Source: an optimization exercise on an open RTL-to-GDS flow (aim: small area, a short achievable clock period and few clock cycles per item). Production flows keep margins and buffers that such runs may drop. RTL that was checked went through simulation tests only; none was proved equivalent to the original. Not every run is shown, and edits may drop behaviour that the tests do not exercise. The RTL of run 2 was laid out without a check of its function.

Run 1, metal 3:
Cells faint in the background.
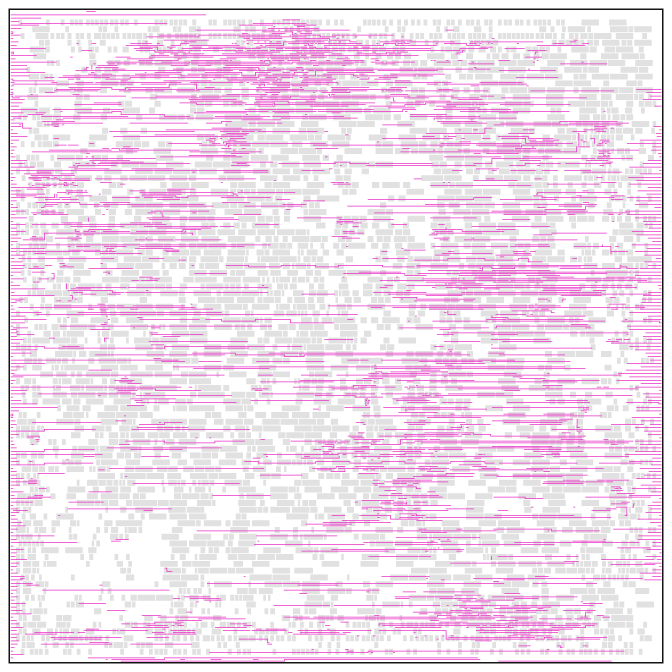
Run 1, where the registers sit:
Other sequential cells in the stronger gray, the rest of the logic in the fainter gray.
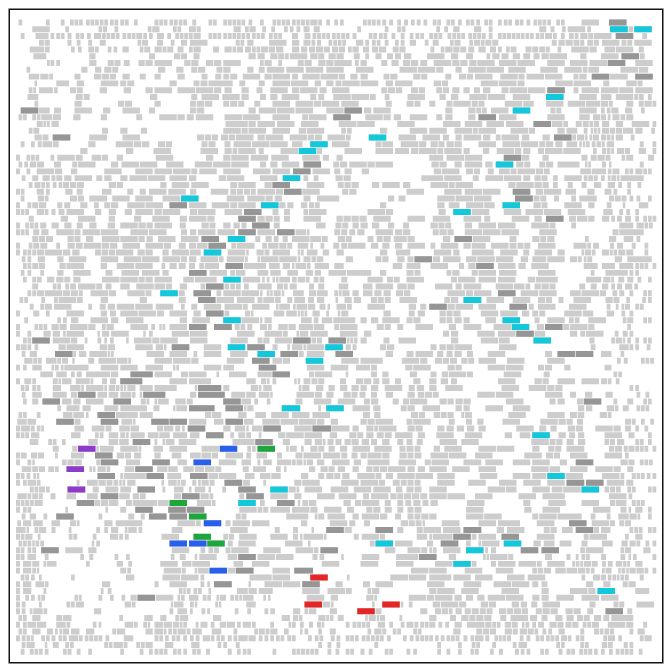
Run 1, routing congestion map:
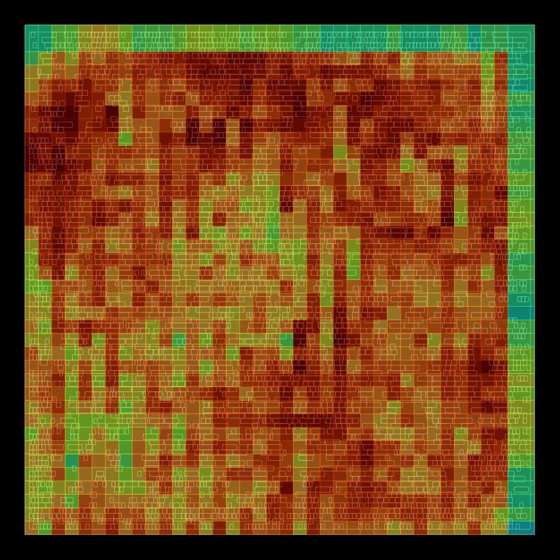
## flow/design.v in outline (module list and top-level ports)
// module booth_ctl: 12 lines
// module csa_fa: 10 lines
// module csa_ha: 9 lines
// module ReLU: 34 lines
// module fully_serial: 1817 lines
// module neuron_top: 19 lines
module neuron_top (
    input  logic         clk,
    input  logic         rst_n,
    input  logic [511:0] in_vec,
    input  logic [255:0] weights_vec,
    input  logic [31:0]  bias,
    output logic [31:0]  out,
    output logic         done
);
  // ...
==> flow/flow/run.sh <==
#!/bin/bash
set -euo pipefail
export BUFFER_PORTS_ARGS="-buffer_cell sky130_fd_sc_hd__buf_2"
export SETUP_SLACK_MARGIN=5.8
bash standard.sh synth > flow_synth.log 2>&1
bash standard.sh finish > flow_finish.log 2>&1
==> flow/standard.sh <==
#!/bin/bash
# synth_recipe.tcl (not shown) runs the flow's synth.tcl, then flattens the netlist and writes it again
# the make line also repeats each setting of config.mk as NAME=value (left out here)
make -C /OpenROAD-flow-scripts/flow DESIGN_CONFIG=/design/flow/config.mk WORK_HOME=/design/flow/orfs CLKGATE_MAP_FILE= SYNTH_SCRIPT=/design/flow/synth_recipe.tcl "${@:-finish}"
==> flow/config.mk <==
export PLATFORM = sky130hd
export DESIGN_NAME = neuron_top
export DESIGN_NICKNAME = neuron_top
export VERILOG_FILES = /design/flow/design.v
export SDC_FILE = /design/flow/constraint.sdc
export NUM_CORES = 4
export LEC_CHECK = 0
export CAP_MARGIN = 20
export CORE_MARGIN = 2
export CORE_UTILIZATION = 50
export SLEW_MARGIN = 20
export SYNTH_HIERARCHICAL = 1
==> flow/constraint.sdc <==
create_clock -name core_clock -period 12.0 [get_ports {clk}]
set_input_delay 2.4000 -clock core_clock [delete_from_list [all_inputs] [get_ports {clk}]]
set_output_delay 2.4000 -clock core_clock [all_outputs]
set_load 0.01 [all_outputs]
==> metrics.cfg, run 1 <==
[outcome]
status=timing/DRC/antenna clean

[floorplanning]
boundaryPins=835
fp.dieH_um=262.1
start_util=0.5055
floorplan.core_area_mm2=0.06586
core.rowCount=94
dieWidth_um=262.1
die_area_mm2=0.06867
taps=864

[clock_network]
clockBufferDepth=2
cts_root_buf=clkbuf_16
cts_tree=built
worstSkewPairLatency_ns=0.52
cts_hold_buf=0
cts_buffers=17
cts_setup_buffers=9
cts_resized=37
clk_pin_slew_ns=0.09
htree_num_levels=4

[detailed_routing]
dr.pass1.iters=9
drtAntennaViolNets=0
routedWlPerCell_um=35.56
vias=30940
avgViaCountPerCell=6.643
drc=0
drt-total-wl_um=165600
initialDrtViolationCount=4686

[placed_design]
dpl.cell_count=4566
place_hpwl_um=133600
port_buffers=833
place_congestion=1.094

[synthesis]
synthSimpleGateAreaFrac=0.05422
ys.flop_type=dfxtp_1
synth.distinct_cells=63
synthAdderAreaFrac=0.4391
synth_top_family_by_area=adder cells
ys_seq_area_frac=0.1110
synth_edf_count=0
syn_area_per_cell_um2=10.88
muxShareOfSynthArea=0.02848
async_reset_ff_frac=0.03279
synth_xor_area_frac=0.1494
synthCells=3060
synth_commonest_cells=fa_1 (661), xnor2_1 (552), a22oi_1 (513)
synth_area_mm2=0.03330
ys_seq_elements=183
yosysWarnings=9
synth_area_leader_cell=fa_1

[layout]
seq_share=0.09361
design.seq.count=183
clock_area_frac=0.01652
layout.cells.most_common=buf_2
regArea_mm2=0.003707
signal_buffers=912
multi_input_area_mm2=0.02867
inverters=96
largest_class=multi-input combinational cells
nClkBuffers=17
non_clock_buffer_area_share=0.1282
num_antenna_cells=23
layout_common_cells=buf_2 (829), fa_1 (658), xnor2_1 (550)
nMultiInputCombCells=2547
multi_input_area_share=0.7238
instances_no_fill=4657
fillCellCount=5622
layout-drive-gt1-share=0.2950

[setup_path]
reg2reg_slack_ns=5.89
r2r_cells=10
cp-end-kind=primary output
crit_type=flop to primary output
cp_max_fo=8
crit_required_ns=9.60
cp-start-kind=flop

[sta]
hold_viol_final=0
drv_slew=0
worstMarginPinSlew_ns=1.179
max_slew_margin=0.1914
finClkSkew_ns=0.03119
grt_setup_unrepaired=true
timing.final.crit_share=0.5254
setup_tns_ns=0
finalSetupViolCount=0
fin_crit_ns=6.305

[global_routing]
antenna_found_initial=31
grt_overflow=0
grt_pass1_wl_um=225300
grt_start_max_net_pins=126
grt_pass1_vias=31940
grt_use_total=0.4716

[worst_hold_path]
hold_depth=0

[run]
drv_cap=0

Testbench counts for the RTL of run 1, summed over its fixed seeds: cycles 7,680, items 960.
Notes on 'metal 3' above:
main direction: horizontal
wire length on this layer: 22.8 mm
longest straight run: 157 µm

Notes on 'where the registers sit' above:
[cyan] u_neuron.a2_q | flops: 38
[red] u_neuron.low_q | flops: 4 | where: south
[purple] u_neuron.win_r_1_0 | flops: 3
[green] u_neuron.rc_q | flops: 5
[blue] u_neuron.rs_q | flops: 6
not colored: 127

Notes on 'routing congestion map' above:
met3 usage: 0.1703
met2 Usage GRT: 0.6992

-- run 1: metal layers --
layer | up-vias | wire, µm | GRT usage
met1 | 15490 | 58010 | 0.5839
met2 | 2728 | 71800 | 0.6992
li1 | 12030 | - | -
met3 | 670 | 22800 | 0.1703
met5 | - | 125 | 0
met4 | 18 | 12860 | 0.3018
-- run 1: worst max-delay path, stage by stage (launching register included) --
cell,delay [ns]
dfxtp_1,0.40
fa_1,0.44
ha_1,0.36
a21oi_1,0.16
o21ai_0,0.17
a22oi_1,0.47
nand3b_1,0.30
nand3_4,0.21
nand3_4,0.10
xnor2_4,0.16
buf_6,0.16
clkbuf_16,0.18
a21oi_4,0.11
buf_2,0.14
-- run 1: metrics by stage --
step / worst slack, ns / hold slack [ns] / utilization / cell area [µm²]
after floorplan: 5.897 / 0.3308 / - / 33330
after global placement: 5.260 / 0.3545 / 0.5771 / 38010
after CTS: 5.677 / 0.3740 / 0.5924 / 39020
after detailed placement: 5.267 / 0.3611 / 0.5780 / 38070
after global routing: 5.674 / 0.3796 / 0.6011 / 39590
final: 5.695 / 0.3788 / 0.6013 / 39610
Run 1, cells colored by class:
Fill, decap, tap and diode cells in gray.
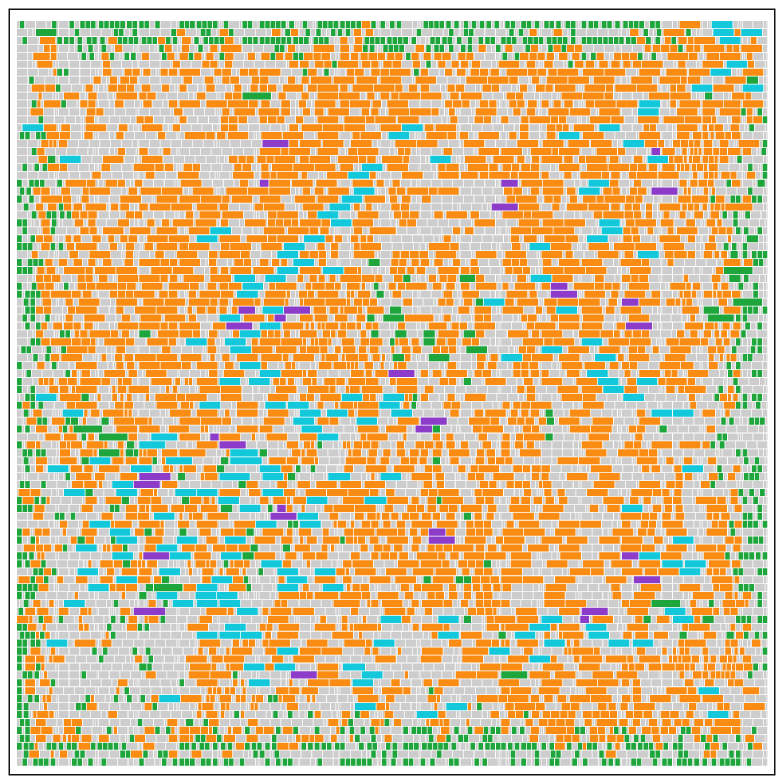

## Run 2: large edit since run 1, in outline
flow/design.v: 1901 -> 3089 lines; modules unchanged: 3
  ReLU: edited, 34 -> 17 lines
  fully_serial: edited, 1817 -> 3034 lines
  removed: booth_ctl
==> module ReLU as of run 2 <==
module ReLU #(parameter AW = 41, parameter M = 40) (
  input  logic [AW-1:0] s,
  input  logic [AW-1:0] c,
  input  logic [1:0] low,
  output logic [31:0] out
);
  logic [AW-1:0] t, g, p;
  logic negative, big;
  assign t = s + c;
  assign negative = ~t[M];
  assign big = t[M] & (|t[M-1:29]);
  always_comb begin
    if (negative) out = 32'd0;
    else if (big) out = 32'h7fffffff;
    else out = {1'b0, t[28:0], low};
  end
endmodule
==> flow/flow/run.sh (replaced) <==
#!/bin/bash
# Own layout flow: the standard flow (standard.sh, unchanged synthesis and
# steps), except that the port buffers are plain buffers
# (sky130_fd_sc_hd__buf_2) rather than the delay buffers that buffer_ports
# picks by itself.  Each step's full output goes to a log file here.
set -euo pipefail
export BUFFER_PORTS_ARGS="-buffer_cell sky130_fd_sc_hd__buf_2"
bash standard.sh synth > flow_synth.log 2>&1
bash standard.sh finish > flow_finish.log 2>&1
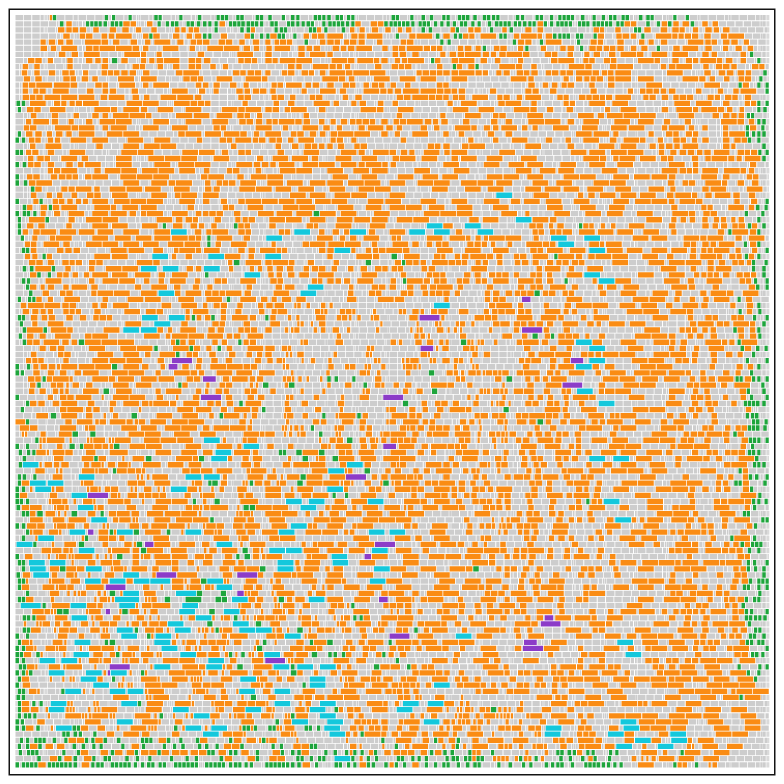
Run 2: cells colored by class
Fill, decap, tap and diode cells in gray.
[purple] clock drivers and dummy loads | cells: 32 | share of their area: 1.0%
[cyan] flip-flops | cells: 185 | share of their area: 6.3%
[green] other buffers and delay cells | cells: 910 | share of their area: 8.0%
[orange] all other logic | cells: 4,538 | share of their area: 85%

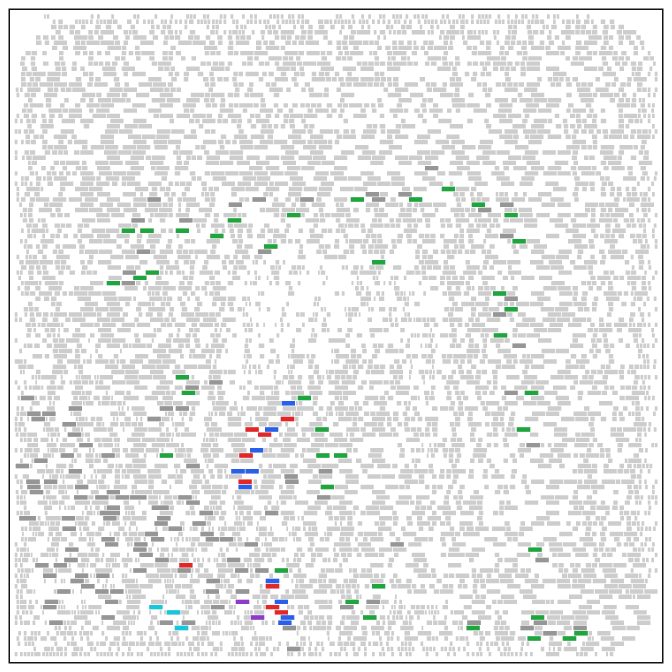
Run 2: where the registers sit
Other sequential cells in the stronger gray, the rest of the logic in the fainter gray.
[blue] u_neuron.rs_q | flops: 10
[purple] u_neuron.win_r_1_0 | flops: 2
[cyan] u_neuron.win_r_0_1 | flops: 3
[red] u_neuron.rc_q | flops: 9
[green] u_neuron.as_q | flops: 40
not colored: 121

==> run 2 against run 1 <==
Synthesized cell count increased by 66%. Global-route usage increased by 2.1 points. Clock skew decreased by 0.012 ns. Critical path type is now input pin to flop. Routed wire length increased by 74%. First-iteration DRC count increased by 66%. Critical path depth increased by 4.
==> metrics.cfg, run 2 <==
[outcome]
status=timing/DRC/antenna clean  ; unchanged

[global_routing]
grt_start_max_net_pins=143  ; was 126
grt_overflow=0  ; unchanged
met1_usage=0.6044  ; was 0.5839
grt_pass1_wl_um=392900  ; was 225,300 µm
use_met3=0.1920  ; was 0.1703
busiest_layer=met2  ; unchanged
use_met2=0.7228  ; was 0.6992
grt_pass1_vias=51560  ; was 31.94k
antenna_found_initial=57  ; was 31

[sta]
setup_tns_ns=0  ; unchanged
max_slew_margin=0.2283  ; was 0.1914
grt_setup_unrepaired=false  ; was true
fin_crit_ns=8.221  ; was 6.305 ns
timing.final.crit_share=0.6851  ; was 0.5254
finClkSkew_ns=0.01893  ; was 0.03119 ns
worstMarginPinSlew_ns=1.156  ; was 1.179 ns
drv_slew=0  ; unchanged
finalSetupViolCount=0  ; unchanged
hold-worst-slack_ns=0.5257  ; was 0.3788 ns
setup_ws_ns=3.779  ; was 5.695 ns

[detailed_routing]
drc=0  ; unchanged
met2_wirelength_um=123500  ; was 71,800 µm
m1WireLength_um=102700  ; was 58,010 µm
vias=50240  ; was 30.94k
routedWlPerCell_um=40.15  ; was 35.56 µm
dr.pass1.iters=11  ; was 9
top_layer_used=met5  ; unchanged
drt-total-wl_um=288700  ; was 165,600 µm
initialDrtViolationCount=7802  ; was 4,686
avgViaCountPerCell=6.986  ; was 6.643
drtAntennaViolNets=0  ; unchanged

[worst_hold_path]
hold_depth=1  ; was 0

[setup_path]
crit_type=input pin to flop  ; was flop to primary output
crit_family=adder cells  ; was compound AO/OA/AOI/OAI gates
cp-end-kind=flop  ; was primary output
path_depth=17  ; was 13
crit_arrival_ns=8.63  ; was 3.90 ns
worst-path-buf-inv=3  ; unchanged
crit_required_ns=12.41  ; was 9.60 ns
cp_max_fo=16  ; was 8
r2r_cells=14  ; was 10
cp-start-kind=input pin  ; was flop
worstPathCellList=buf_2 > inv_1 > ha_1 > mux2i_1 > mux2i_4 > buf_4 > a22oi_1 > xnor2_1 > fa_1 > fa_1 > fa_1 > fa_1 > fa_1 > fa_1 > fa_1 > fa_1 > ha_1  ; was fa_1 > ha_1 > a21oi_1 > o21ai_0 > a22oi_1 > nand3b_1 > nand3_4 > nand3_4 > xnor2_4 > buf_6 > clkbuf_16 > a21oi_4 > buf_2
max_stage_delay_ns=0.78  ; was 0.47 ns
reg2reg_slack_ns=3.84  ; was 5.89 ns

[clock_network]
worstSkewPairLatency_ns=0.52  ; about the same
htree_num_levels=4  ; unchanged
cts_hold_buf=0  ; unchanged
cts_setup_buffers=0  ; was 9
clk_pin_slew_ns=0.08  ; was 0.09 ns
clockBufferDepth=2  ; unchanged
cts_tree=built  ; unchanged
cts_resized=0  ; was 37
cts_root_buf=clkbuf_16  ; unchanged

[synthesis]
synthCells=5089  ; was 3,060
ys_seq_elements=185  ; was 183
ys.flop_type=dfxtp_1  ; unchanged
yosysWarnings=9  ; unchanged
synth_edf_count=0  ; unchanged
synth_area_mm2=0.05622  ; was 0.03330 mm²
async_reset_ff_frac=0.02162  ; was 0.03279
synth_area_leader_cell=fa_1  ; unchanged
synth_commonest_cells=fa_1 (1,196), xnor2_1 (1,104), a22oi_1 (1,009)  ; was fa_1 (661), xnor2_1 (552), a22oi_1 (513)
ys_seq_area_frac=0.06625  ; was 0.1110
syn_area_per_cell_um2=11.05  ; was 10.88 µm²

[placed_design]
place_hpwl_um=226700  ; was 133,600 µm
port_buffers=833  ; unchanged
place_area_mm2=0.06068  ; was 0.03807 mm²
dpl.cell_count=7133  ; was 4,566
pre_cts_ws_ns=3.390  ; was 5.267 ns
place_congestion=1.026  ; was 1.094

[layout]
instances_no_fill=7191  ; was 4,657
layout.cells.most_common=fa_1  ; was buf_2
fin_util=0.5475  ; was 0.6013
layout-drive-gt1-share=0.1894  ; was 0.2950

[floorplanning]
core.rowCount=123  ; was 94
dieWidth_um=339.3  ; was 262.1 µm
floorplan.core_area_mm2=0.1120  ; was 0.06586 mm²
die_area_mm2=0.1151  ; was 0.06867 mm²
boundaryPins=835  ; unchanged

[run]
drv_cap=0  ; unchanged

[run 2: final cells by class]
| cell class | count | area, µm² |
|---|---|---|
| fill | 10370 | 50690 |
| multi-input combinational | 4395 | 49780 |
| timing repair buffer | 910 | 4760 |
| sequential | 185 | 3729 |
| tap | 1500 | 1877 |
| inverter | 143 | 536.8 |
| clock buffer | 18 | 429.2 |
| clock inverter | 14 | 168.9 |
| antenna | 26 | 65.06 |
[run 2: cell families (layout without fill, tap and decap cells)]
group | Yosys count | count (layout) | synth area share
AND/OR/NAND/NOR | 489 | 489 | 0.04402
flip-flops | 185 | 185 | 0.06625
buffers and inverters | 517 | 1085 | 0.05510
XOR/XNOR | 1121 | 1121 | 0.1746
other | 2 | 36 | 0.0001336
multiplexers | 128 | 128 | 0.02564
adder cells (fa/ha/maj) | 1370 | 1370 | 0.4646
AO/OA/AOI/OAI | 1277 | 1277 | 0.1696
Run 2, routed metal, one color a layer:
Bar = 100 µm. Only two layers are drawn.
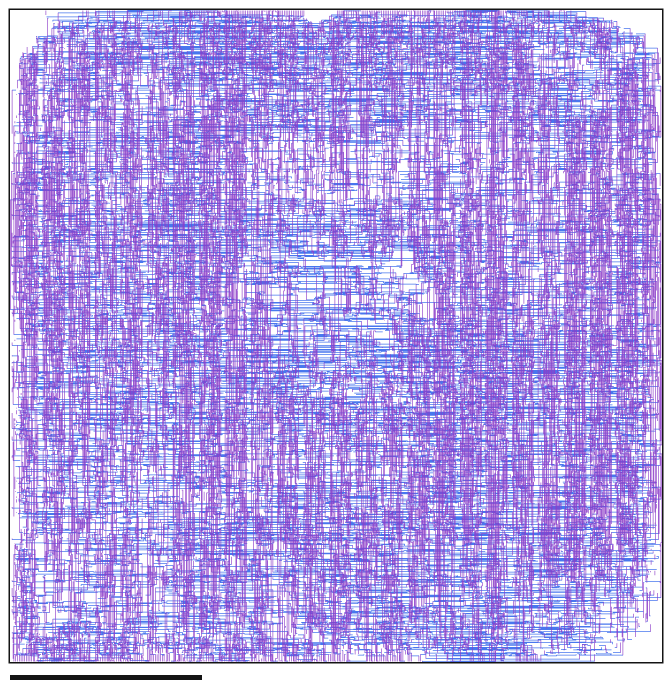

## Run 3: large edit since run 2, in outline
flow/design.v: 3089 -> 3364 lines; modules unchanged: 3
  booth_ctl: new, 12 lines
  ReLU: edited, 17 -> 19 lines
  fully_serial: edited, 3034 -> 3295 lines
==> module booth_ctl as of run 3 <==
module booth_ctl (
    input  logic       first,
    input  logic [2:0] ctl0,
    input  logic [2:0] winr,
    output logic [2:0] ctl
);
  logic [2:0] ctlr;
  assign ctlr[2] = winr[1] ^ winr[0];
  assign ctlr[1] = winr[2] ? (~winr[1] & ~winr[0]) : (winr[1] & winr[0]);
  assign ctlr[0] = winr[2];
  assign ctl     = first ? ctl0 : ctlr;
endmodule
==> module ReLU as of run 3 <==
module ReLU #(parameter AW = 41, parameter M = 40, parameter NR = 4) (
  input  logic [NR*AW-1:0] rows,
  input  logic [1:0] low,
  output logic [31:0] out
);
  logic [AW-1:0] t, g, p;
  logic negative, big;
  always_comb begin
    t = '0;
    for (int r = 0; r < NR; r++) t = t + rows[r*AW +: AW];
  end
  assign negative = ~t[M];
  assign big = t[M] & (|t[M-1:29]);
  always_comb begin
    if (negative) out = 32'd0;
    else if (big) out = 32'h7fffffff;
    else out = {1'b0, t[28:0], low};
  end
endmodule
--- a/flow/config.mk
+++ b/flow/config.mk
@@ -9,4 +9,5 @@
 export CORE_MARGIN = 2
 export CORE_UTILIZATION = 50
+export SETUP_SLACK_MARGIN = 5
 export SLEW_MARGIN = 20
 export SYNTH_HIERARCHICAL = 1
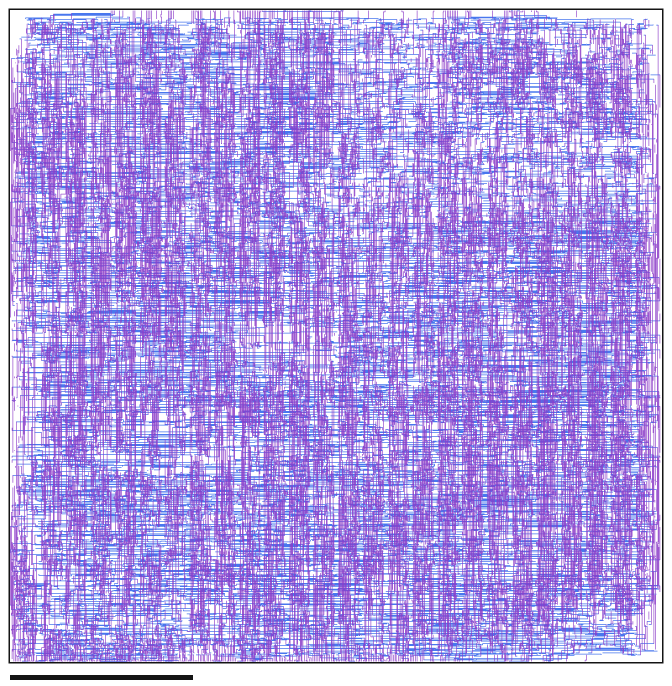
Run 3: routed metal, one color a layer
Bar = 100 µm. Only two layers are drawn.
[blue] met1 | wire length: 116 mm
[purple] met2 | wire length: 135 mm

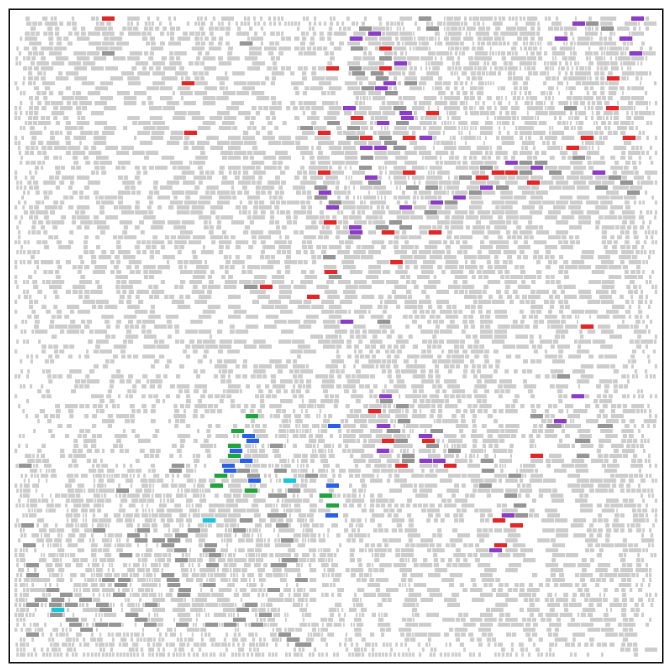
Run 3: where the registers sit
Other sequential cells in the stronger gray, the rest of the logic in the fainter gray.
Core Util, Final: 0.5637
Seq/total area: 0.07626

==> run 3 against run 2 <==
Largest cell class unchanged. Routed wire length is 13% higher. Worst hold slack better by 0.075 ns. Non-clock buffer count is 37 higher. Cell count is 13% higher. Highest routed layer unchanged. Synthesized area is 11% higher.
==> metrics.cfg, run 3 <==
[global_routing]
grt_pass1_wl_um=439200  ; was 392,900 µm
grt_use_total=0.5059  ; was 0.4929
grt_overflow=0  ; unchanged
grt_pass1_vias=54820  ; was 51.56k
grt_start_max_net_pins=97  ; was 143
antenna_found_initial=91  ; was 57

[setup_path]
worst-path-buf-inv=6  ; was 3
crit_required_ns=9.60  ; was 12.41 ns
cp_max_fo=31  ; was 16
crit_type=flop to primary output  ; was input pin to flop
reg2reg_slack_ns=5.01  ; was 3.84 ns
crit_arrival_ns=5.12  ; was 8.63 ns
r2r_cells=11  ; was 14
max_stage_delay_ns=0.61  ; was 0.78 ns
cp-start-kind=flop  ; was input pin
crit_slowest_cell=fa_1  ; was mux2i_4
worstPathCellList=inv_1 > fa_1 > fa_1 > inv_1 > ha_1 > and3_2 > a311oi_2 > o31ai_1 > a31oi_1 > buf_4 > o31ai_2 > buf_4 > o21a_1 > xnor2_2 > buf_6 > a41oi_1 > buf_2  ; was buf_2 > inv_1 > ha_1 > mux2i_1 > mux2i_4 > buf_4 > a22oi_1 > xnor2_1 > fa_1 > fa_1 > fa_1 > fa_1 > fa_1 > fa_1 > fa_1 > fa_1 > ha_1
crit_family=adder cells  ; unchanged
cp-end-kind=primary output  ; was flop
path_depth=17  ; unchanged

[placed_design]
place_hpwl_um=273800  ; was 226,700 µm
dpl.cell_count=7965  ; was 7,133
pre_cts_ws_ns=4.664  ; was 3.390 ns
place_congestion=1.073  ; was 1.026
port_buffers=833  ; unchanged
place_area_mm2=0.06729  ; was 0.06068 mm²

[floorplanning]
die_area_mm2=0.1274  ; was 0.1151 mm²
fp.dieH_um=357.0  ; was 339.3 µm
core.rowCount=129  ; was 123
start_util=0.5039  ; was 0.5018
boundaryPins=835  ; unchanged
dieWidth_um=357.0  ; was 339.3 µm
floorplan.core_area_mm2=0.1236  ; was 0.1120 mm²

[clock_network]
cts_root_buf=clkbuf_16  ; unchanged
worstSkewPairLatency_ns=0.62  ; was 0.52 ns
clockBufferDepth=3  ; was 2
htree_num_levels=2  ; was 4
cts_hold_buf=0  ; unchanged
cts_buffers=38  ; was 17
clock-sinks=263  ; was 185
clk_pin_slew_ns=0.07  ; was 0.08 ns
cts_setup_buffers=27  ; was 0
cts_resized=77  ; was 0
cts_tree=built  ; unchanged

[sta]
finalSetupViolCount=0  ; unchanged
hold_viol_final=0  ; unchanged
setup_tns_ns=0  ; unchanged
fmax_mhz=133.0  ; was 121.6 MHz
worstMarginPinSlew_ns=1.209  ; was 1.156 ns
finClkSkew_ns=0.04512  ; was 0.01893 ns
timing.final.crit_share=0.6266  ; was 0.6851
setup_ws_ns=4.481  ; was 3.779 ns
hold-worst-slack_ns=0.6009  ; was 0.5257 ns
fin_crit_ns=7.519  ; was 8.221 ns
drv_slew=0  ; unchanged
max_slew_margin=0.1938  ; was 0.2283
grt_setup_unrepaired=true  ; was false

[synthesis]
synth_edf_count=0  ; unchanged
ys.flop_type=dfxtp_1  ; unchanged
syn_area_per_cell_um2=10.73  ; was 11.05 µm²
ys_seq_area_frac=0.08493  ; was 0.06625
synth_commonest_cells=fa_1 (1,280), xnor2_1 (1,081), a22oi_1 (992)  ; was fa_1 (1,196), xnor2_1 (1,104), a22oi_1 (1,009)
synthCells=5809  ; was 5,089
synth_area_leader_cell=fa_1  ; unchanged
yosysTopAreaCellShare=0.4113  ; was 0.4259
synth_area_mm2=0.06230  ; was 0.05622 mm²
async_reset_ff_frac=0.01901  ; was 0.02162
synth_area_leaders=fa_1 (41%), xnor2_1 (15%), a22oi_1 (12%)  ; was fa_1 (43%), xnor2_1 (17%), a22oi_1 (13%)
yosysWarnings=9  ; unchanged
ys_seq_elements=263  ; was 185
yosysMostFrequentCell=fa_1  ; unchanged
synth.distinct_cells=63  ; was 67

[detailed_routing]
drc=0  ; unchanged
drtAntennaViolNets=0  ; unchanged
initialDrtViolationCount=8280  ; was 7,802
drt-total-wl_um=326600  ; was 288,700 µm
vias=54920  ; was 50.24k
routedWlPerCell_um=40.26  ; was 40.15 µm
dr.pass1.iters=10  ; was 11
avgViaCountPerCell=6.770  ; was 6.986

[layout]
largest_reg_flops=40
instances_no_fill=8112  ; was 7,191
areaGrowthSynthToFinish_pct=11.87  ; was 9.111%
layout.cells.most_common=fa_1  ; unchanged
final_nets=8725  ; was 7,824
layout_common_cells=fa_1 (1,273), xnor2_1 (1,077), a22oi_1 (992)  ; was fa_1 (1,196), xnor2_1 (1,103), a22oi_1 (1,009)
fin_area_mm2=0.06970  ; was 0.06135 mm²
layout-drive-gt1-share=0.2019  ; was 0.1894

[worst_hold_path]
hp-class=flop to flop  ; unchanged
hold_depth=2  ; was 1

[run]
drv_cap=0  ; unchanged

[outcome]
status=timing/DRC/antenna clean  ; unchanged

Testbench counts for the RTL of run 3, summed over its fixed seeds: cycles 3,840, items 960.
[run 3: changes by cell type after synthesis, moves of 77 or more]
cell,delta
o21ai_0,+98
fa_1,+84
buf_6,-107
and2_1,+173
buf_2,+121
mux2_2,+174
inv_1,+248
dfxtp_1,+77
nor2b_1,-98
[run 3: final cells by class]
class                   count  area [µm²]
multi-input cells        4795       54240
fillers                 11130       53940
flip-flops and latches    263        5315
repair buffers            947        5216
well taps                1637        2048
inverters                 360        1354
clock buffers              51        1112
clock inverters            19       314.1
diodes                     40       100.1
[run 3: kinds of logic after synthesis]
| kind of cell | Yosys count | share of synthesized area |
|---|---|---|
| AO/OA/AOI/OAI | 1341 | 0.1584 |
| XOR/XNOR | 1128 | 0.1586 |
| adder cells (fa/ha/maj) | 1518 | 0.4591 |
| buffers and inverters | 769 | 0.05348 |
| flip-flops | 263 | 0.08493 |
| multiplexers | 240 | 0.04209 |
| other | 2 | 0.0001205 |
| AND/OR/NAND/NOR | 548 | 0.04336 |
[run 3: routing by layer]
layer  share of wire  track usage
met1            0.35       0.6205
met4           0.090       0.3637
met5          0.0017     0.002963
met3            0.14       0.1972
met2            0.41       0.7259
Run 3, routing congestion map:
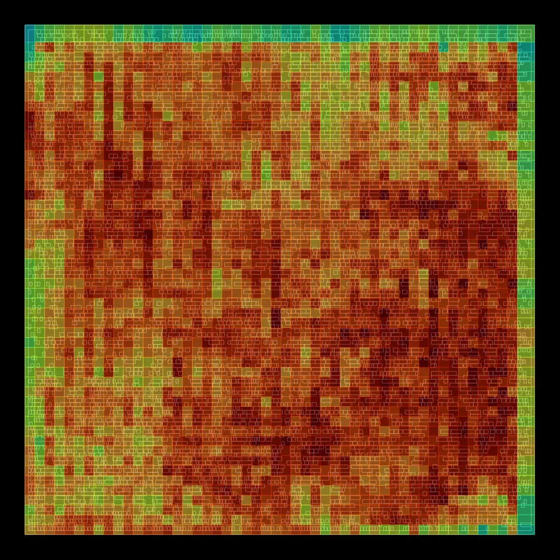

==> run 4, diff against run 3 <==
--- a/flow/design.v
+++ b/flow/design.v
@@ -38,8 +38,26 @@
   logic negative, big;
-  always_comb begin
-    t = '0;
-    for (int r = 0; r < NR; r++) t = t + rows[r*AW +: AW];
-  end
-  assign negative = ~t[M];
-  assign big = t[M] & (|t[M-1:29]);
+  logic [AW-1:0] s2, c2;
+  logic [AW-1:0] ra, rb, rc, rd, sa, ca, cb;
+  assign ra = rows[AW-1:0];
+  assign rb = rows[2*AW-1:AW];
+  assign rc = rows[3*AW-1:2*AW];
+  assign rd = rows[4*AW-1:3*AW];
+  assign sa = ra ^ rb ^ rc;
+  assign ca = {((ra[AW-2:0] & rb[AW-2:0]) | (ra[AW-2:0] & rc[AW-2:0]) | (rb[AW-2:0] & rc[AW-2:0])), 1'b0};
+  assign s2 = sa ^ ca ^ rd;
+  assign cb = (sa & ca) | (sa & rd) | (ca & rd);
+  assign c2 = {cb[AW-2:0], 1'b0};
+  assign t = s2 + c2;
+  logic [M:0] cm;        
+  logic [29:0] cl;
+  assign cm = {1'b0, s2[M-1:0]} + {1'b0, c2[M-1:0]};
+  assign cl = {1'b0, s2[28:0]} + {1'b0, c2[28:0]};
+  logic [M-1:29] hx, ho;
+  logic e, zero;
+  assign hx = s2[M-1:29] ^ c2[M-1:29];
+  assign ho = s2[M-1:29] | c2[M-1:29];
+  assign e = &(hx[M-1:30] ~^ ho[M-2:29]);
+  assign zero = e & ~(hx[29] ^ cl[29]);
+  assign negative = ~(s2[M] ^ c2[M] ^ cm[M]);
+  assign big = ~negative & ~zero;
   always_comb begin
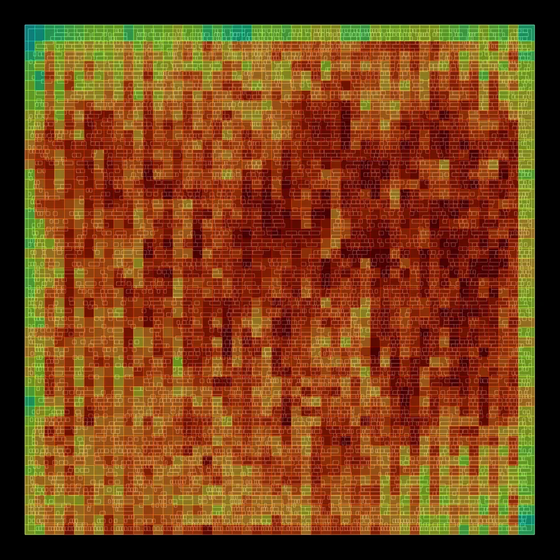
Run 4: routing congestion map
GRT Resource Usage Total: 0.5002
met2 Usage GRT: 0.7400
GRT busiest layer: met2

==> run 4 against run 3 <==
Register-to-register slack better by 0.11 ns. Highest routed layer unchanged. Count of clock-buffer cells in the layout is 2 higher. Maximum frequency is 8.2% higher. Critical path depth stayed put. Routed wire length is 1.5% lower. Still clean. Sequential share of layout area is 0.071 points higher. Cell count is 1.2% lower. Non-clock buffer count is 24 lower.
==> metrics.cfg, run 4 <==
[outcome]
status=timing/DRC/antenna clean  ; unchanged

[detailed_routing]
avgViaCountPerCell=6.764  ; was 6.770
dr.pass1.iters=10  ; unchanged
drt-total-wl_um=321900  ; was 326,600 µm
initialDrtViolationCount=8397  ; was 8,280
drtAntennaViolNets=0  ; unchanged

[synthesis]
ys.flop_type=dfxtp_1  ; unchanged
ys_seq_area_frac=0.08529  ; was 0.08493
synth_area_leader_cell=fa_1  ; unchanged
yosysTopAreaCellShare=0.4130  ; was 0.4113
synth_area_mm2=0.06204  ; was 0.06230 mm²
syn_area_per_cell_um2=10.87  ; was 10.73 µm²
synth_commonest_cells=fa_1 (1,280), xnor2_1 (1,084), a22oi_1 (992)  ; was fa_1 (1,280), xnor2_1 (1,081), a22oi_1 (992)
synthSimpleGateAreaFrac=0.04023  ; was 0.04336
synth_top_family_by_area=adder cells  ; unchanged
synth_compound_gate_area_share=0.1559  ; was 0.1584
synthCells=5710  ; was 5,809
yosysMostFrequentCell=fa_1  ; unchanged
yosysWarnings=9  ; unchanged
synth_area_leaders=fa_1 (41%), xnor2_1 (15%), a22oi_1 (12%)  ; unchanged
synthAdderAreaFrac=0.4631  ; was 0.4591
synth.distinct_cells=65  ; was 63

[placed_design]
place_area_mm2=0.06699  ; was 0.06729 mm²
place_congestion=1.093  ; was 1.073
pre_cts_ws_ns=4.779  ; was 4.664 ns
port_buffers=833  ; unchanged
place_hpwl_um=268600  ; was 273,800 µm

[setup_path]
cp-end-kind=primary output  ; unchanged
r2r_cells=10  ; was 11
crit_top_cell=fa_2
crit_family=adder cells  ; unchanged
worst-path-buf-inv=5  ; was 6
crit_slowest_cell=fa_2  ; was fa_1
cp_max_fo=16  ; was 31
crit_required_ns=9.60  ; about the same
crit_arrival_ns=4.55  ; was 5.12 ns
cp-start-kind=flop  ; unchanged
path_depth=17  ; unchanged

[layout]
layout_common_cells=fa_1 (1,275), xnor2_1 (1,084), a22oi_1 (992)  ; was fa_1 (1,273), xnor2_1 (1,077), a22oi_1 (992)
layout-drive-gt1-share=0.2009  ; was 0.2019
final_nets=8623  ; was 8,725
fillCellCount=11120  ; was 11.13k
layout.cells.most_common=fa_1  ; unchanged
regArea_mm2=0.005300  ; was 0.005315 mm²

[clock_network]
worstSkewPairLatency_ns=0.64  ; was 0.62 ns
cts_resized=18  ; was 77
clk_pin_slew_ns=0.06  ; was 0.07 ns
cts_buffers=37  ; was 38
cts_hold_buf=0  ; unchanged
clockBufferDepth=3  ; unchanged
clock-sinks=263  ; unchanged

[sta]
worstMarginPinSlew_ns=1.355  ; was 1.209 ns
fmax_mhz=143.9  ; was 133.0 MHz
finClkSkew_ns=0.05944  ; was 0.04512 ns
setup_tns_ns=0  ; unchanged
setup_ws_ns=5.049  ; was 4.481 ns
fin_crit_ns=6.951  ; was 7.519 ns
grt_setup_unrepaired=true  ; unchanged

[floorplanning]
start_util=0.5024  ; was 0.5039
fp.dieH_um=356.3  ; was 357.0 µm
core.rowCount=129  ; unchanged

[global_routing]
grt_pass1_wl_um=433500  ; was 439,200 µm
grt_pass1_vias=54770  ; was 54.82k
grt_start_max_net_pins=109  ; was 97
grt_overflow=0  ; unchanged

[run]
drv_cap=0  ; unchanged

[worst_hold_path]
hold_depth=1  ; was 2

Testbench counts for the RTL of run 4, summed over its fixed seeds: cycles 3,840, items 960.
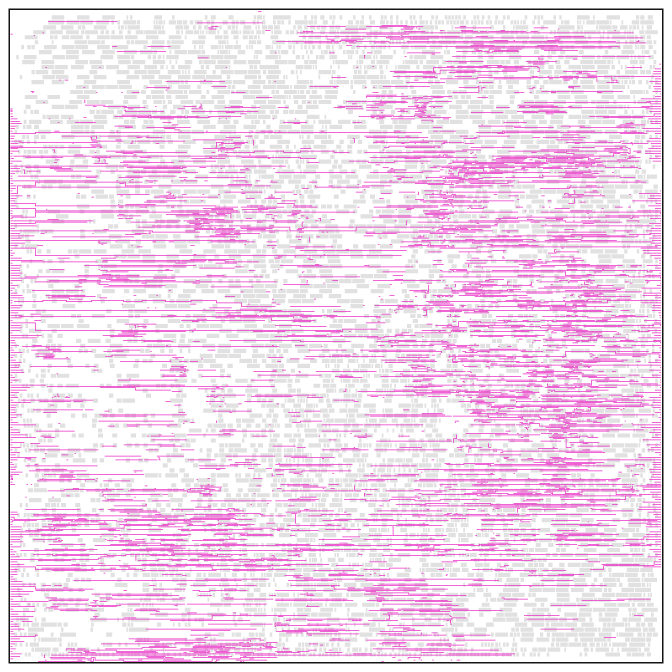
Run 4: metal 3
Cells faint in the background.
wire length on this layer: 38.0 mm
longest straight run: 211 µm

[run 4: cell count changes in the layout (fill, tap and decap cells not counted), sizes merged, moves of 8 or more]
cell	before	now
a21oi	62	77
buf	945	921
diode	40	54
nor2	140	125
a31oi	14	3
inv	362	342
o21ai	136	128
ha	238	248
a41oi	25	1
nand2	152	137
[run 4: layout make-up]
cell class	count	share of cell area
Multi-Input combinational cell	4729	0.7829
Inverter	339	0.01852
Antenna cell	54	0.001962
Tap cell	1637	0.02975
Clock buffer	53	0.01521
Clock inverter	13	0.002508
Sequential cell	263	0.07697
Timing Repair Buffer	923	0.07223
[run 4: through the flow]
step	std cells	hold WS [ns]	util
after floorplan	5728	0.4851	-
after global placement	7868	0.5593	0.5423
after detailed placement	7869	0.5736	0.5425
after CTS	7947	0.5795	0.5543
after global routing	7983	0.6189	0.5571
final	8011	0.5940	0.5577
[run 4: metal layers]
metal / vias to the layer above / global-route usage / part of all wire
met5: - / 0.0003704 / 0.0010
met4: 36 / 0.4169 / 0.11
met3: 1357 / 0.1425 / 0.12
met2: 4691 / 0.7400 / 0.42
met1: 27450 / 0.6063 / 0.35
li1: 20650 / - / -
Run 4, where the registers sit:
Other sequential cells in the stronger gray, the rest of the logic in the fainter gray.
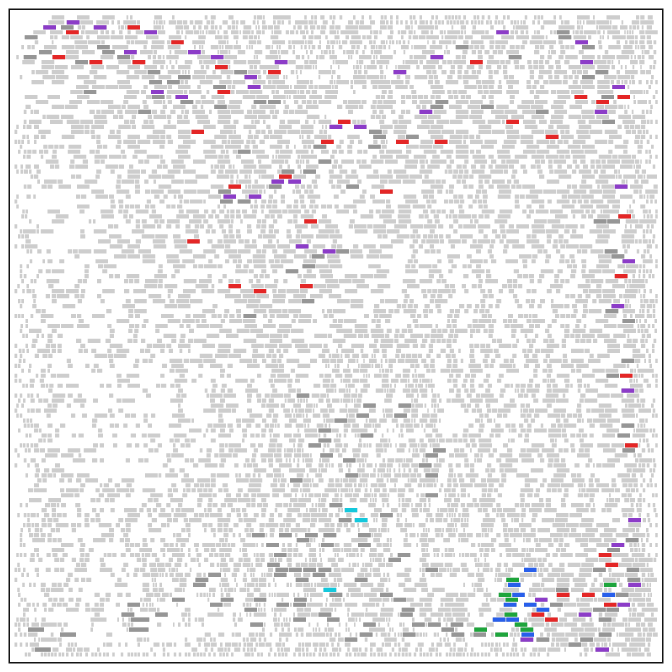

==> run 5, diff against run 4 <==
==> flow/flow/run.sh (replaced) <==
#!/bin/bash
set -euo pipefail
export BUFFER_PORTS_ARGS="-buffer_cell sky130_fd_sc_hd__buf_2"
export SETUP_SLACK_MARGIN=5.6
bash standard.sh synth > flow_synth.log 2>&1
bash standard.sh finish > flow_finish.log 2>&1
--- a/flow/config.mk
+++ b/flow/config.mk
@@ -10,3 +10,2 @@
 export CORE_UTILIZATION = 50
-export SETUP_SLACK_MARGIN = 5
 export SLEW_MARGIN = 20
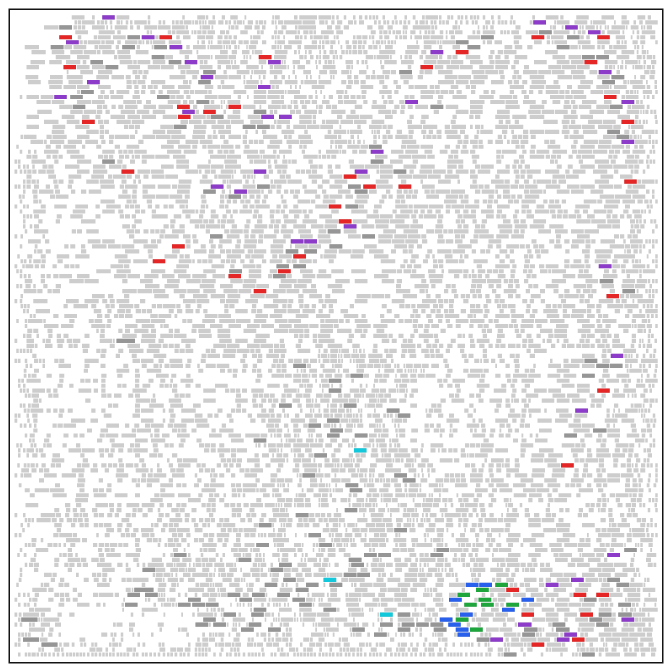
Run 5: where the registers sit
Other sequential cells in the stronger gray, the rest of the logic in the fainter gray.
[green] u_neuron.rc_q | flops: 9 | where: south-east
[blue] u_neuron.rs_q | flops: 10
[purple] u_neuron.a0_q | flops: 40 | where: spread over the die
[red] u_neuron.a3_q | flops: 39 | where: spread over the die
[cyan] u_neuron.win_r_0_1 | flops: 3

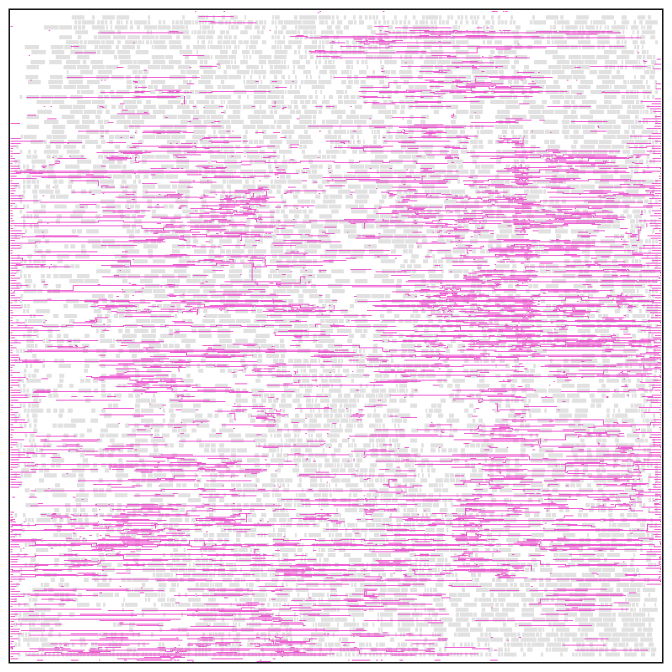
Run 5: metal 3
Cells faint in the background.
via count: 54.13k
Post-Route WL: 322,300 µm
met3 usage: 0.1613

==> run 5 against run 4 <==
Largest cell class unchanged. Still clean. Count of clock-buffer cells in the layout shrank 3. Via count shrank 0.11%. Highest routed layer unchanged. Synthesized cell count is the same.
==> metrics.cfg, run 5 <==
[clock_network]
cts_hold_buf=0  ; unchanged
clock-sinks=263  ; unchanged
clk_pin_slew_ns=0.06  ; about the same
clockBufferDepth=3  ; unchanged
htree_num_levels=2  ; unchanged
worstSkewPairLatency_ns=0.65  ; was 0.64 ns
cts_root_buf=clkbuf_16  ; unchanged
cts_buffers=38  ; was 37
cts_resized=79  ; was 18
cts_setup_buffers=19  ; was 11
cts_tree=built  ; unchanged

[layout]
fin_area_mm2=0.07139  ; was 0.06886 mm²
areaGrowthSynthToFinish_pct=15.07  ; was 10.99%
fillCellCount=10810  ; was 11.12k
regArea_mm2=0.005306  ; was 0.005300 mm²
fin_util=0.5782  ; was 0.5577
multi_input_area_mm2=0.05599  ; was 0.05391 mm²
layout_common_cells=xnor2_1 (1,081), fa_1 (978), buf_2 (830)  ; was fa_1 (1,275), xnor2_1 (1,084), a22oi_1 (992)
layout-drive-gt1-share=0.2856  ; was 0.2009
largest_reg_flops=40  ; unchanged
final_nets=8643  ; was 8,623
layout.cells.most_common=xnor2_1  ; was fa_1

[synthesis]
synth.distinct_cells=65  ; unchanged
synth_xor_area_frac=0.1603  ; unchanged
synth_compound_gate_area_share=0.1559  ; unchanged
synth_edf_count=0  ; unchanged
synthAdderAreaFrac=0.4631  ; unchanged
synth_area_mm2=0.06204  ; unchanged
synthCells=5710  ; unchanged
async_reset_ff_frac=0.01901  ; unchanged
yosysTopAreaCellShare=0.4130  ; unchanged
synth_top_family_by_area=adder cells  ; unchanged
synthSimpleGateAreaFrac=0.04023  ; unchanged
ys_seq_elements=263  ; unchanged
synth_area_leaders=fa_1 (41%), xnor2_1 (15%), a22oi_1 (12%)  ; unchanged
yosysWarnings=9  ; unchanged
syn_area_per_cell_um2=10.87  ; unchanged
synth_commonest_cells=fa_1 (1,280), xnor2_1 (1,084), a22oi_1 (992)  ; unchanged
ys_seq_area_frac=0.08529  ; unchanged
ys.flop_type=dfxtp_1  ; unchanged
muxShareOfSynthArea=0.04227  ; unchanged
yosysMostFrequentCell=fa_1  ; unchanged
synth_area_leader_cell=fa_1  ; unchanged

[detailed_routing]
avgViaCountPerCell=6.726  ; was 6.764
dr.pass1.iters=10  ; unchanged
drc=0  ; unchanged
drtAntennaViolNets=0  ; unchanged
initialDrtViolationCount=7499  ; was 8,397
routedWlPerCell_um=40.05  ; was 40.18 µm

[setup_path]
worst-path-buf-inv=5  ; unchanged
cp-start-kind=flop  ; unchanged
r2r_cells=11  ; was 10
reg2reg_slack_ns=5.56  ; was 5.12 ns
crit_type=flop to primary output  ; unchanged
cp-end-kind=primary output  ; unchanged
crit_required_ns=9.60  ; about the same
max_stage_delay_ns=0.52  ; was 0.56 ns
crit_arrival_ns=4.64  ; was 4.55 ns
worstPathCellList=inv_2 > fa_1 > inv_1 > fa_2 > ha_4 > fa_2 > a211oi_4 > o21ai_4 > o21a_4 > o22ai_4 > o21a_4 > xnor2_4 > nor2_8 > buf_12 > buf_16 > a21oi_2 > buf_2  ; was inv_2 > fa_2 > inv_2 > fa_2 > ha_4 > fa_2 > a211oi_2 > o21ai_2 > buf_6 > o21a_4 > o22ai_4 > o21a_4 > xnor2_4 > nor2_8 > buf_12 > a21oi_2 > buf_2
crit_family=adder cells  ; unchanged
cp_max_fo=8  ; was 16
crit_slowest_cell=fa_1  ; was fa_2
path_depth=17  ; unchanged

[floorplanning]
start_util=0.5024  ; unchanged
dieWidth_um=356.3  ; unchanged
die_area_mm2=0.1269  ; unchanged
floorplan.core_area_mm2=0.1235  ; unchanged
boundaryPins=835  ; unchanged
fp.dieH_um=356.3  ; unchanged
core.rowCount=129  ; unchanged

[sta]
grt_setup_unrepaired=true  ; unchanged
fmax_mhz=142.0  ; was 143.9 MHz
fin_crit_ns=7.043  ; was 6.951 ns
worstMarginPinSlew_ns=1.401  ; was 1.355 ns
timing.final.crit_share=0.5869  ; was 0.5793
drv_slew=0  ; unchanged
setup_tns_ns=0  ; unchanged
finClkSkew_ns=0.03883  ; was 0.05944 ns
max_slew_margin=0.03897  ; was 0.09644
finalSetupViolCount=0  ; unchanged
hold_viol_final=0  ; unchanged

[global_routing]
grt_start_max_net_pins=88  ; was 109
grt_overflow=0  ; unchanged
grt_use_total=0.5012  ; was 0.5002
antenna_found_initial=91  ; was 71
grt_pass1_vias=54950  ; was 54.77k
grt_pass1_wl_um=434000  ; was 433,500 µm

[placed_design]
port_buffers=833  ; unchanged
place_hpwl_um=265200  ; was 268,600 µm
place_congestion=1.097  ; was 1.093
place_area_mm2=0.06862  ; was 0.06699 mm²

[run]
drv_cap=0  ; unchanged

[worst_hold_path]
hold_depth=1  ; unchanged
hp-class=flop to flop  ; unchanged

[outcome]
status=timing/DRC/antenna clean  ; unchanged

run 5: cell counts after synthesis:
Identical to the previous run, type by type.
run 5: metal layers:
metal  global-route usage  up-vias  wire length (µm)
met5                    0        -               339
met4               0.4219       48             35240
met3               0.1613     1328             38650
met2               0.7430     4413            136700
met1               0.5922    27620            111300
li1                     -    20720                 -
run 5: logic make-up after synthesis:
kind of cell	Yosys count
fa+ha+maj	1528
compound gates	1308
xor+xnor	1131
buf+inv	737
simple gates	501
flops	263
mux	240
other cells	2
run 5: per-stage QoR:
stage	hold WS, ns	worst slack, ns	std cells
after CTS	0.5839	5.014	7955
after detailed placement	0.5781	4.751	7863
after global routing	0.6151	4.890	8009
after floorplan	0.4851	5.438	5728
final	0.5843	4.957	8048
after global placement	0.5565	4.812	7863
run 5: cell type report:
cell class	count	share of cell area
Tap cell	1637	0.02869
Inverter	339	0.01861
Timing Repair inverter	1	0.00007011
Clock buffer	50	0.01495
Multi-Input combinational cell	4730	0.7843
Clock inverter	18	0.001840
Sequential cell	263	0.07433
Timing Repair Buffer	940	0.07480
Antenna cell	70	0.002454
Run 5, routing congestion map:
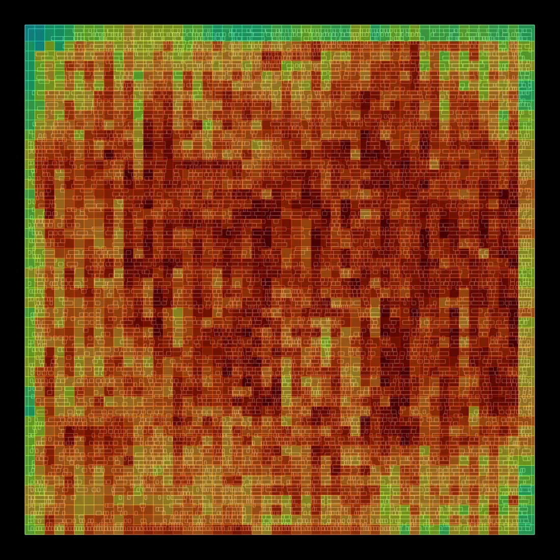

==> run 6, diff against run 5 <==
==> flow/flow/run.sh (replaced) <==
#!/bin/bash
set -euo pipefail
export BUFFER_PORTS_ARGS="-buffer_cell sky130_fd_sc_hd__buf_2"
export SETUP_SLACK_MARGIN=5.3
bash standard.sh synth > flow_synth.log 2>&1
bash standard.sh finish > flow_finish.log 2>&1
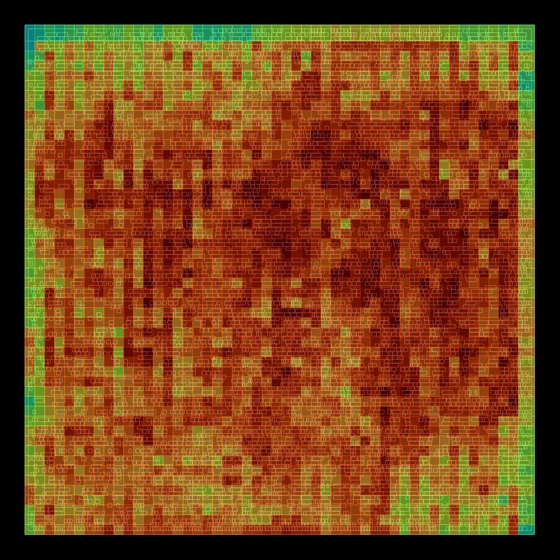
Run 6: routing congestion map
grt met1 use: 0.6050
Core Util, Final: 0.5601
met3 usage: 0.1502
met2 Usage GRT: 0.7381

==> run 6 against run 5 <==
Maximum frequency grew 1.3%. Cell count shrank 0.19%. Die area is the same. Critical path depth shrank 1. Flip-flop and latch count is the same. Worst setup slack gained 0.089 ns. Cell area shrank 3.1%. Routed wire length shrank 0.32%. Synthesized cell count is the same. Clock skew grew 0.011 ns. Highest routed layer unchanged.
==> metrics.cfg, run 6 <==
[outcome]
status=timing/DRC/antenna clean  ; unchanged

[synthesis]
synth_area_mm2=0.06204  ; unchanged
yosysMostFrequentCell=fa_1  ; unchanged
ys.flop_type=dfxtp_1  ; unchanged
synth_xor_area_frac=0.1603  ; unchanged
synth_compound_gate_area_share=0.1559  ; unchanged
synthSimpleGateAreaFrac=0.04023  ; unchanged
synth_commonest_cells=fa_1 (1,280), xnor2_1 (1,084), a22oi_1 (992)  ; unchanged
synth_area_leaders=fa_1 (41%), xnor2_1 (15%), a22oi_1 (12%)  ; unchanged
ys_seq_area_frac=0.08529  ; unchanged
yosysTopAreaCellShare=0.4130  ; unchanged
muxShareOfSynthArea=0.04227  ; unchanged

[clock_network]
cts_root_buf=clkbuf_16  ; unchanged
clock-sinks=263  ; unchanged
clk_pin_slew_ns=0.07  ; was 0.06 ns
clockBufferDepth=3  ; unchanged
cts_setup_buffers=17  ; was 19
htree_num_levels=2  ; unchanged

[detailed_routing]
routedWlPerCell_um=39.99  ; was 40.05 µm
route.met3.wl_um=39600  ; was 38,650 µm
initialDrtViolationCount=8508  ; was 7,499
drtAntennaViolNets=0  ; unchanged

[setup_path]
path_depth=16  ; was 17
worst-path-buf-inv=5  ; unchanged
worstPathCellList=inv_1 > fa_1 > fa_1 > inv_1 > ha_4 > o211ai_1 > o21ai_4 > o21a_4 > o22ai_4 > buf_12 > o21a_4 > xnor2_4 > nor2_8 > buf_12 > a21oi_2 > buf_2  ; was inv_2 > fa_1 > inv_1 > fa_2 > ha_4 > fa_2 > a211oi_4 > o21ai_4 > o21a_4 > o22ai_4 > o21a_4 > xnor2_4 > nor2_8 > buf_12 > buf_16 > a21oi_2 > buf_2

[global_routing]
antenna_found_initial=90  ; was 91
grt_overflow=0  ; unchanged

[sta]
hold_viol_final=0  ; unchanged
worstMarginPinSlew_ns=1.202  ; was 1.401 ns
finClkSkew_ns=0.05007  ; was 0.03883 ns
timing.final.crit_share=0.5795  ; was 0.5869
setup_tns_ns=0  ; unchanged
fin_crit_ns=6.954  ; was 7.043 ns

[placed_design]
port_buffers=833  ; unchanged

[floorplanning]
start_util=0.5024  ; unchanged
core.rowCount=129  ; unchanged

[layout]
largest_reg_flops=40  ; unchanged
final_nets=8634  ; was 8,643
fillCellCount=11050  ; was 10.81k

[worst_hold_path]
hold_depth=2  ; was 1

[run]
drv_cap=0  ; unchanged

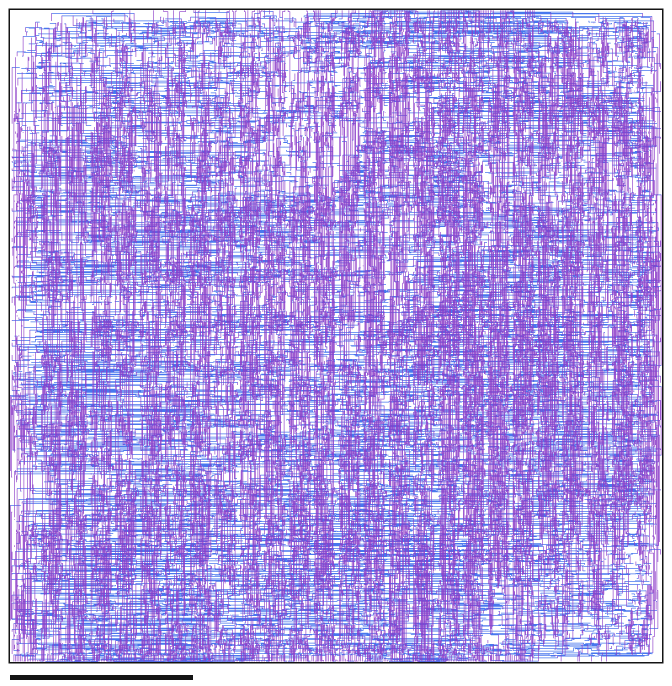
Run 6: routed metal, one color a layer
Bar = 100 µm. Only two layers are drawn.
[blue] met1 | wire length: 111 mm
[purple] met2 | wire length: 137 mm

-- run 6: cell counts after synthesis --
No cell type changed its count.
-- run 6: stage by stage --
step | setup slack (ns) | hold WS, ns | cells | util
2_1_floorplan | 5.311 | 0.4851 | 5728 | -
3_3_place_gp | 4.778 | 0.5572 | 7872 | 0.5426
3_5_place_dp | 4.740 | 0.5860 | 7874 | 0.5428
4_1_cts | 5.090 | 0.5729 | 7955 | 0.5566
5_1_grt | 4.978 | 0.5967 | 7996 | 0.5594
6_report | 5.046 | 0.5883 | 8033 | 0.5601
-- run 6: worst min-delay path, delay by kind of cell (launching register included) --
kind,cells,cell delay [ns]
AOI/OAI and AO/OA,2,0.18
DFF,1,0.39
-- run 6: area by class of cell --
type | instances | share of cell area
multi-input cells | 4729 | 0.7811
flip-flops and latches | 263 | 0.07669
repair buffers | 934 | 0.07361
well taps | 1637 | 0.02961
inverters | 339 | 0.01845
clock buffers | 47 | 0.01467
clock inverters | 14 | 0.003311
diodes | 70 | 0.002533
Run 6, where the registers sit:
Other sequential cells in the stronger gray, the rest of the logic in the fainter gray.
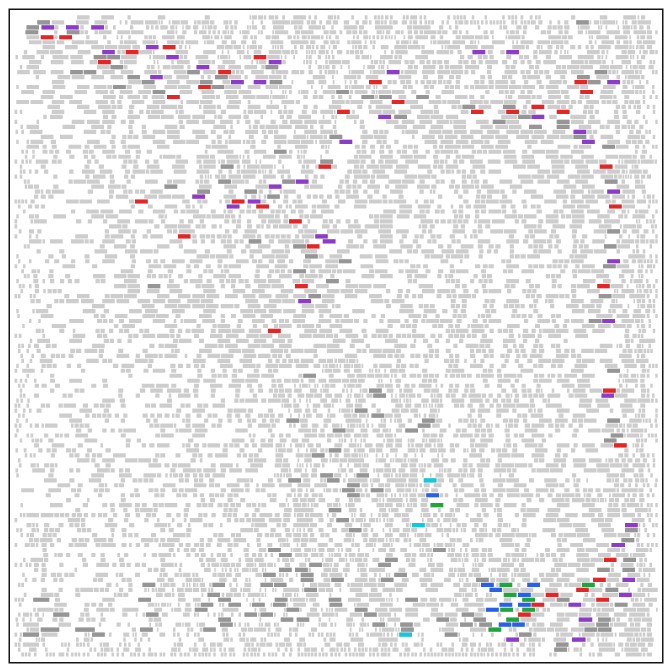

==> run 7, diff against run 6 <==
--- a/flow/design.v
+++ b/flow/design.v
@@ -329,35 +329,35 @@
       end
-      default: begin
-        win_nxt_0_0 = 3'b000;
-        win_nxt_0_1 = 3'b000;
-        win_nxt_1_0 = 3'b000;
-        win_nxt_1_1 = 3'b000;
-        win_nxt_2_0 = 3'b000;
-        win_nxt_2_1 = 3'b000;
-        win_nxt_3_0 = 3'b000;
-        win_nxt_3_1 = 3'b000;
-        win_nxt_4_0 = 3'b000;
-        win_nxt_4_1 = 3'b000;
-        win_nxt_5_0 = 3'b000;
-        win_nxt_5_1 = 3'b000;
-        win_nxt_6_0 = 3'b000;
-        win_nxt_6_1 = 3'b000;
-        win_nxt_7_0 = 3'b000;
-        win_nxt_7_1 = 3'b000;
-        win_nxt_8_0 = 3'b000;
-        win_nxt_8_1 = 3'b000;
-        win_nxt_9_0 = 3'b000;
-        win_nxt_9_1 = 3'b000;
-        win_nxt_10_0 = 3'b000;
-        win_nxt_10_1 = 3'b000;
-        win_nxt_11_0 = 3'b000;
-        win_nxt_11_1 = 3'b000;
-        win_nxt_12_0 = 3'b000;
-        win_nxt_12_1 = 3'b000;
-        win_nxt_13_0 = 3'b000;
-        win_nxt_13_1 = 3'b000;
-        win_nxt_14_0 = 3'b000;
-        win_nxt_14_1 = 3'b000;
-        win_nxt_15_0 = 3'b000;
-        win_nxt_15_1 = 3'b000;
+      default: begin   
+        win_nxt_0_0 = {weights_vec[5], weights_vec[4], weights_vec[3]};
+        win_nxt_0_1 = {weights_vec[7], weights_vec[6], weights_vec[5]};
+        win_nxt_1_0 = {weights_vec[21], weights_vec[20], weights_vec[19]};
+        win_nxt_1_1 = {weights_vec[23], weights_vec[22], weights_vec[21]};
+        win_nxt_2_0 = {weights_vec[37], weights_vec[36], weights_vec[35]};
+        win_nxt_2_1 = {weights_vec[39], weights_vec[38], weights_vec[37]};
+        win_nxt_3_0 = {weights_vec[53], weights_vec[52], weights_vec[51]};
+        win_nxt_3_1 = {weights_vec[55], weights_vec[54], weights_vec[53]};
+        win_nxt_4_0 = {weights_vec[69], weights_vec[68], weights_vec[67]};
+        win_nxt_4_1 = {weights_vec[71], weights_vec[70], weights_vec[69]};
+        win_nxt_5_0 = {weights_vec[85], weights_vec[84], weights_vec[83]};
+        win_nxt_5_1 = {weights_vec[87], weights_vec[86], weights_vec[85]};
+        win_nxt_6_0 = {weights_vec[101], weights_vec[100], weights_vec[99]};
+        win_nxt_6_1 = {weights_vec[103], weights_vec[102], weights_vec[101]};
+        win_nxt_7_0 = {weights_vec[117], weights_vec[116], weights_vec[115]};
+        win_nxt_7_1 = {weights_vec[119], weights_vec[118], weights_vec[117]};
+        win_nxt_8_0 = {weights_vec[133], weights_vec[132], weights_vec[131]};
+        win_nxt_8_1 = {weights_vec[135], weights_vec[134], weights_vec[133]};
+        win_nxt_9_0 = {weights_vec[149], weights_vec[148], weights_vec[147]};
+        win_nxt_9_1 = {weights_vec[151], weights_vec[150], weights_vec[149]};
+        win_nxt_10_0 = {weights_vec[165], weights_vec[164], weights_vec[163]};
+        win_nxt_10_1 = {weights_vec[167], weights_vec[166], weights_vec[165]};
+        win_nxt_11_0 = {weights_vec[181], weights_vec[180], weights_vec[179]};
+        win_nxt_11_1 = {weights_vec[183], weights_vec[182], weights_vec[181]};
+        win_nxt_12_0 = {weights_vec[197], weights_vec[196], weights_vec[195]};
+        win_nxt_12_1 = {weights_vec[199], weights_vec[198], weights_vec[197]};
+        win_nxt_13_0 = {weights_vec[213], weights_vec[212], weights_vec[211]};
+        win_nxt_13_1 = {weights_vec[215], weights_vec[214], weights_vec[213]};
+        win_nxt_14_0 = {weights_vec[229], weights_vec[228], weights_vec[227]};
+        win_nxt_14_1 = {weights_vec[231], weights_vec[230], weights_vec[229]};
+        win_nxt_15_0 = {weights_vec[245], weights_vec[244], weights_vec[243]};
+        win_nxt_15_1 = {weights_vec[247], weights_vec[246], weights_vec[245]};
       end
==> flow/flow/run.sh (replaced) <==
#!/bin/bash
set -euo pipefail
export BUFFER_PORTS_ARGS="-buffer_cell sky130_fd_sc_hd__buf_1"
export SETUP_SLACK_MARGIN=5.0
bash standard.sh synth > flow_synth.log 2>&1
bash standard.sh finish > flow_finish.log 2>&1
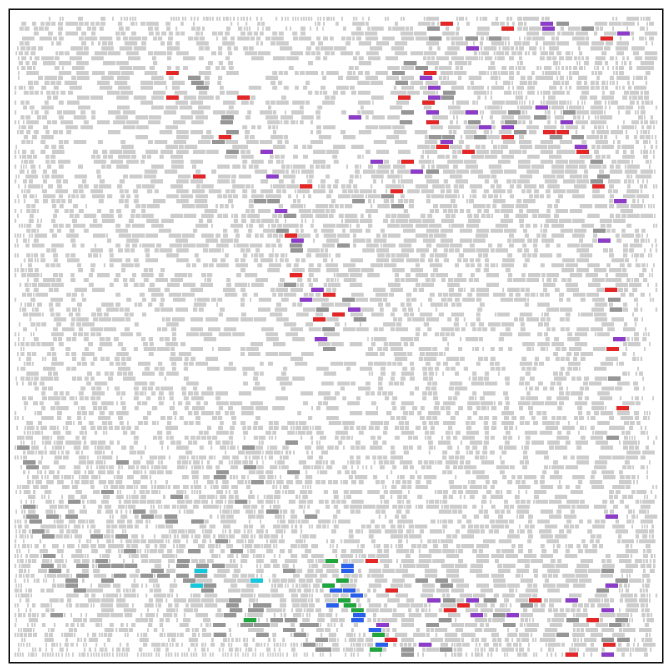
Run 7: where the registers sit
Other sequential cells in the stronger gray, the rest of the logic in the fainter gray.
[purple] u_neuron.a0_q | flops: 40
[cyan] u_neuron.win_r_0_1 | flops: 3
[red] u_neuron.a3_q | flops: 39
[blue] u_neuron.rs_q | flops: 10 | where: south
[green] u_neuron.rc_q | flops: 9 | where: south

==> run 7 against run 6 <==
Via count shrank 0.62%. Routed wire length down 0.77%. Maximum frequency is 1.3% lower. Still clean. Critical endpoint is now u_neuron.a1_q[20]. Synthesized cell count is 1.8% higher. Flip-flop and latch count unchanged.
==> metrics.cfg, run 7 <==
[worst_hold_path]
hp-class=flop to flop  ; unchanged
hold_depth=1  ; was 2

[sta]
hold_viol_final=0  ; unchanged
max_slew_margin=0.1320  ; was 0.1973
grt_setup_unrepaired=true  ; unchanged
setup_tns_ns=0  ; unchanged
setup_ws_ns=4.951  ; was 5.046 ns
timing.final.crit_share=0.5874  ; was 0.5795
fin_crit_ns=7.049  ; was 6.954 ns
fmax_mhz=141.9  ; was 143.8 MHz
finClkSkew_ns=0.03341  ; was 0.05007 ns
finalSetupViolCount=0  ; unchanged
drv_slew=0  ; unchanged
hold-worst-slack_ns=0.5587  ; was 0.5883 ns
worstMarginPinSlew_ns=1.302  ; was 1.202 ns

[layout]
layout_common_cells=fa_1 (1,276), xnor2_1 (1,083), a22oi_1 (1,024)  ; was fa_1 (1,269), xnor2_1 (1,082), a22oi_1 (991)
fillCellCount=11540  ; was 11.05k
layout-drive-gt1-share=0.07124  ; was 0.2046
final_nets=8716  ; was 8,634
areaGrowthSynthToFinish_pct=8.357  ; was 11.48%
largest_reg_flops=40  ; unchanged
layout.cells.most_common=fa_1  ; unchanged

[detailed_routing]
routedWlPerCell_um=39.14  ; was 39.99 µm
drtAntennaViolNets=0  ; unchanged
avgViaCountPerCell=6.611  ; was 6.745
drc=0  ; unchanged
drt-total-wl_um=318800  ; was 321,300 µm
vias=53850  ; was 54.18k
initialDrtViolationCount=7727  ; was 8,508
dr.pass1.iters=6  ; was 20

[outcome]
status=timing/DRC/antenna clean  ; unchanged

[setup_path]
cp-end-kind=flop  ; was primary output
max_stage_delay_ns=0.76  ; was 0.53 ns
crit_family=adder cells  ; unchanged
cp-start-kind=flop  ; unchanged
path_depth=12  ; was 16
crit_arrival_ns=7.53  ; was 4.55 ns
r2r_cells=12  ; was 10
worstPathCellList=clkinvlp_4 > buf_4 > buf_4 > mux2_2 > a22oi_1 > xnor2_1 > fa_1 > fa_1 > fa_1 > fa_1 > fa_1 > fa_1  ; was inv_1 > fa_1 > fa_1 > inv_1 > ha_4 > o211ai_1 > o21ai_4 > o21a_4 > o22ai_4 > buf_12 > o21a_4 > xnor2_4 > nor2_8 > buf_12 > a21oi_2 > buf_2
cp_max_fo=71  ; was 16
crit_type=flop to flop  ; was flop to primary output
worst-path-buf-inv=3  ; was 5
crit_required_ns=12.48  ; was 9.60 ns
crit_top_cell=fa_1
reg2reg_slack_ns=4.95  ; was 5.40 ns
crit_slowest_cell=xnor2_1  ; was fa_1

[clock_network]
cts_root_buf=clkbuf_16  ; unchanged
htree_num_levels=2  ; unchanged
clk_pin_slew_ns=0.06  ; was 0.07 ns
worstSkewPairLatency_ns=0.62  ; was 0.64 ns
clockBufferDepth=3  ; unchanged
cts_hold_buf=0  ; unchanged
cts_buffers=37  ; unchanged
clock-sinks=263  ; unchanged
cts_tree=built  ; unchanged

[floorplanning]
fp.dieH_um=359.8  ; was 356.3 µm
dieWidth_um=359.8  ; was 356.3 µm
start_util=0.5041  ; was 0.5024
boundaryPins=835  ; unchanged
die_area_mm2=0.1295  ; was 0.1269 mm²

[global_routing]
grt_pass1_vias=53450  ; was 54.79k
grt_use_total=0.4854  ; was 0.5004
grt_pass1_wl_um=431700  ; was 432,900 µm
grt_start_max_net_pins=101  ; was 100
antenna_found_initial=121  ; was 90
grt_overflow=0  ; unchanged

[synthesis]
synth_edf_count=0  ; unchanged
synth_compound_gate_area_share=0.1604  ; was 0.1559
yosysWarnings=9  ; unchanged
synthAdderAreaFrac=0.4535  ; was 0.4631
yosysMostFrequentCell=fa_1  ; unchanged
synth_commonest_cells=fa_1 (1,280), xnor2_1 (1,084), a22oi_1 (1,024)  ; was fa_1 (1,280), xnor2_1 (1,084), a22oi_1 (992)
yosysTopAreaCellShare=0.4048  ; was 0.4130
muxShareOfSynthArea=0.04143  ; was 0.04227
synth_area_mm2=0.06330  ; was 0.06204 mm²
async_reset_ff_frac=0.01901  ; unchanged
synth_top_family_by_area=adder cells  ; unchanged
ys.flop_type=dfxtp_1  ; unchanged
synth_xor_area_frac=0.1571  ; was 0.1603
synth_area_leader_cell=fa_1  ; unchanged
ys_seq_elements=263  ; unchanged
synth_area_leaders=fa_1 (40%), xnor2_1 (15%), a22oi_1 (12%)  ; was fa_1 (41%), xnor2_1 (15%), a22oi_1 (12%)
ys_seq_area_frac=0.08360  ; was 0.08529
synth.distinct_cells=67  ; was 65
syn_area_per_cell_um2=10.89  ; was 10.87 µm²
synthCells=5811  ; was 5,710
synthSimpleGateAreaFrac=0.04527  ; was 0.04023

[run]
drv_cap=0  ; unchanged

[placed_design]
place_congestion=1.080  ; was 1.067
pre_cts_ws_ns=4.648  ; was 4.740 ns
port_buffers=833  ; unchanged
place_area_mm2=0.06678  ; was 0.06702 mm²
place_hpwl_um=271900  ; was 265,500 µm

Testbench counts for the RTL of run 7, summed over its fixed seeds: cycles 3,840, items 960.
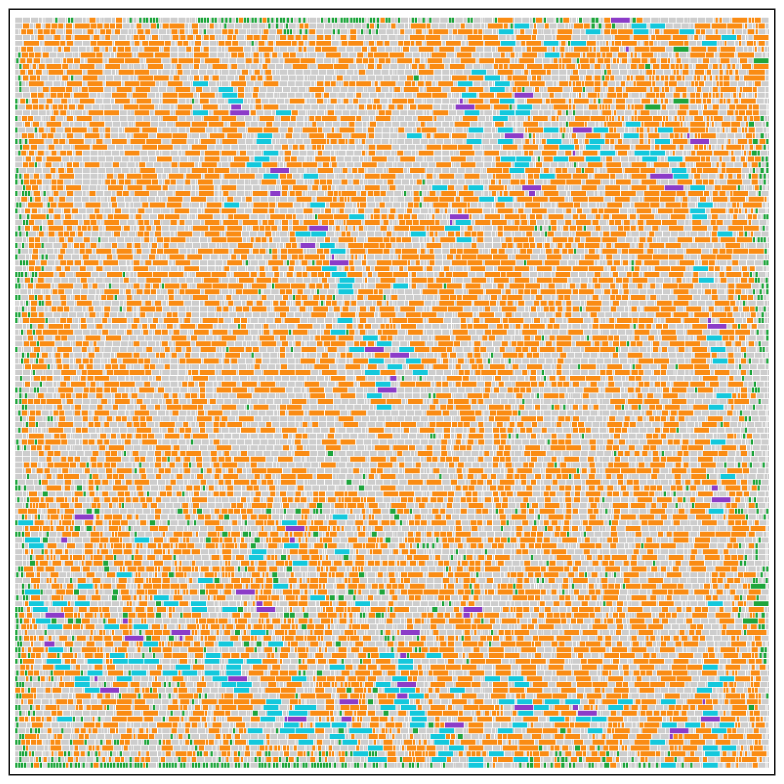
Run 7: cells colored by class
Fill, decap, tap and diode cells in gray.
Final Instance Area: 0.06859 mm²
row count: 130
Core Area: 0.1256 mm²
Seq/total area: 0.07728
Core Util, Final: 0.5462

[run 7: stage by stage]
step,std cells,utilization
4_1_cts,8061,0.5430
6_report,8145,0.5462
3_3_place_gp,7984,0.5318
2_1_floorplan,5829,-
3_5_place_dp,7984,0.5318
5_1_grt,8118,0.5457
[run 7: final cells by class]
cell class / instances / area, µm² / share of cell area
antenna: 80 / 200.2 / 0.002919
clock inverter: 18 / 163.9 / 0.002390
multi-input combinational: 4822 / 54630 / 0.7966
clock buffer: 48 / 1017 / 0.01483
inverter: 340 / 1280 / 0.01866
sequential: 263 / 5300 / 0.07728
timing repair buffer: 924 / 3926 / 0.05725
tap: 1650 / 2064 / 0.03010
[run 7: timing repair]
item                       4_1_cts  5_1_grt
pin swaps                        6       11
cloned                           1        0
buffers inserted                10        4
setup endpoints to repair       31       31
gates resized for setup         14       49
[run 7: layer usage]
metal,vias up,share of wire,track usage
met3,1007,0.13,0.1817
met4,88,0.074,0.2934
li1,21010,-,-
met5,-,0.0018,0
met2,4119,0.42,0.7112
met1,27630,0.37,0.6091
Run 7, metal 3:
Cells faint in the background.
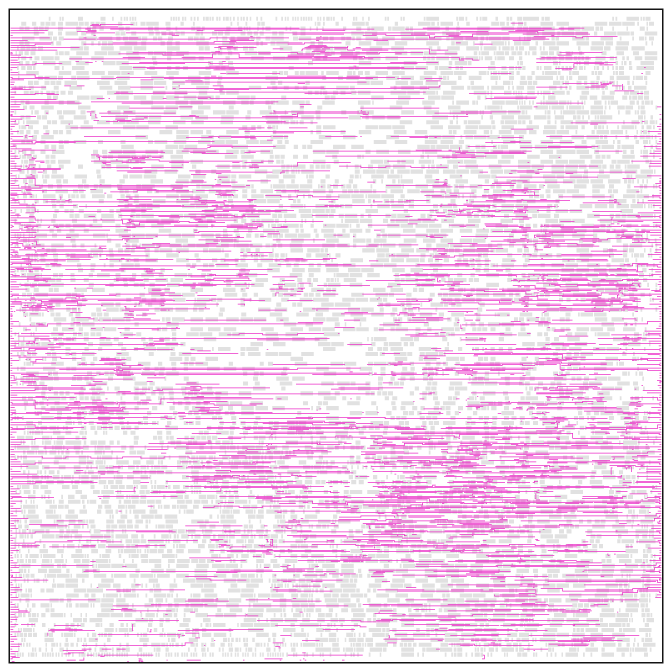

==> run 8, diff against run 7 <==
--- a/flow/config.mk
+++ b/flow/config.mk
@@ -9,3 +9,3 @@
 export CORE_MARGIN = 2
-export CORE_UTILIZATION = 50
+export CORE_UTILIZATION = 60
 export SLEW_MARGIN = 20
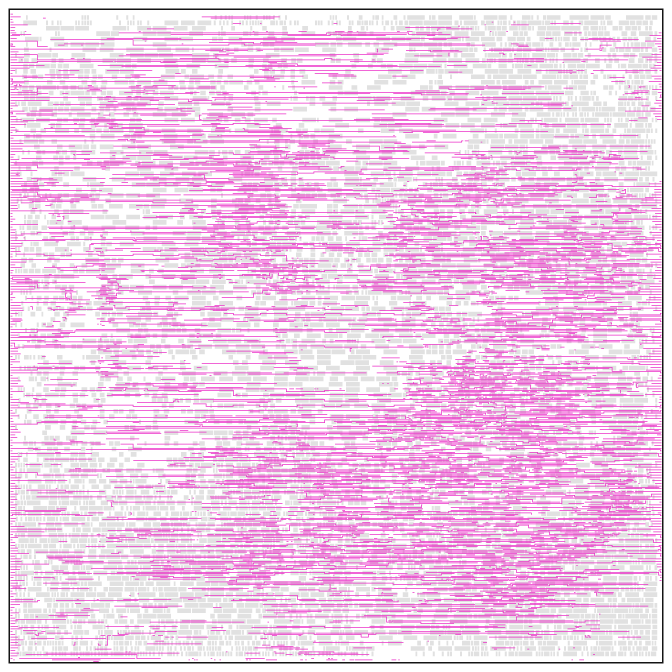
Run 8: metal 3
Cells faint in the background.
Post-Route WL: 311,400 µm
met3 usage: 0.3141
via count: 56.12k

==> run 8 against run 7 <==
Die area down 16%. Flip-flop and latch count unchanged. Sequential share of layout area about the same. Register-to-register slack better by 0.24 ns. Clock skew up 0.018 ns. Critical endpoint is now out[6].
==> metrics.cfg, run 8 <==
[outcome]
status=timing/DRC/antenna clean  ; unchanged

[setup_path]
crit_required_ns=9.60  ; was 12.48 ns
path_depth=15  ; was 12
reg2reg_slack_ns=5.19  ; was 4.95 ns
max_stage_delay_ns=0.90  ; was 0.76 ns
cp-start-kind=flop  ; unchanged
crit_arrival_ns=4.84  ; was 7.53 ns
crit_family=adder cells  ; unchanged
worstPathCellList=fa_2 > clkinvlp_4 > fa_2 > inv_2 > ha_4 > nand4_1 > a21oi_2 > o21a_4 > o22ai_4 > o21a_4 > xnor2_4 > nor2_8 > buf_12 > a21oi_2 > buf_1  ; was clkinvlp_4 > buf_4 > buf_4 > mux2_2 > a22oi_1 > xnor2_1 > fa_1 > fa_1 > fa_1 > fa_1 > fa_1 > fa_1
crit_slowest_cell=fa_2  ; was xnor2_1

[synthesis]
muxShareOfSynthArea=0.04143  ; unchanged
synth_top_family_by_area=adder cells  ; unchanged
synthSimpleGateAreaFrac=0.04527  ; unchanged
synth_xor_area_frac=0.1571  ; unchanged
yosysWarnings=9  ; unchanged
synth_edf_count=0  ; unchanged
synth_area_mm2=0.06330  ; unchanged
synth_compound_gate_area_share=0.1604  ; unchanged
syn_area_per_cell_um2=10.89  ; unchanged
ys_seq_elements=263  ; unchanged
synth_area_leader_cell=fa_1  ; unchanged
yosysTopAreaCellShare=0.4048  ; unchanged
synthAdderAreaFrac=0.4535  ; unchanged
async_reset_ff_frac=0.01901  ; unchanged
synthCells=5811  ; unchanged
ys.flop_type=dfxtp_1  ; unchanged
synth.distinct_cells=67  ; unchanged
synth_area_leaders=fa_1 (40%), xnor2_1 (15%), a22oi_1 (12%)  ; unchanged
synth_commonest_cells=fa_1 (1,280), xnor2_1 (1,084), a22oi_1 (1,024)  ; unchanged
yosysMostFrequentCell=fa_1  ; unchanged

[detailed_routing]
avgViaCountPerCell=7.109  ; was 6.611
drtAntennaViolNets=0  ; unchanged
top_layer_used=met5  ; unchanged
initialDrtViolationCount=9066  ; was 7,727

[global_routing]
grt_pass1_wl_um=422500  ; was 431,700 µm
grt_start_max_net_pins=107  ; was 101
busiest_layer=met2  ; unchanged
grt_use_total=0.5696  ; was 0.4854
antenna_found_initial=124  ; was 121

[placed_design]
place_hpwl_um=258100  ; was 271,900 µm
place_area_mm2=0.06641  ; was 0.06678 mm²
port_buffers=833  ; unchanged
dpl.cell_count=7719  ; was 7,984
pre_cts_ws_ns=4.731  ; was 4.648 ns

[layout]
largest_reg_flops=40  ; unchanged
layout_common_cells=fa_1 (1,275), xnor2_1 (1,084), a22oi_1 (1,023)  ; was fa_1 (1,276), xnor2_1 (1,083), a22oi_1 (1,024)
fin_area_mm2=0.06845  ; was 0.06859 mm²
final_nets=8718  ; was 8,716
areaGrowthSynthToFinish_pct=8.144  ; was 8.357%
instances_no_fill=7894  ; was 8,145
layout-drive-gt1-share=0.07184  ; was 0.07124

[clock_network]
cts_tree=built  ; unchanged
clk_pin_slew_ns=0.06  ; about the same
cts_root_buf=clkbuf_16  ; unchanged
clock-sinks=263  ; unchanged
worstSkewPairLatency_ns=0.68  ; was 0.62 ns
cts_buffers=38  ; was 37

[sta]
hold-worst-slack_ns=0.5818  ; was 0.5587 ns
grt_setup_unrepaired=true  ; unchanged
setup_tns_ns=0  ; unchanged
finalSetupViolCount=0  ; unchanged
drv_slew=0  ; unchanged
finClkSkew_ns=0.05185  ; was 0.03341 ns
fin_crit_ns=7.237  ; was 7.049 ns
worstMarginPinSlew_ns=1.297  ; was 1.302 ns
setup_ws_ns=4.763  ; was 4.951 ns
timing.final.crit_share=0.6031  ; was 0.5874

[floorplanning]
boundaryPins=835  ; unchanged
fp.dieH_um=328.8  ; was 359.8 µm
core.rowCount=119  ; was 130

[worst_hold_path]
hp-class=flop to flop  ; unchanged
hold_depth=2  ; was 1

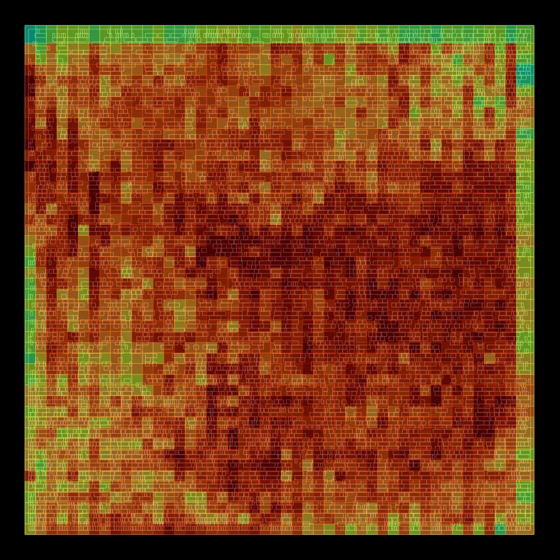
Run 8: routing congestion map
grt met1 use: 0.6516
met2 Usage GRT: 0.7913

==> run 8: cell counts after synthesis <==
No cell type changed its count.
==> run 8: timing repair <==
item | in CTS | in global routing
hold endpoints to repair | 0 | 0
resized for setup | 17 | 67
setup endpoints to repair | 31 | 44
setup buffers | 10 | 8
gates cloned | 1 | 2
hold buffers | 0 | 0
pin swaps | 8 | 10
==> run 8: kinds of logic (layout without fill, tap and decap cells) <==
kind of cell             Yosys count  after routing
multiplexers                     240            240
XOR/XNOR                        1131           1131
AO/OA/AOI/OAI                   1372           1372
adder cells (fa/ha/maj)         1526           1526
flip-flops                       263            263
other                              2            106
buffers and inverters            745           1332
AND/OR/NAND/NOR                  532            533
==> run 8: area by class of cell <==
type	count	area (µm²)
Fill cell	8495	36520
Clock inverter	20	307.8
Inverter	340	1284
Tap cell	1391	1740
Clock buffer	47	1005
Sequential cell	263	5314
Antenna cell	86	215.2
Timing Repair Buffer	925	3964
Multi-Input combinational cell	4822	54620
Run 8, where the registers sit:
Other sequential cells in the stronger gray, the rest of the logic in the fainter gray.
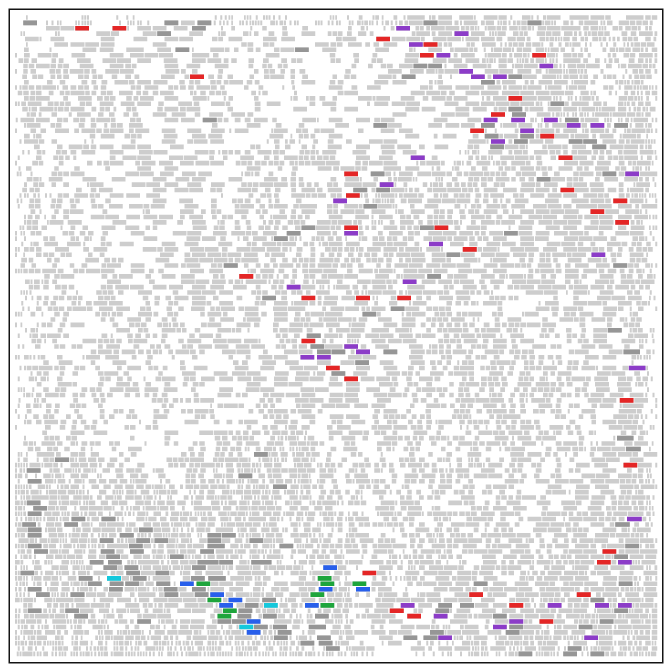

## Run 9: large edit since run 8, in outline
flow/design.v: 3382 -> 3286 lines; modules unchanged: 5
  fully_serial: edited, 3295 -> 3199 lines
==> flow/flow/run.sh (replaced) <==
#!/bin/bash
# Own layout flow: the standard flow (standard.sh, unchanged synthesis and
# steps), except that the port buffers are plain buffers
# (sky130_fd_sc_hd__buf_2) rather than the delay buffers that buffer_ports
# picks by itself.  Each step's full output goes to a log file here.
set -euo pipefail
export BUFFER_PORTS_ARGS="-buffer_cell sky130_fd_sc_hd__buf_2"
bash standard.sh synth > flow_synth.log 2>&1
bash standard.sh finish > flow_finish.log 2>&1
--- a/flow/config.mk
+++ b/flow/config.mk
@@ -8,5 +8,6 @@
 export CAP_MARGIN = 20
 export CORE_MARGIN = 2
-export CORE_UTILIZATION = 60
+export CORE_UTILIZATION = 50
+export SETUP_SLACK_MARGIN = 5
 export SLEW_MARGIN = 20
 export SYNTH_HIERARCHICAL = 1
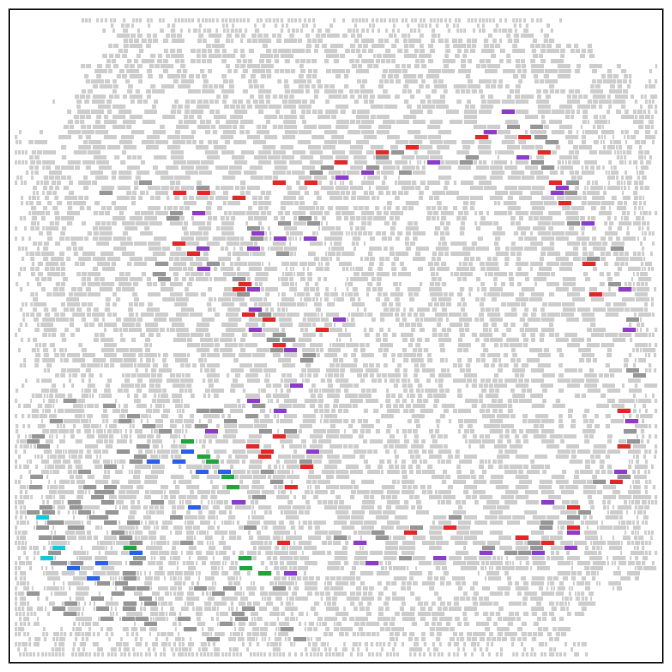
Run 9: where the registers sit
Other sequential cells in the stronger gray, the rest of the logic in the fainter gray.
[red] u_neuron.a3_q | flops: 39
[green] u_neuron.rc_q | flops: 9
[blue] u_neuron.rs_q | flops: 10 | where: south-west
[cyan] u_neuron.win_r_0_1 | flops: 3
[purple] u_neuron.a0_q | flops: 40

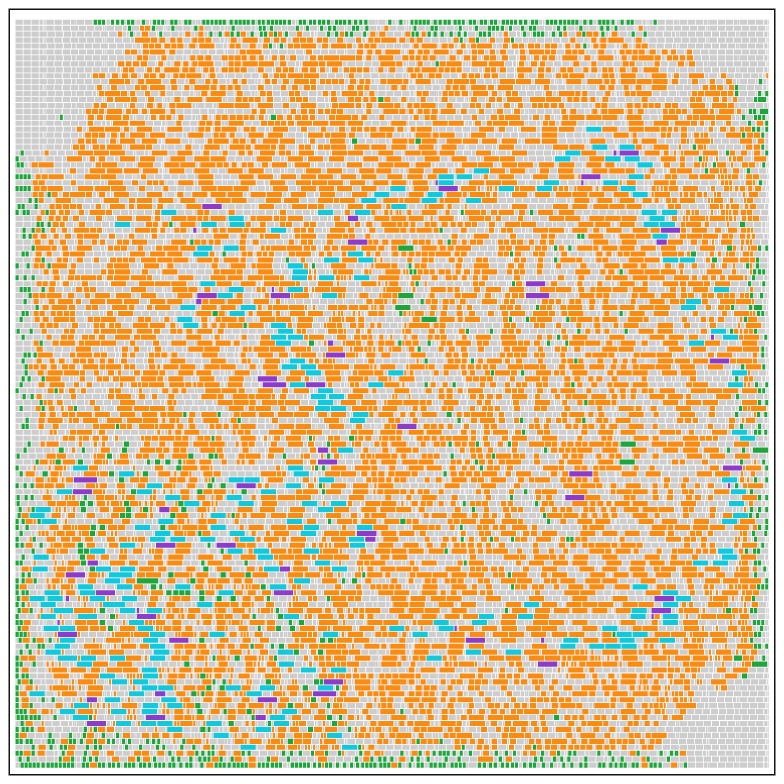
Run 9: cells colored by class
Fill, decap, tap and diode cells in gray.
Core Area: 0.1182 mm²
row count: 126
Final Instance Area: 0.06684 mm²
Seq/total area: 0.07932

==> run 9 against run 8 <==
Utilization is 8.7 points lower. Still clean on timing, DRC and antenna. Critical path depth shrank 1. Sequential share of layout area rose by 0.17 points. Maximum frequency is 2.0% higher. Die area up 13%. Synthesized cell count down 6.2%.
==> metrics.cfg, run 9 <==
[outcome]
status=timing/DRC/antenna clean  ; unchanged

[synthesis]
synth_area_mm2=0.05975  ; was 0.06330 mm²
yosysWarnings=9  ; unchanged
yosysMostFrequentCell=fa_1  ; unchanged
synth_area_leader_cell=fa_1  ; unchanged
ys.flop_type=dfxtp_1  ; unchanged
synth_top_family_by_area=adder cells  ; unchanged
synthAdderAreaFrac=0.4674  ; was 0.4535
synthCells=5453  ; was 5,811
async_reset_ff_frac=0.01901  ; unchanged
syn_area_per_cell_um2=10.96  ; was 10.89 µm²

[setup_path]
max_stage_delay_ns=0.88  ; was 0.90 ns
cp-end-kind=primary output  ; unchanged
crit_required_ns=9.60  ; about the same
worstPathCellList=inv_1 > fa_1 > fa_1 > inv_1 > ha_1 > o21ai_0 > a2bb2oi_1 > o21a_4 > xnor2_4 > buf_12 > nor2_8 > buf_12 > a21oi_2 > buf_2  ; was fa_2 > clkinvlp_4 > fa_2 > inv_2 > ha_4 > nand4_1 > a21oi_2 > o21a_4 > o22ai_4 > o21a_4 > xnor2_4 > nor2_8 > buf_12 > a21oi_2 > buf_1

[layout]
layout.cells.most_common=fa_1  ; unchanged
areaGrowthSynthToFinish_pct=11.85  ; was 8.144%
fillCellCount=10450  ; was 8,495
regArea_mm2=0.005301  ; was 0.005314 mm²
final_nets=8297  ; was 8,718
largest_reg_flops=40  ; unchanged

[placed_design]
port_buffers=833  ; unchanged
place_congestion=1.038  ; was 1.093
place_hpwl_um=225600  ; was 258,100 µm
place_area_mm2=0.06496  ; was 0.06641 mm²

[clock_network]
clockBufferDepth=3  ; unchanged
clock-sinks=263  ; unchanged
clk_pin_slew_ns=0.06  ; about the same
htree_num_levels=2  ; unchanged
cts_hold_buf=0  ; unchanged
cts_resized=34  ; was 17
cts_setup_buffers=14  ; was 10
cts_tree=built  ; unchanged

[floorplanning]
die_area_mm2=0.1223  ; was 0.1081 mm²
dieWidth_um=349.7  ; was 328.8 µm

[detailed_routing]
avgViaCountPerCell=6.758  ; was 7.109
m1WireLength_um=103800  ; was 100,600 µm
drt-total-wl_um=290100  ; was 311,400 µm
drc=0  ; unchanged
met2_wirelength_um=120700  ; was 125,600 µm
route.met3.wl_um=42930  ; was 53,540 µm
vias=51680  ; was 56.12k

[global_routing]
grt_use_total=0.4679  ; was 0.5696
grt_pass1_wl_um=394500  ; was 422,500 µm
use_met3=0.2027  ; was 0.3141

[worst_hold_path]
hp-class=flop to flop  ; unchanged

[sta]
finalSetupViolCount=0  ; unchanged
drv_slew=0  ; unchanged
fin_crit_ns=7.093  ; was 7.237 ns
grt_setup_unrepaired=true  ; unchanged
hold_viol_final=0  ; unchanged
fmax_mhz=141.0  ; was 138.2 MHz

[run]
drv_cap=0  ; unchanged

Testbench counts for the RTL of run 9, summed over its fixed seeds: cycles 3,840, items 960.
==> run 9: area by class of cell <==
cell class / count / area share
antenna: 52 / 0.001947
clock buffer: 54 / 0.01599
timing repair buffer: 951 / 0.07773
sequential: 263 / 0.07932
clock inverter: 12 / 0.002846
tap: 1536 / 0.02875
inverter: 274 / 0.01539
multi-input combinational: 4505 / 0.7780
==> run 9: worst reg2reg max path: cells and delay by family (launching register included) <==
family | cells | cell delay, ns
xor+xnor | 1 | 0.23
fa+ha+maj | 6 | 2.97
buf+inv | 2 | 1.37
flops | 1 | 0.95
mux | 1 | 0.99
==> run 9: through the flow <==
step / instances / worst slack (ns) / hold WS (ns) / util
after detailed placement: 7509 / 4.594 / 0.5183 / 0.5494
after global placement: 7509 / 4.636 / 0.5085 / 0.5494
after floorplan: 5471 / 5.348 / 0.4851 / -
after CTS: 7590 / 4.937 / 0.5292 / 0.5633
after global routing: 7624 / 4.867 / 0.5520 / 0.5648
final: 7647 / 4.907 / 0.5332 / 0.5653
Run 9, routed metal, one color a layer:
Bar = 100 µm. Only two layers are drawn.
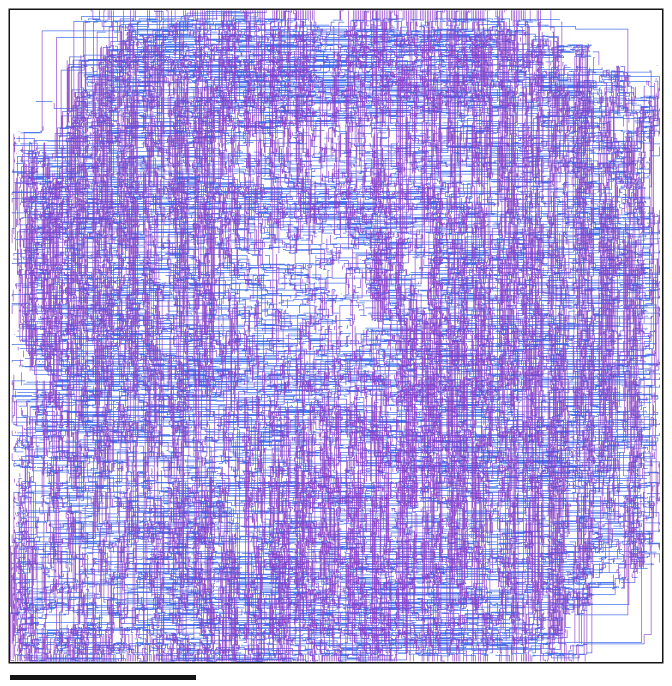

==> run 10, diff against run 9 <==
==> flow/flow/run.sh (replaced) <==
#!/bin/bash
set -euo pipefail
export BUFFER_PORTS_ARGS="-buffer_cell sky130_fd_sc_hd__buf_2"
export SETUP_SLACK_MARGIN=5.3
bash standard.sh synth > flow_synth.log 2>&1
bash standard.sh finish > flow_finish.log 2>&1
--- a/flow/config.mk
+++ b/flow/config.mk
@@ -10,3 +10,2 @@
 export CORE_UTILIZATION = 50
-export SETUP_SLACK_MARGIN = 5
 export SLEW_MARGIN = 20
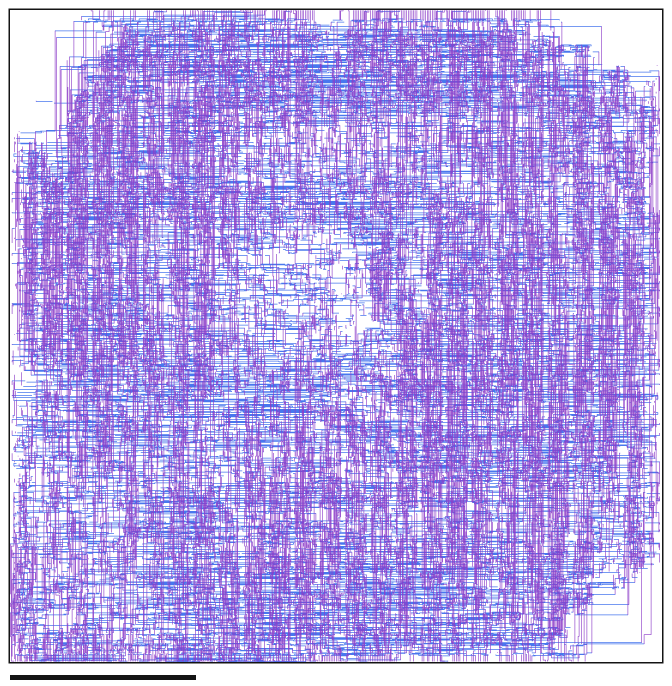
Run 10: routed metal, one color a layer
Bar = 100 µm. Only two layers are drawn.
Post-Route WL: 290,800 µm
drt wl/cell: 38.02 µm

==> run 10 against run 9 <==
Cell count barely moved. Via count up 0.30%. Maximum frequency grew 0.26%. Register-to-register slack is essentially flat. Routed wire length is 0.23% higher. Critical path depth did not move. Critical path type unchanged. Critical endpoint unchanged. Largest cell class unchanged.
==> metrics.cfg, run 10 <==
[sta]
finalSetupViolCount=0  ; unchanged
max_slew_margin=0.2544  ; was 0.1487
hold-worst-slack_ns=0.5323  ; was 0.5332 ns
fin_crit_ns=7.074  ; was 7.093 ns
finClkSkew_ns=0.06013  ; was 0.06823 ns
hold_viol_final=0  ; unchanged
timing.final.crit_share=0.5895  ; was 0.5911
setup_ws_ns=4.926  ; was 4.907 ns
worstMarginPinSlew_ns=1.114  ; was 1.277 ns
grt_setup_unrepaired=true  ; unchanged
fmax_mhz=141.4  ; was 141.0 MHz

[synthesis]
ys.flop_type=dfxtp_1  ; unchanged
syn_area_per_cell_um2=10.96  ; unchanged
yosysMostFrequentCell=fa_1  ; unchanged
synth.distinct_cells=65  ; unchanged
synth_edf_count=0  ; unchanged
muxShareOfSynthArea=0.02647  ; unchanged
synth_area_leaders=fa_1 (43%), xnor2_1 (16%), a22oi_1 (12%)  ; unchanged
synthAdderAreaFrac=0.4674  ; unchanged
yosysTopAreaCellShare=0.4288  ; unchanged
yosysWarnings=9  ; unchanged
synth_compound_gate_area_share=0.1592  ; unchanged
synth_area_leader_cell=fa_1  ; unchanged
synth_area_mm2=0.05975  ; unchanged

[layout]
fillCellCount=10440  ; was 10.45k
instances_no_fill=7648  ; was 7,647
fin_util=0.5663  ; was 0.5653
layout-drive-gt1-share=0.2038  ; was 0.2035
layout_common_cells=fa_1 (1,277), xnor2_1 (1,084), a22oi_1 (992)  ; unchanged

[setup_path]
cp-start-kind=flop  ; unchanged
max_stage_delay_ns=0.87  ; was 0.88 ns
r2r_cells=10  ; unchanged
reg2reg_slack_ns=5.32  ; was 5.33 ns
crit_arrival_ns=4.67  ; was 4.69 ns
worstPathCellList=inv_1 > fa_1 > fa_1 > inv_1 > ha_1 > o21ai_0 > a2bb2oi_1 > o21a_4 > xnor2_4 > buf_12 > nor2_8 > buf_12 > a21oi_2 > buf_2  ; unchanged

[placed_design]
pre_cts_ws_ns=4.594  ; unchanged
port_buffers=833  ; unchanged
place_congestion=1.038  ; unchanged
place_area_mm2=0.06496  ; unchanged

[detailed_routing]
initialDrtViolationCount=7862  ; was 7,923
drc=0  ; unchanged
vias=51840  ; was 51.68k
dr.pass1.iters=11  ; was 12

[global_routing]
grt_pass1_vias=52280  ; about the same
antenna_found_initial=98  ; was 100
grt_overflow=0  ; unchanged
grt_start_max_net_pins=95  ; unchanged
grt_pass1_wl_um=394500  ; about the same

[floorplanning]
start_util=0.5054  ; unchanged
die_area_mm2=0.1223  ; unchanged
dieWidth_um=349.7  ; unchanged
fp.dieH_um=349.7  ; unchanged
floorplan.core_area_mm2=0.1182  ; unchanged

[clock_network]
cts_hold_buf=0  ; unchanged
clockBufferDepth=3  ; unchanged
cts_tree=built  ; unchanged
clk_pin_slew_ns=0.06  ; about the same

[outcome]
status=timing/DRC/antenna clean  ; unchanged

[worst_hold_path]
hold_depth=2  ; unchanged

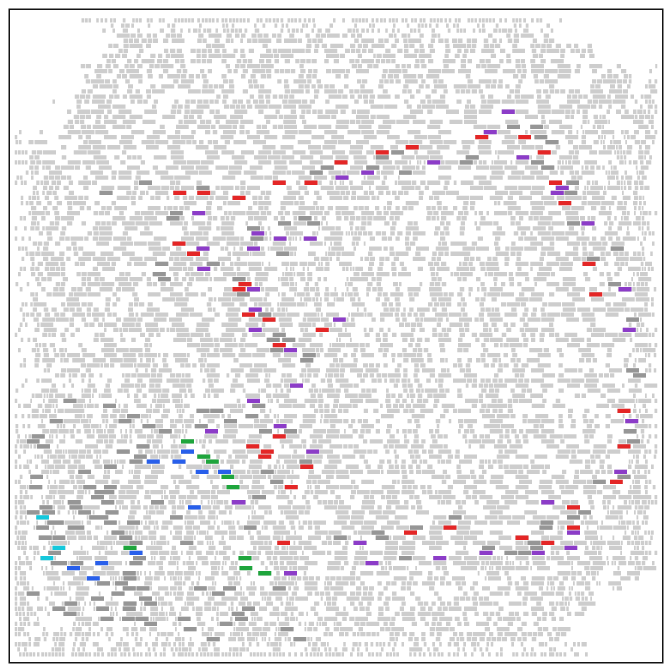
Run 10: where the registers sit
Other sequential cells in the stronger gray, the rest of the logic in the fainter gray.
[cyan] u_neuron.win_r_0_1 | flops: 3
[green] u_neuron.rc_q | flops: 9
[blue] u_neuron.rs_q | flops: 10 | where: south-west
[red] u_neuron.a3_q | flops: 39
[purple] u_neuron.a0_q | flops: 40
not colored: 162

==> run 10: cell counts after synthesis <==
No cell type changed its count.
==> run 10: repair_timing <==
item,in CTS,in global routing
cloned,1,0
resized for setup,41,29
pin swaps,23,7
endpoints found under the setup margin,104,79
buffers inserted,15,5
==> run 10: cell type report <==
type	instances	area, µm²	share of cell area
multi-input cells	4505	52040	0.7771
flip-flops and latches	263	5301	0.07917
repair buffers	952	5281	0.07888
well taps	1536	1922	0.02870
clock buffers	54	1069	0.01596
inverters	274	1028	0.01536
clock inverters	12	190.2	0.002840
diodes	52	130.1	0.001943
==> run 10: critical path, delay by kind of cell (launching register included) <==
family          cells  cell delay [ns]
compound gates      4             1.49
xor+xnor            1             0.15
fa+ha+maj           3             1.46
buf+inv             5             0.58
flops               1             0.32
simple gates        1             0.04
==> run 10: routing by layer <==
layer / vias to the layer above / global-route usage / routed length [µm]
li1: 19710 / - / -
met1: 26320 / 0.5815 / 104500
met2: 4640 / 0.6709 / 121200
met3: 1093 / 0.1991 / 42580
met4: 72 / 0.2916 / 22060
met5: - / 0 / 421
Run 10, cells colored by class:
Fill, decap, tap and diode cells in gray.
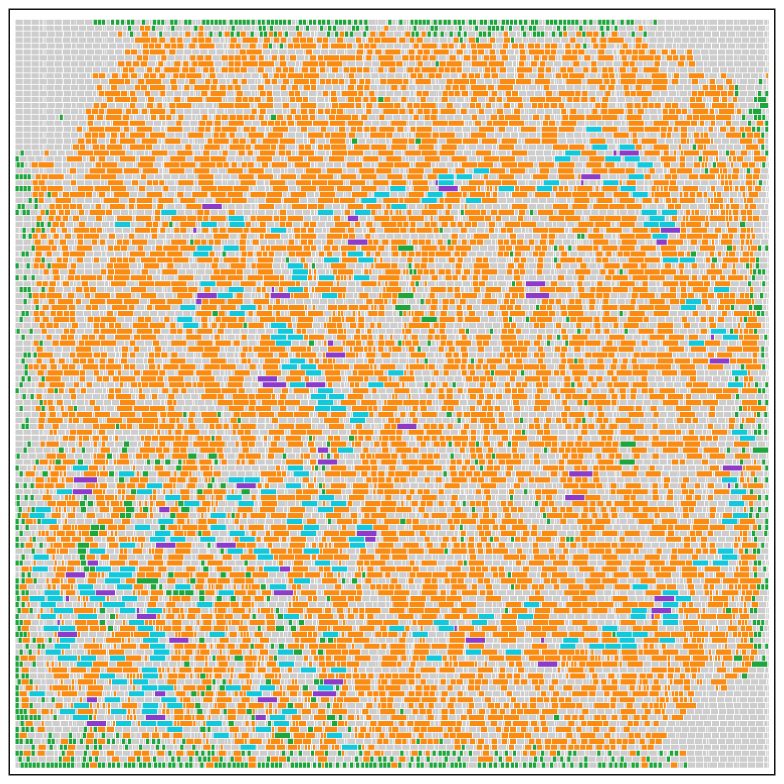

==> run 11, diff against run 10 <==
==> flow/flow/run.sh (replaced) <==
#!/bin/bash
set -euo pipefail
export BUFFER_PORTS_ARGS="-buffer_cell sky130_fd_sc_hd__buf_1"
export SETUP_SLACK_MARGIN=5.3
bash standard.sh synth > flow_synth.log 2>&1
bash standard.sh finish > flow_finish.log 2>&1
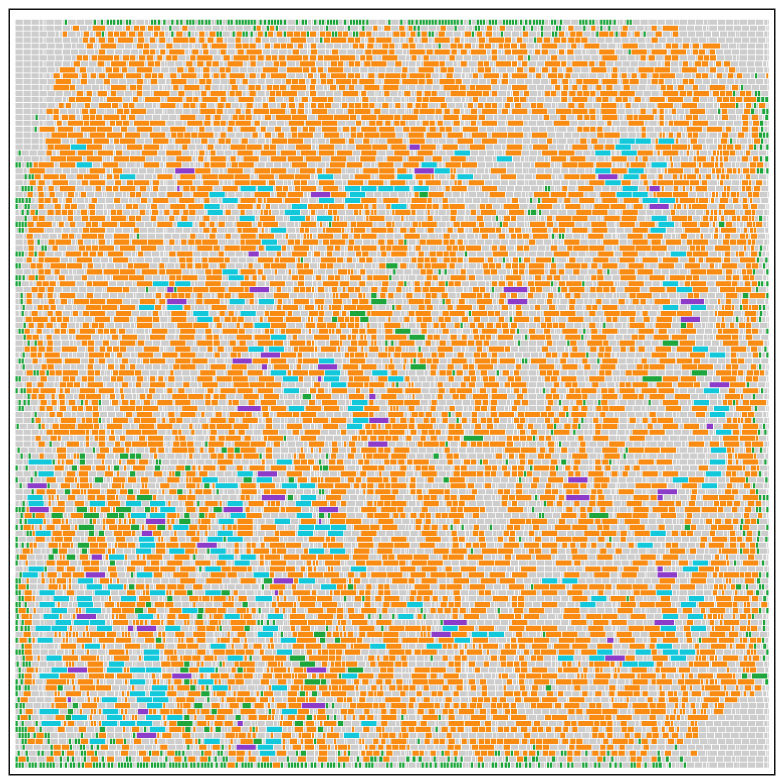
Run 11: cells colored by class
Fill, decap, tap and diode cells in gray.
[cyan] flip-flops | cells: 263 | share of their area: 8.3%
[green] other buffers and delay cells | cells: 956 | share of their area: 7.0%
[purple] clock drivers and dummy loads | cells: 64 | share of their area: 2.0%
[orange] all other logic | cells: 4,779 | share of their area: 83%

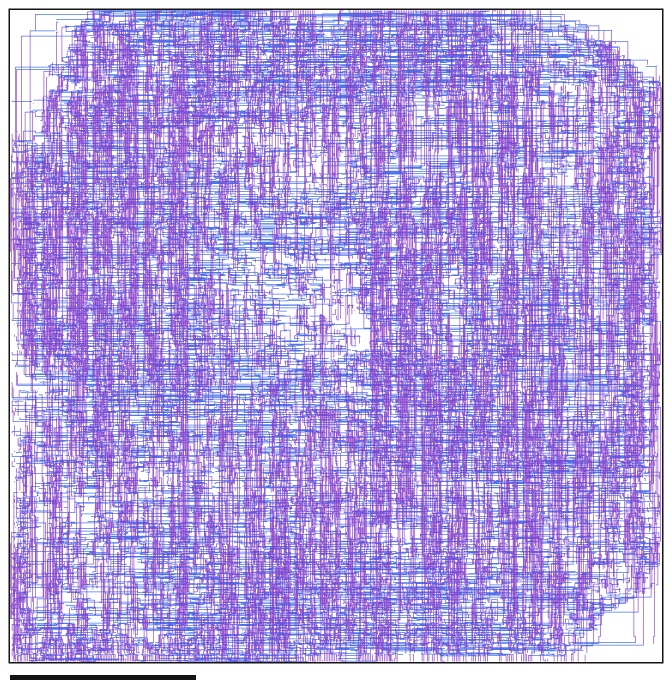
Run 11: routed metal, one color a layer
Bar = 100 µm. Only two layers are drawn.
[purple] met2 | wire length: 125 mm
[blue] met1 | wire length: 108 mm

==> run 11 against run 10 <==
Cell area shrank 1.0%. Die area unchanged. Count of clock-buffer cells in the layout down 9. Routed wire length up 3.5%. Synthesized cell count unchanged. Utilization shrank 0.59 points. Maximum frequency decreased by 1.1%. First-iteration DRC count shrank 3.8%. Synthesized area unchanged. Register-to-register slack lost 0.03 ns. Critical path depth increased by 2. Critical path type unchanged.
==> metrics.cfg, run 11 <==
[outcome]
status=timing/DRC/antenna clean  ; unchanged

[layout]
layout_common_cells=fa_1 (1,274), xnor2_1 (1,081), a22oi_1 (986)  ; was fa_1 (1,277), xnor2_1 (1,084), a22oi_1 (992)
layout-drive-gt1-share=0.07489  ; was 0.2038
non_clock_buffer_area_share=0.06752  ; was 0.07888
nClkBuffers=45  ; was 54
largest_class=multi-input combinational cells  ; unchanged
fin_util=0.5604  ; was 0.5663
multi_input_area_mm2=0.05210  ; was 0.05204 mm²
largest_reg_flops=40  ; unchanged
num_antenna_cells=48  ; was 52
areaGrowthSynthToFinish_pct=10.89  ; was 12.06%
fillCellCount=10620  ; was 10.44k
nMultiInputCombCells=4505  ; unchanged
clock_area_frac=0.01983  ; was 0.01880
regArea_mm2=0.005301  ; unchanged
fin_area_mm2=0.06626  ; was 0.06696 mm²
final_nets=8302  ; was 8,298
inverters=274  ; unchanged
instances_no_fill=7646  ; was 7,648
multi_input_area_share=0.7863  ; was 0.7771
seq_share=0.08001  ; was 0.07917
design.seq.count=263  ; unchanged

[setup_path]
crit_slowest_cell=fa_1  ; was o21ai_0
cp_max_fo=7  ; was 11
worstPathCellList=inv_1 > fa_1 > fa_1 > inv_1 > ha_2 > o211ai_1 > o21ai_4 > o21a_4 > o22ai_4 > o21a_4 > xnor2_4 > buf_12 > nor2_4 > clkbuf_16 > a21oi_2 > buf_2  ; was inv_1 > fa_1 > fa_1 > inv_1 > ha_1 > o21ai_0 > a2bb2oi_1 > o21a_4 > xnor2_4 > buf_12 > nor2_8 > buf_12 > a21oi_2 > buf_2
crit_arrival_ns=4.75  ; was 4.67 ns
max_stage_delay_ns=0.54  ; was 0.87 ns
cp-start-kind=flop  ; unchanged
worst-path-buf-inv=5  ; unchanged
cp-end-kind=primary output  ; unchanged
crit_required_ns=9.60  ; about the same
r2r_cells=11  ; was 10
crit_family=adder cells  ; was compound AO/OA/AOI/OAI gates
crit_type=flop to primary output  ; unchanged
path_depth=16  ; was 14

[clock_network]
clock-sinks=263  ; unchanged
cts_root_buf=clkbuf_16  ; unchanged
cts_setup_buffers=5  ; was 15
cts_hold_buf=0  ; unchanged
cts_buffers=36  ; unchanged
cts_tree=built  ; unchanged
clockBufferDepth=3  ; unchanged
htree_num_levels=2  ; unchanged
cts_resized=42  ; was 41
worstSkewPairLatency_ns=0.63  ; about the same

[floorplanning]
floorplan.core_area_mm2=0.1182  ; unchanged
core.rowCount=126  ; unchanged
start_util=0.5054  ; unchanged
taps=1536  ; unchanged
dieWidth_um=349.7  ; unchanged
fp.dieH_um=349.7  ; unchanged
die_area_mm2=0.1223  ; unchanged
boundaryPins=835  ; unchanged

[sta]
drv_slew=0  ; unchanged
grt_setup_unrepaired=true  ; unchanged
setup_ws_ns=4.849  ; was 4.926 ns
fmax_mhz=139.8  ; was 141.4 MHz
hold_viol_final=0  ; unchanged
worstMarginPinSlew_ns=1.163  ; was 1.114 ns
hold-worst-slack_ns=0.5350  ; was 0.5323 ns
timing.final.crit_share=0.5959  ; was 0.5895
finalSetupViolCount=0  ; unchanged
finClkSkew_ns=0.03586  ; was 0.06013 ns
max_slew_margin=0.2247  ; was 0.2544
fin_crit_ns=7.151  ; was 7.074 ns

[detailed_routing]
drt-total-wl_um=300800  ; was 290,800 µm
initialDrtViolationCount=7565  ; was 7,862
vias=51930  ; was 51.84k
drc=0  ; unchanged
drtAntennaViolNets=0  ; unchanged
routedWlPerCell_um=39.35  ; was 38.02 µm
avgViaCountPerCell=6.791  ; was 6.778

[synthesis]
yosysTopAreaCellShare=0.4288  ; unchanged
synth_commonest_cells=fa_1 (1,280), xnor2_1 (1,084), a22oi_1 (992)  ; unchanged
synth_area_leader_cell=fa_1  ; unchanged
synth.distinct_cells=65  ; unchanged
synth_edf_count=0  ; unchanged
synth_area_leaders=fa_1 (43%), xnor2_1 (16%), a22oi_1 (12%)  ; unchanged
async_reset_ff_frac=0.01901  ; unchanged
ys.flop_type=dfxtp_1  ; unchanged
yosysWarnings=9  ; unchanged
syn_area_per_cell_um2=10.96  ; unchanged
ys_seq_area_frac=0.08855  ; unchanged
synthCells=5453  ; unchanged
synth_area_mm2=0.05975  ; unchanged
ys_seq_elements=263  ; unchanged
yosysMostFrequentCell=fa_1  ; unchanged

[global_routing]
grt_overflow=0  ; unchanged
grt_pass1_wl_um=405800  ; was 394,500 µm
grt_use_total=0.4831  ; was 0.4679
grt_pass1_vias=52630  ; was 52.28k
antenna_found_initial=82  ; was 98

[worst_hold_path]
hp-class=flop to flop  ; unchanged
hold_depth=1  ; was 2

[placed_design]
place_congestion=1.031  ; was 1.038
place_hpwl_um=229300  ; was 225,600 µm
port_buffers=833  ; unchanged
place_area_mm2=0.06394  ; was 0.06496 mm²
pre_cts_ws_ns=4.338  ; was 4.594 ns
dpl.cell_count=7510  ; was 7,509

[run]
drv_cap=0  ; unchanged

==> run 11: logic make-up (layout without fill, tap and decap cells) <==
logic type	Yosys count	after routing	synth area share
adders and majority gates	1464	1464	0.4674
AOI/OAI and AO/OA	1276	1276	0.1592
xor gates and xnor gates	1131	1131	0.1664
buffers and inverters	704	1294	0.05208
and+or+nand+nor	469	470	0.03976
DFF	263	263	0.08855
muxes	144	144	0.02647
other	2	68	0.0001257
==> run 11: metal layers <==
| layer | track usage | share of wire | vias to the layer above |
|---|---|---|---|
| li1 | - | - | 19720 |
| met4 | 0.2871 | 0.076 | 76 |
| met3 | 0.2063 | 0.15 | 1186 |
| met1 | 0.6062 | 0.36 | 26430 |
| met5 | 0.01060 | 0.0017 | - |
| met2 | 0.6905 | 0.42 | 4511 |

==> layout pictures side by side <==
Routing congestion map.
panel A
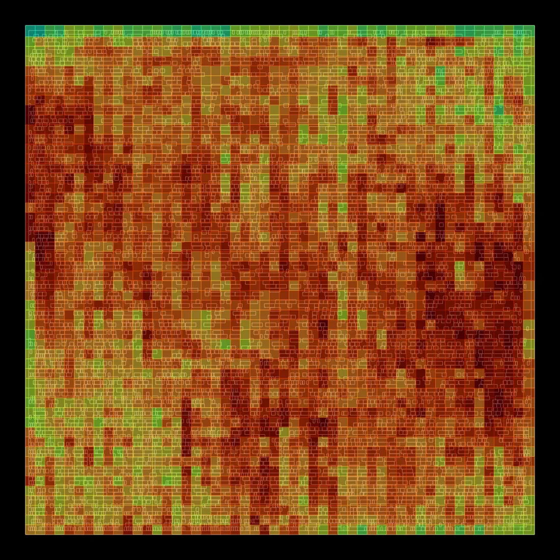
panel B
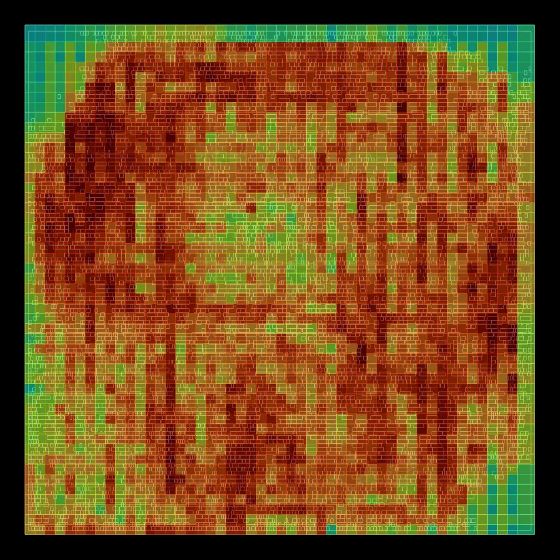
panel C
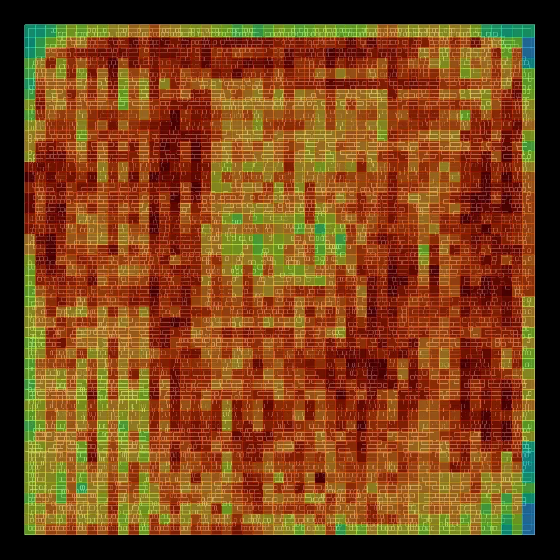
| picture | from |
|---|---|
| panel C | run 2 |
| panel A | run 7 |
| panel B | run 10 |


==> screenshots <==
Metal 3.
Cells faint in the background.
(a)
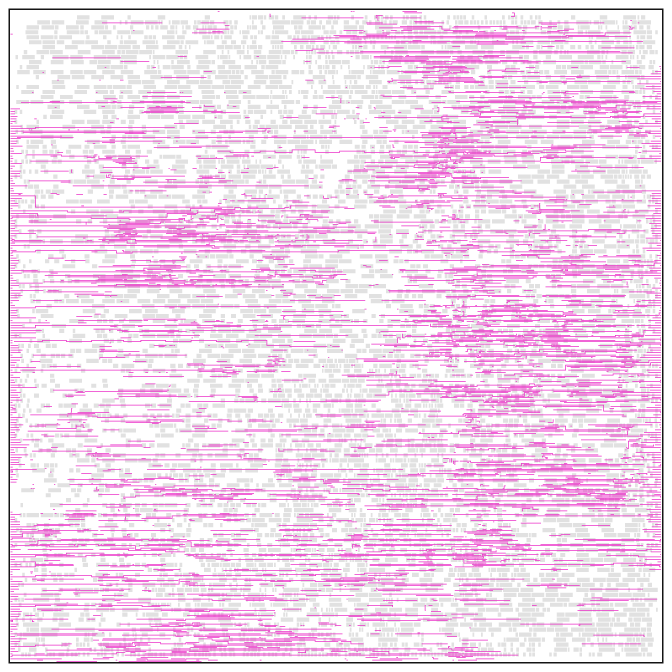
(b)
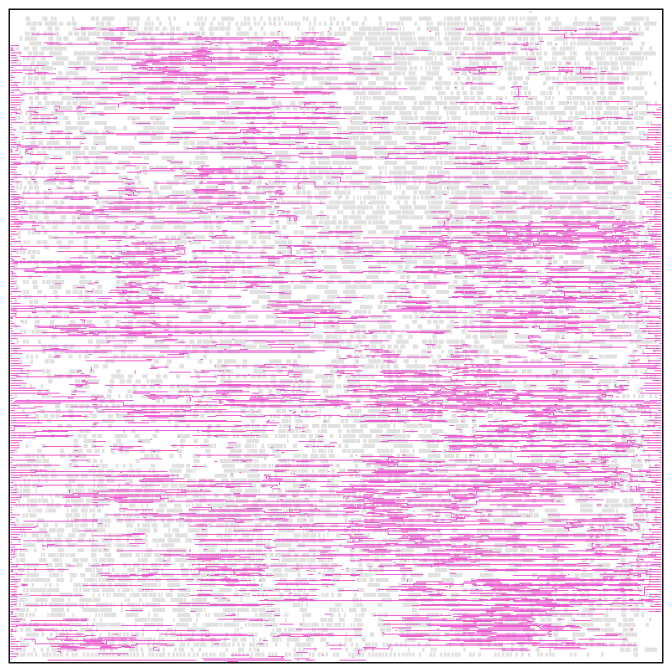
(c)
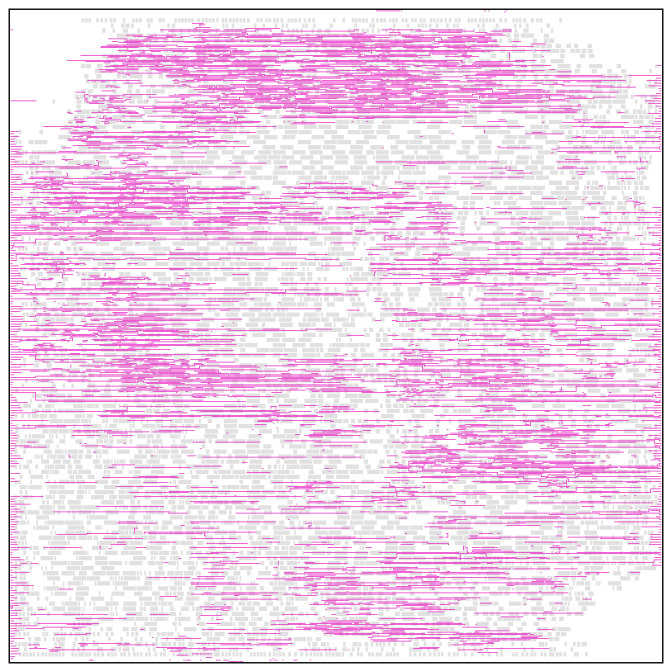
- run 9 = (c)
- run 3 = (b)
- run 6 = (a)

Key to (c):
wire length on this layer: 42.9 mm
main direction: horizontal
share of all routed wire: 15%
nets with wire on the layer: 1,485
longest straight run: 181 µm

re-timing with driven ports:
Ports are ideal in the flow. The routed layouts listed here were re-timed in OpenROAD. Step 1, drivers: a clkbuf_16 drives clk and a buf_2 each remaining input, both assumed. Step 2 moves the port delays by t, midway between the first and last clock arrival at a register: inputs arrive t later, outputs are due t later. That takes back most of the time a late clock gives input paths. a / b / c = no drivers / after step 1 / after step 2; a / b = the first two.
| run | shift t [ns] | setup WS [ns] | worst setup path after step 2 | pins driven straight from the clock port |
|---|---|---|---|---|
| run 1 | 0.574 | 5.695 / 5.629 / 5.241 | input to register | 1 |
| run 2 | 0.595 | 3.779 / 3.840 / 3.244 | input to register | 1 |
| run 3 | 0.666 | 4.481 / 4.414 / 4.405 | input to register | 1 |
| run 4 | 0.698 | 5.049 / 4.964 / 4.482 | input to register | 1 |
| run 5 | 0.715 | 4.957 / 4.876 / 4.814 | input to register | 1 |
| run 6 | 0.700 | 5.046 / 4.958 / 4.554 | input to register | 1 |
| run 7 | 0.697 | 4.951 / 4.951 / 4.500 | input to register | 1 |
| run 8 | 0.740 | 4.763 / 4.678 / 4.375 | input to register | 1 |
| run 9 | 0.689 | 4.907 / 4.824 / 4.384 | input to register | 1 |
| run 10 | 0.686 | 4.926 / 4.840 / 4.629 | input to register | 1 |
| run 11 | 0.696 | 4.849 / 4.766 / 4.622 | input to register | 1 |
After both steps every run listed still meets setup and hold. For run 4, which loses most, drivers alone change the setup slack by -0.085 ns; drivers and shift together by -0.567 ns.
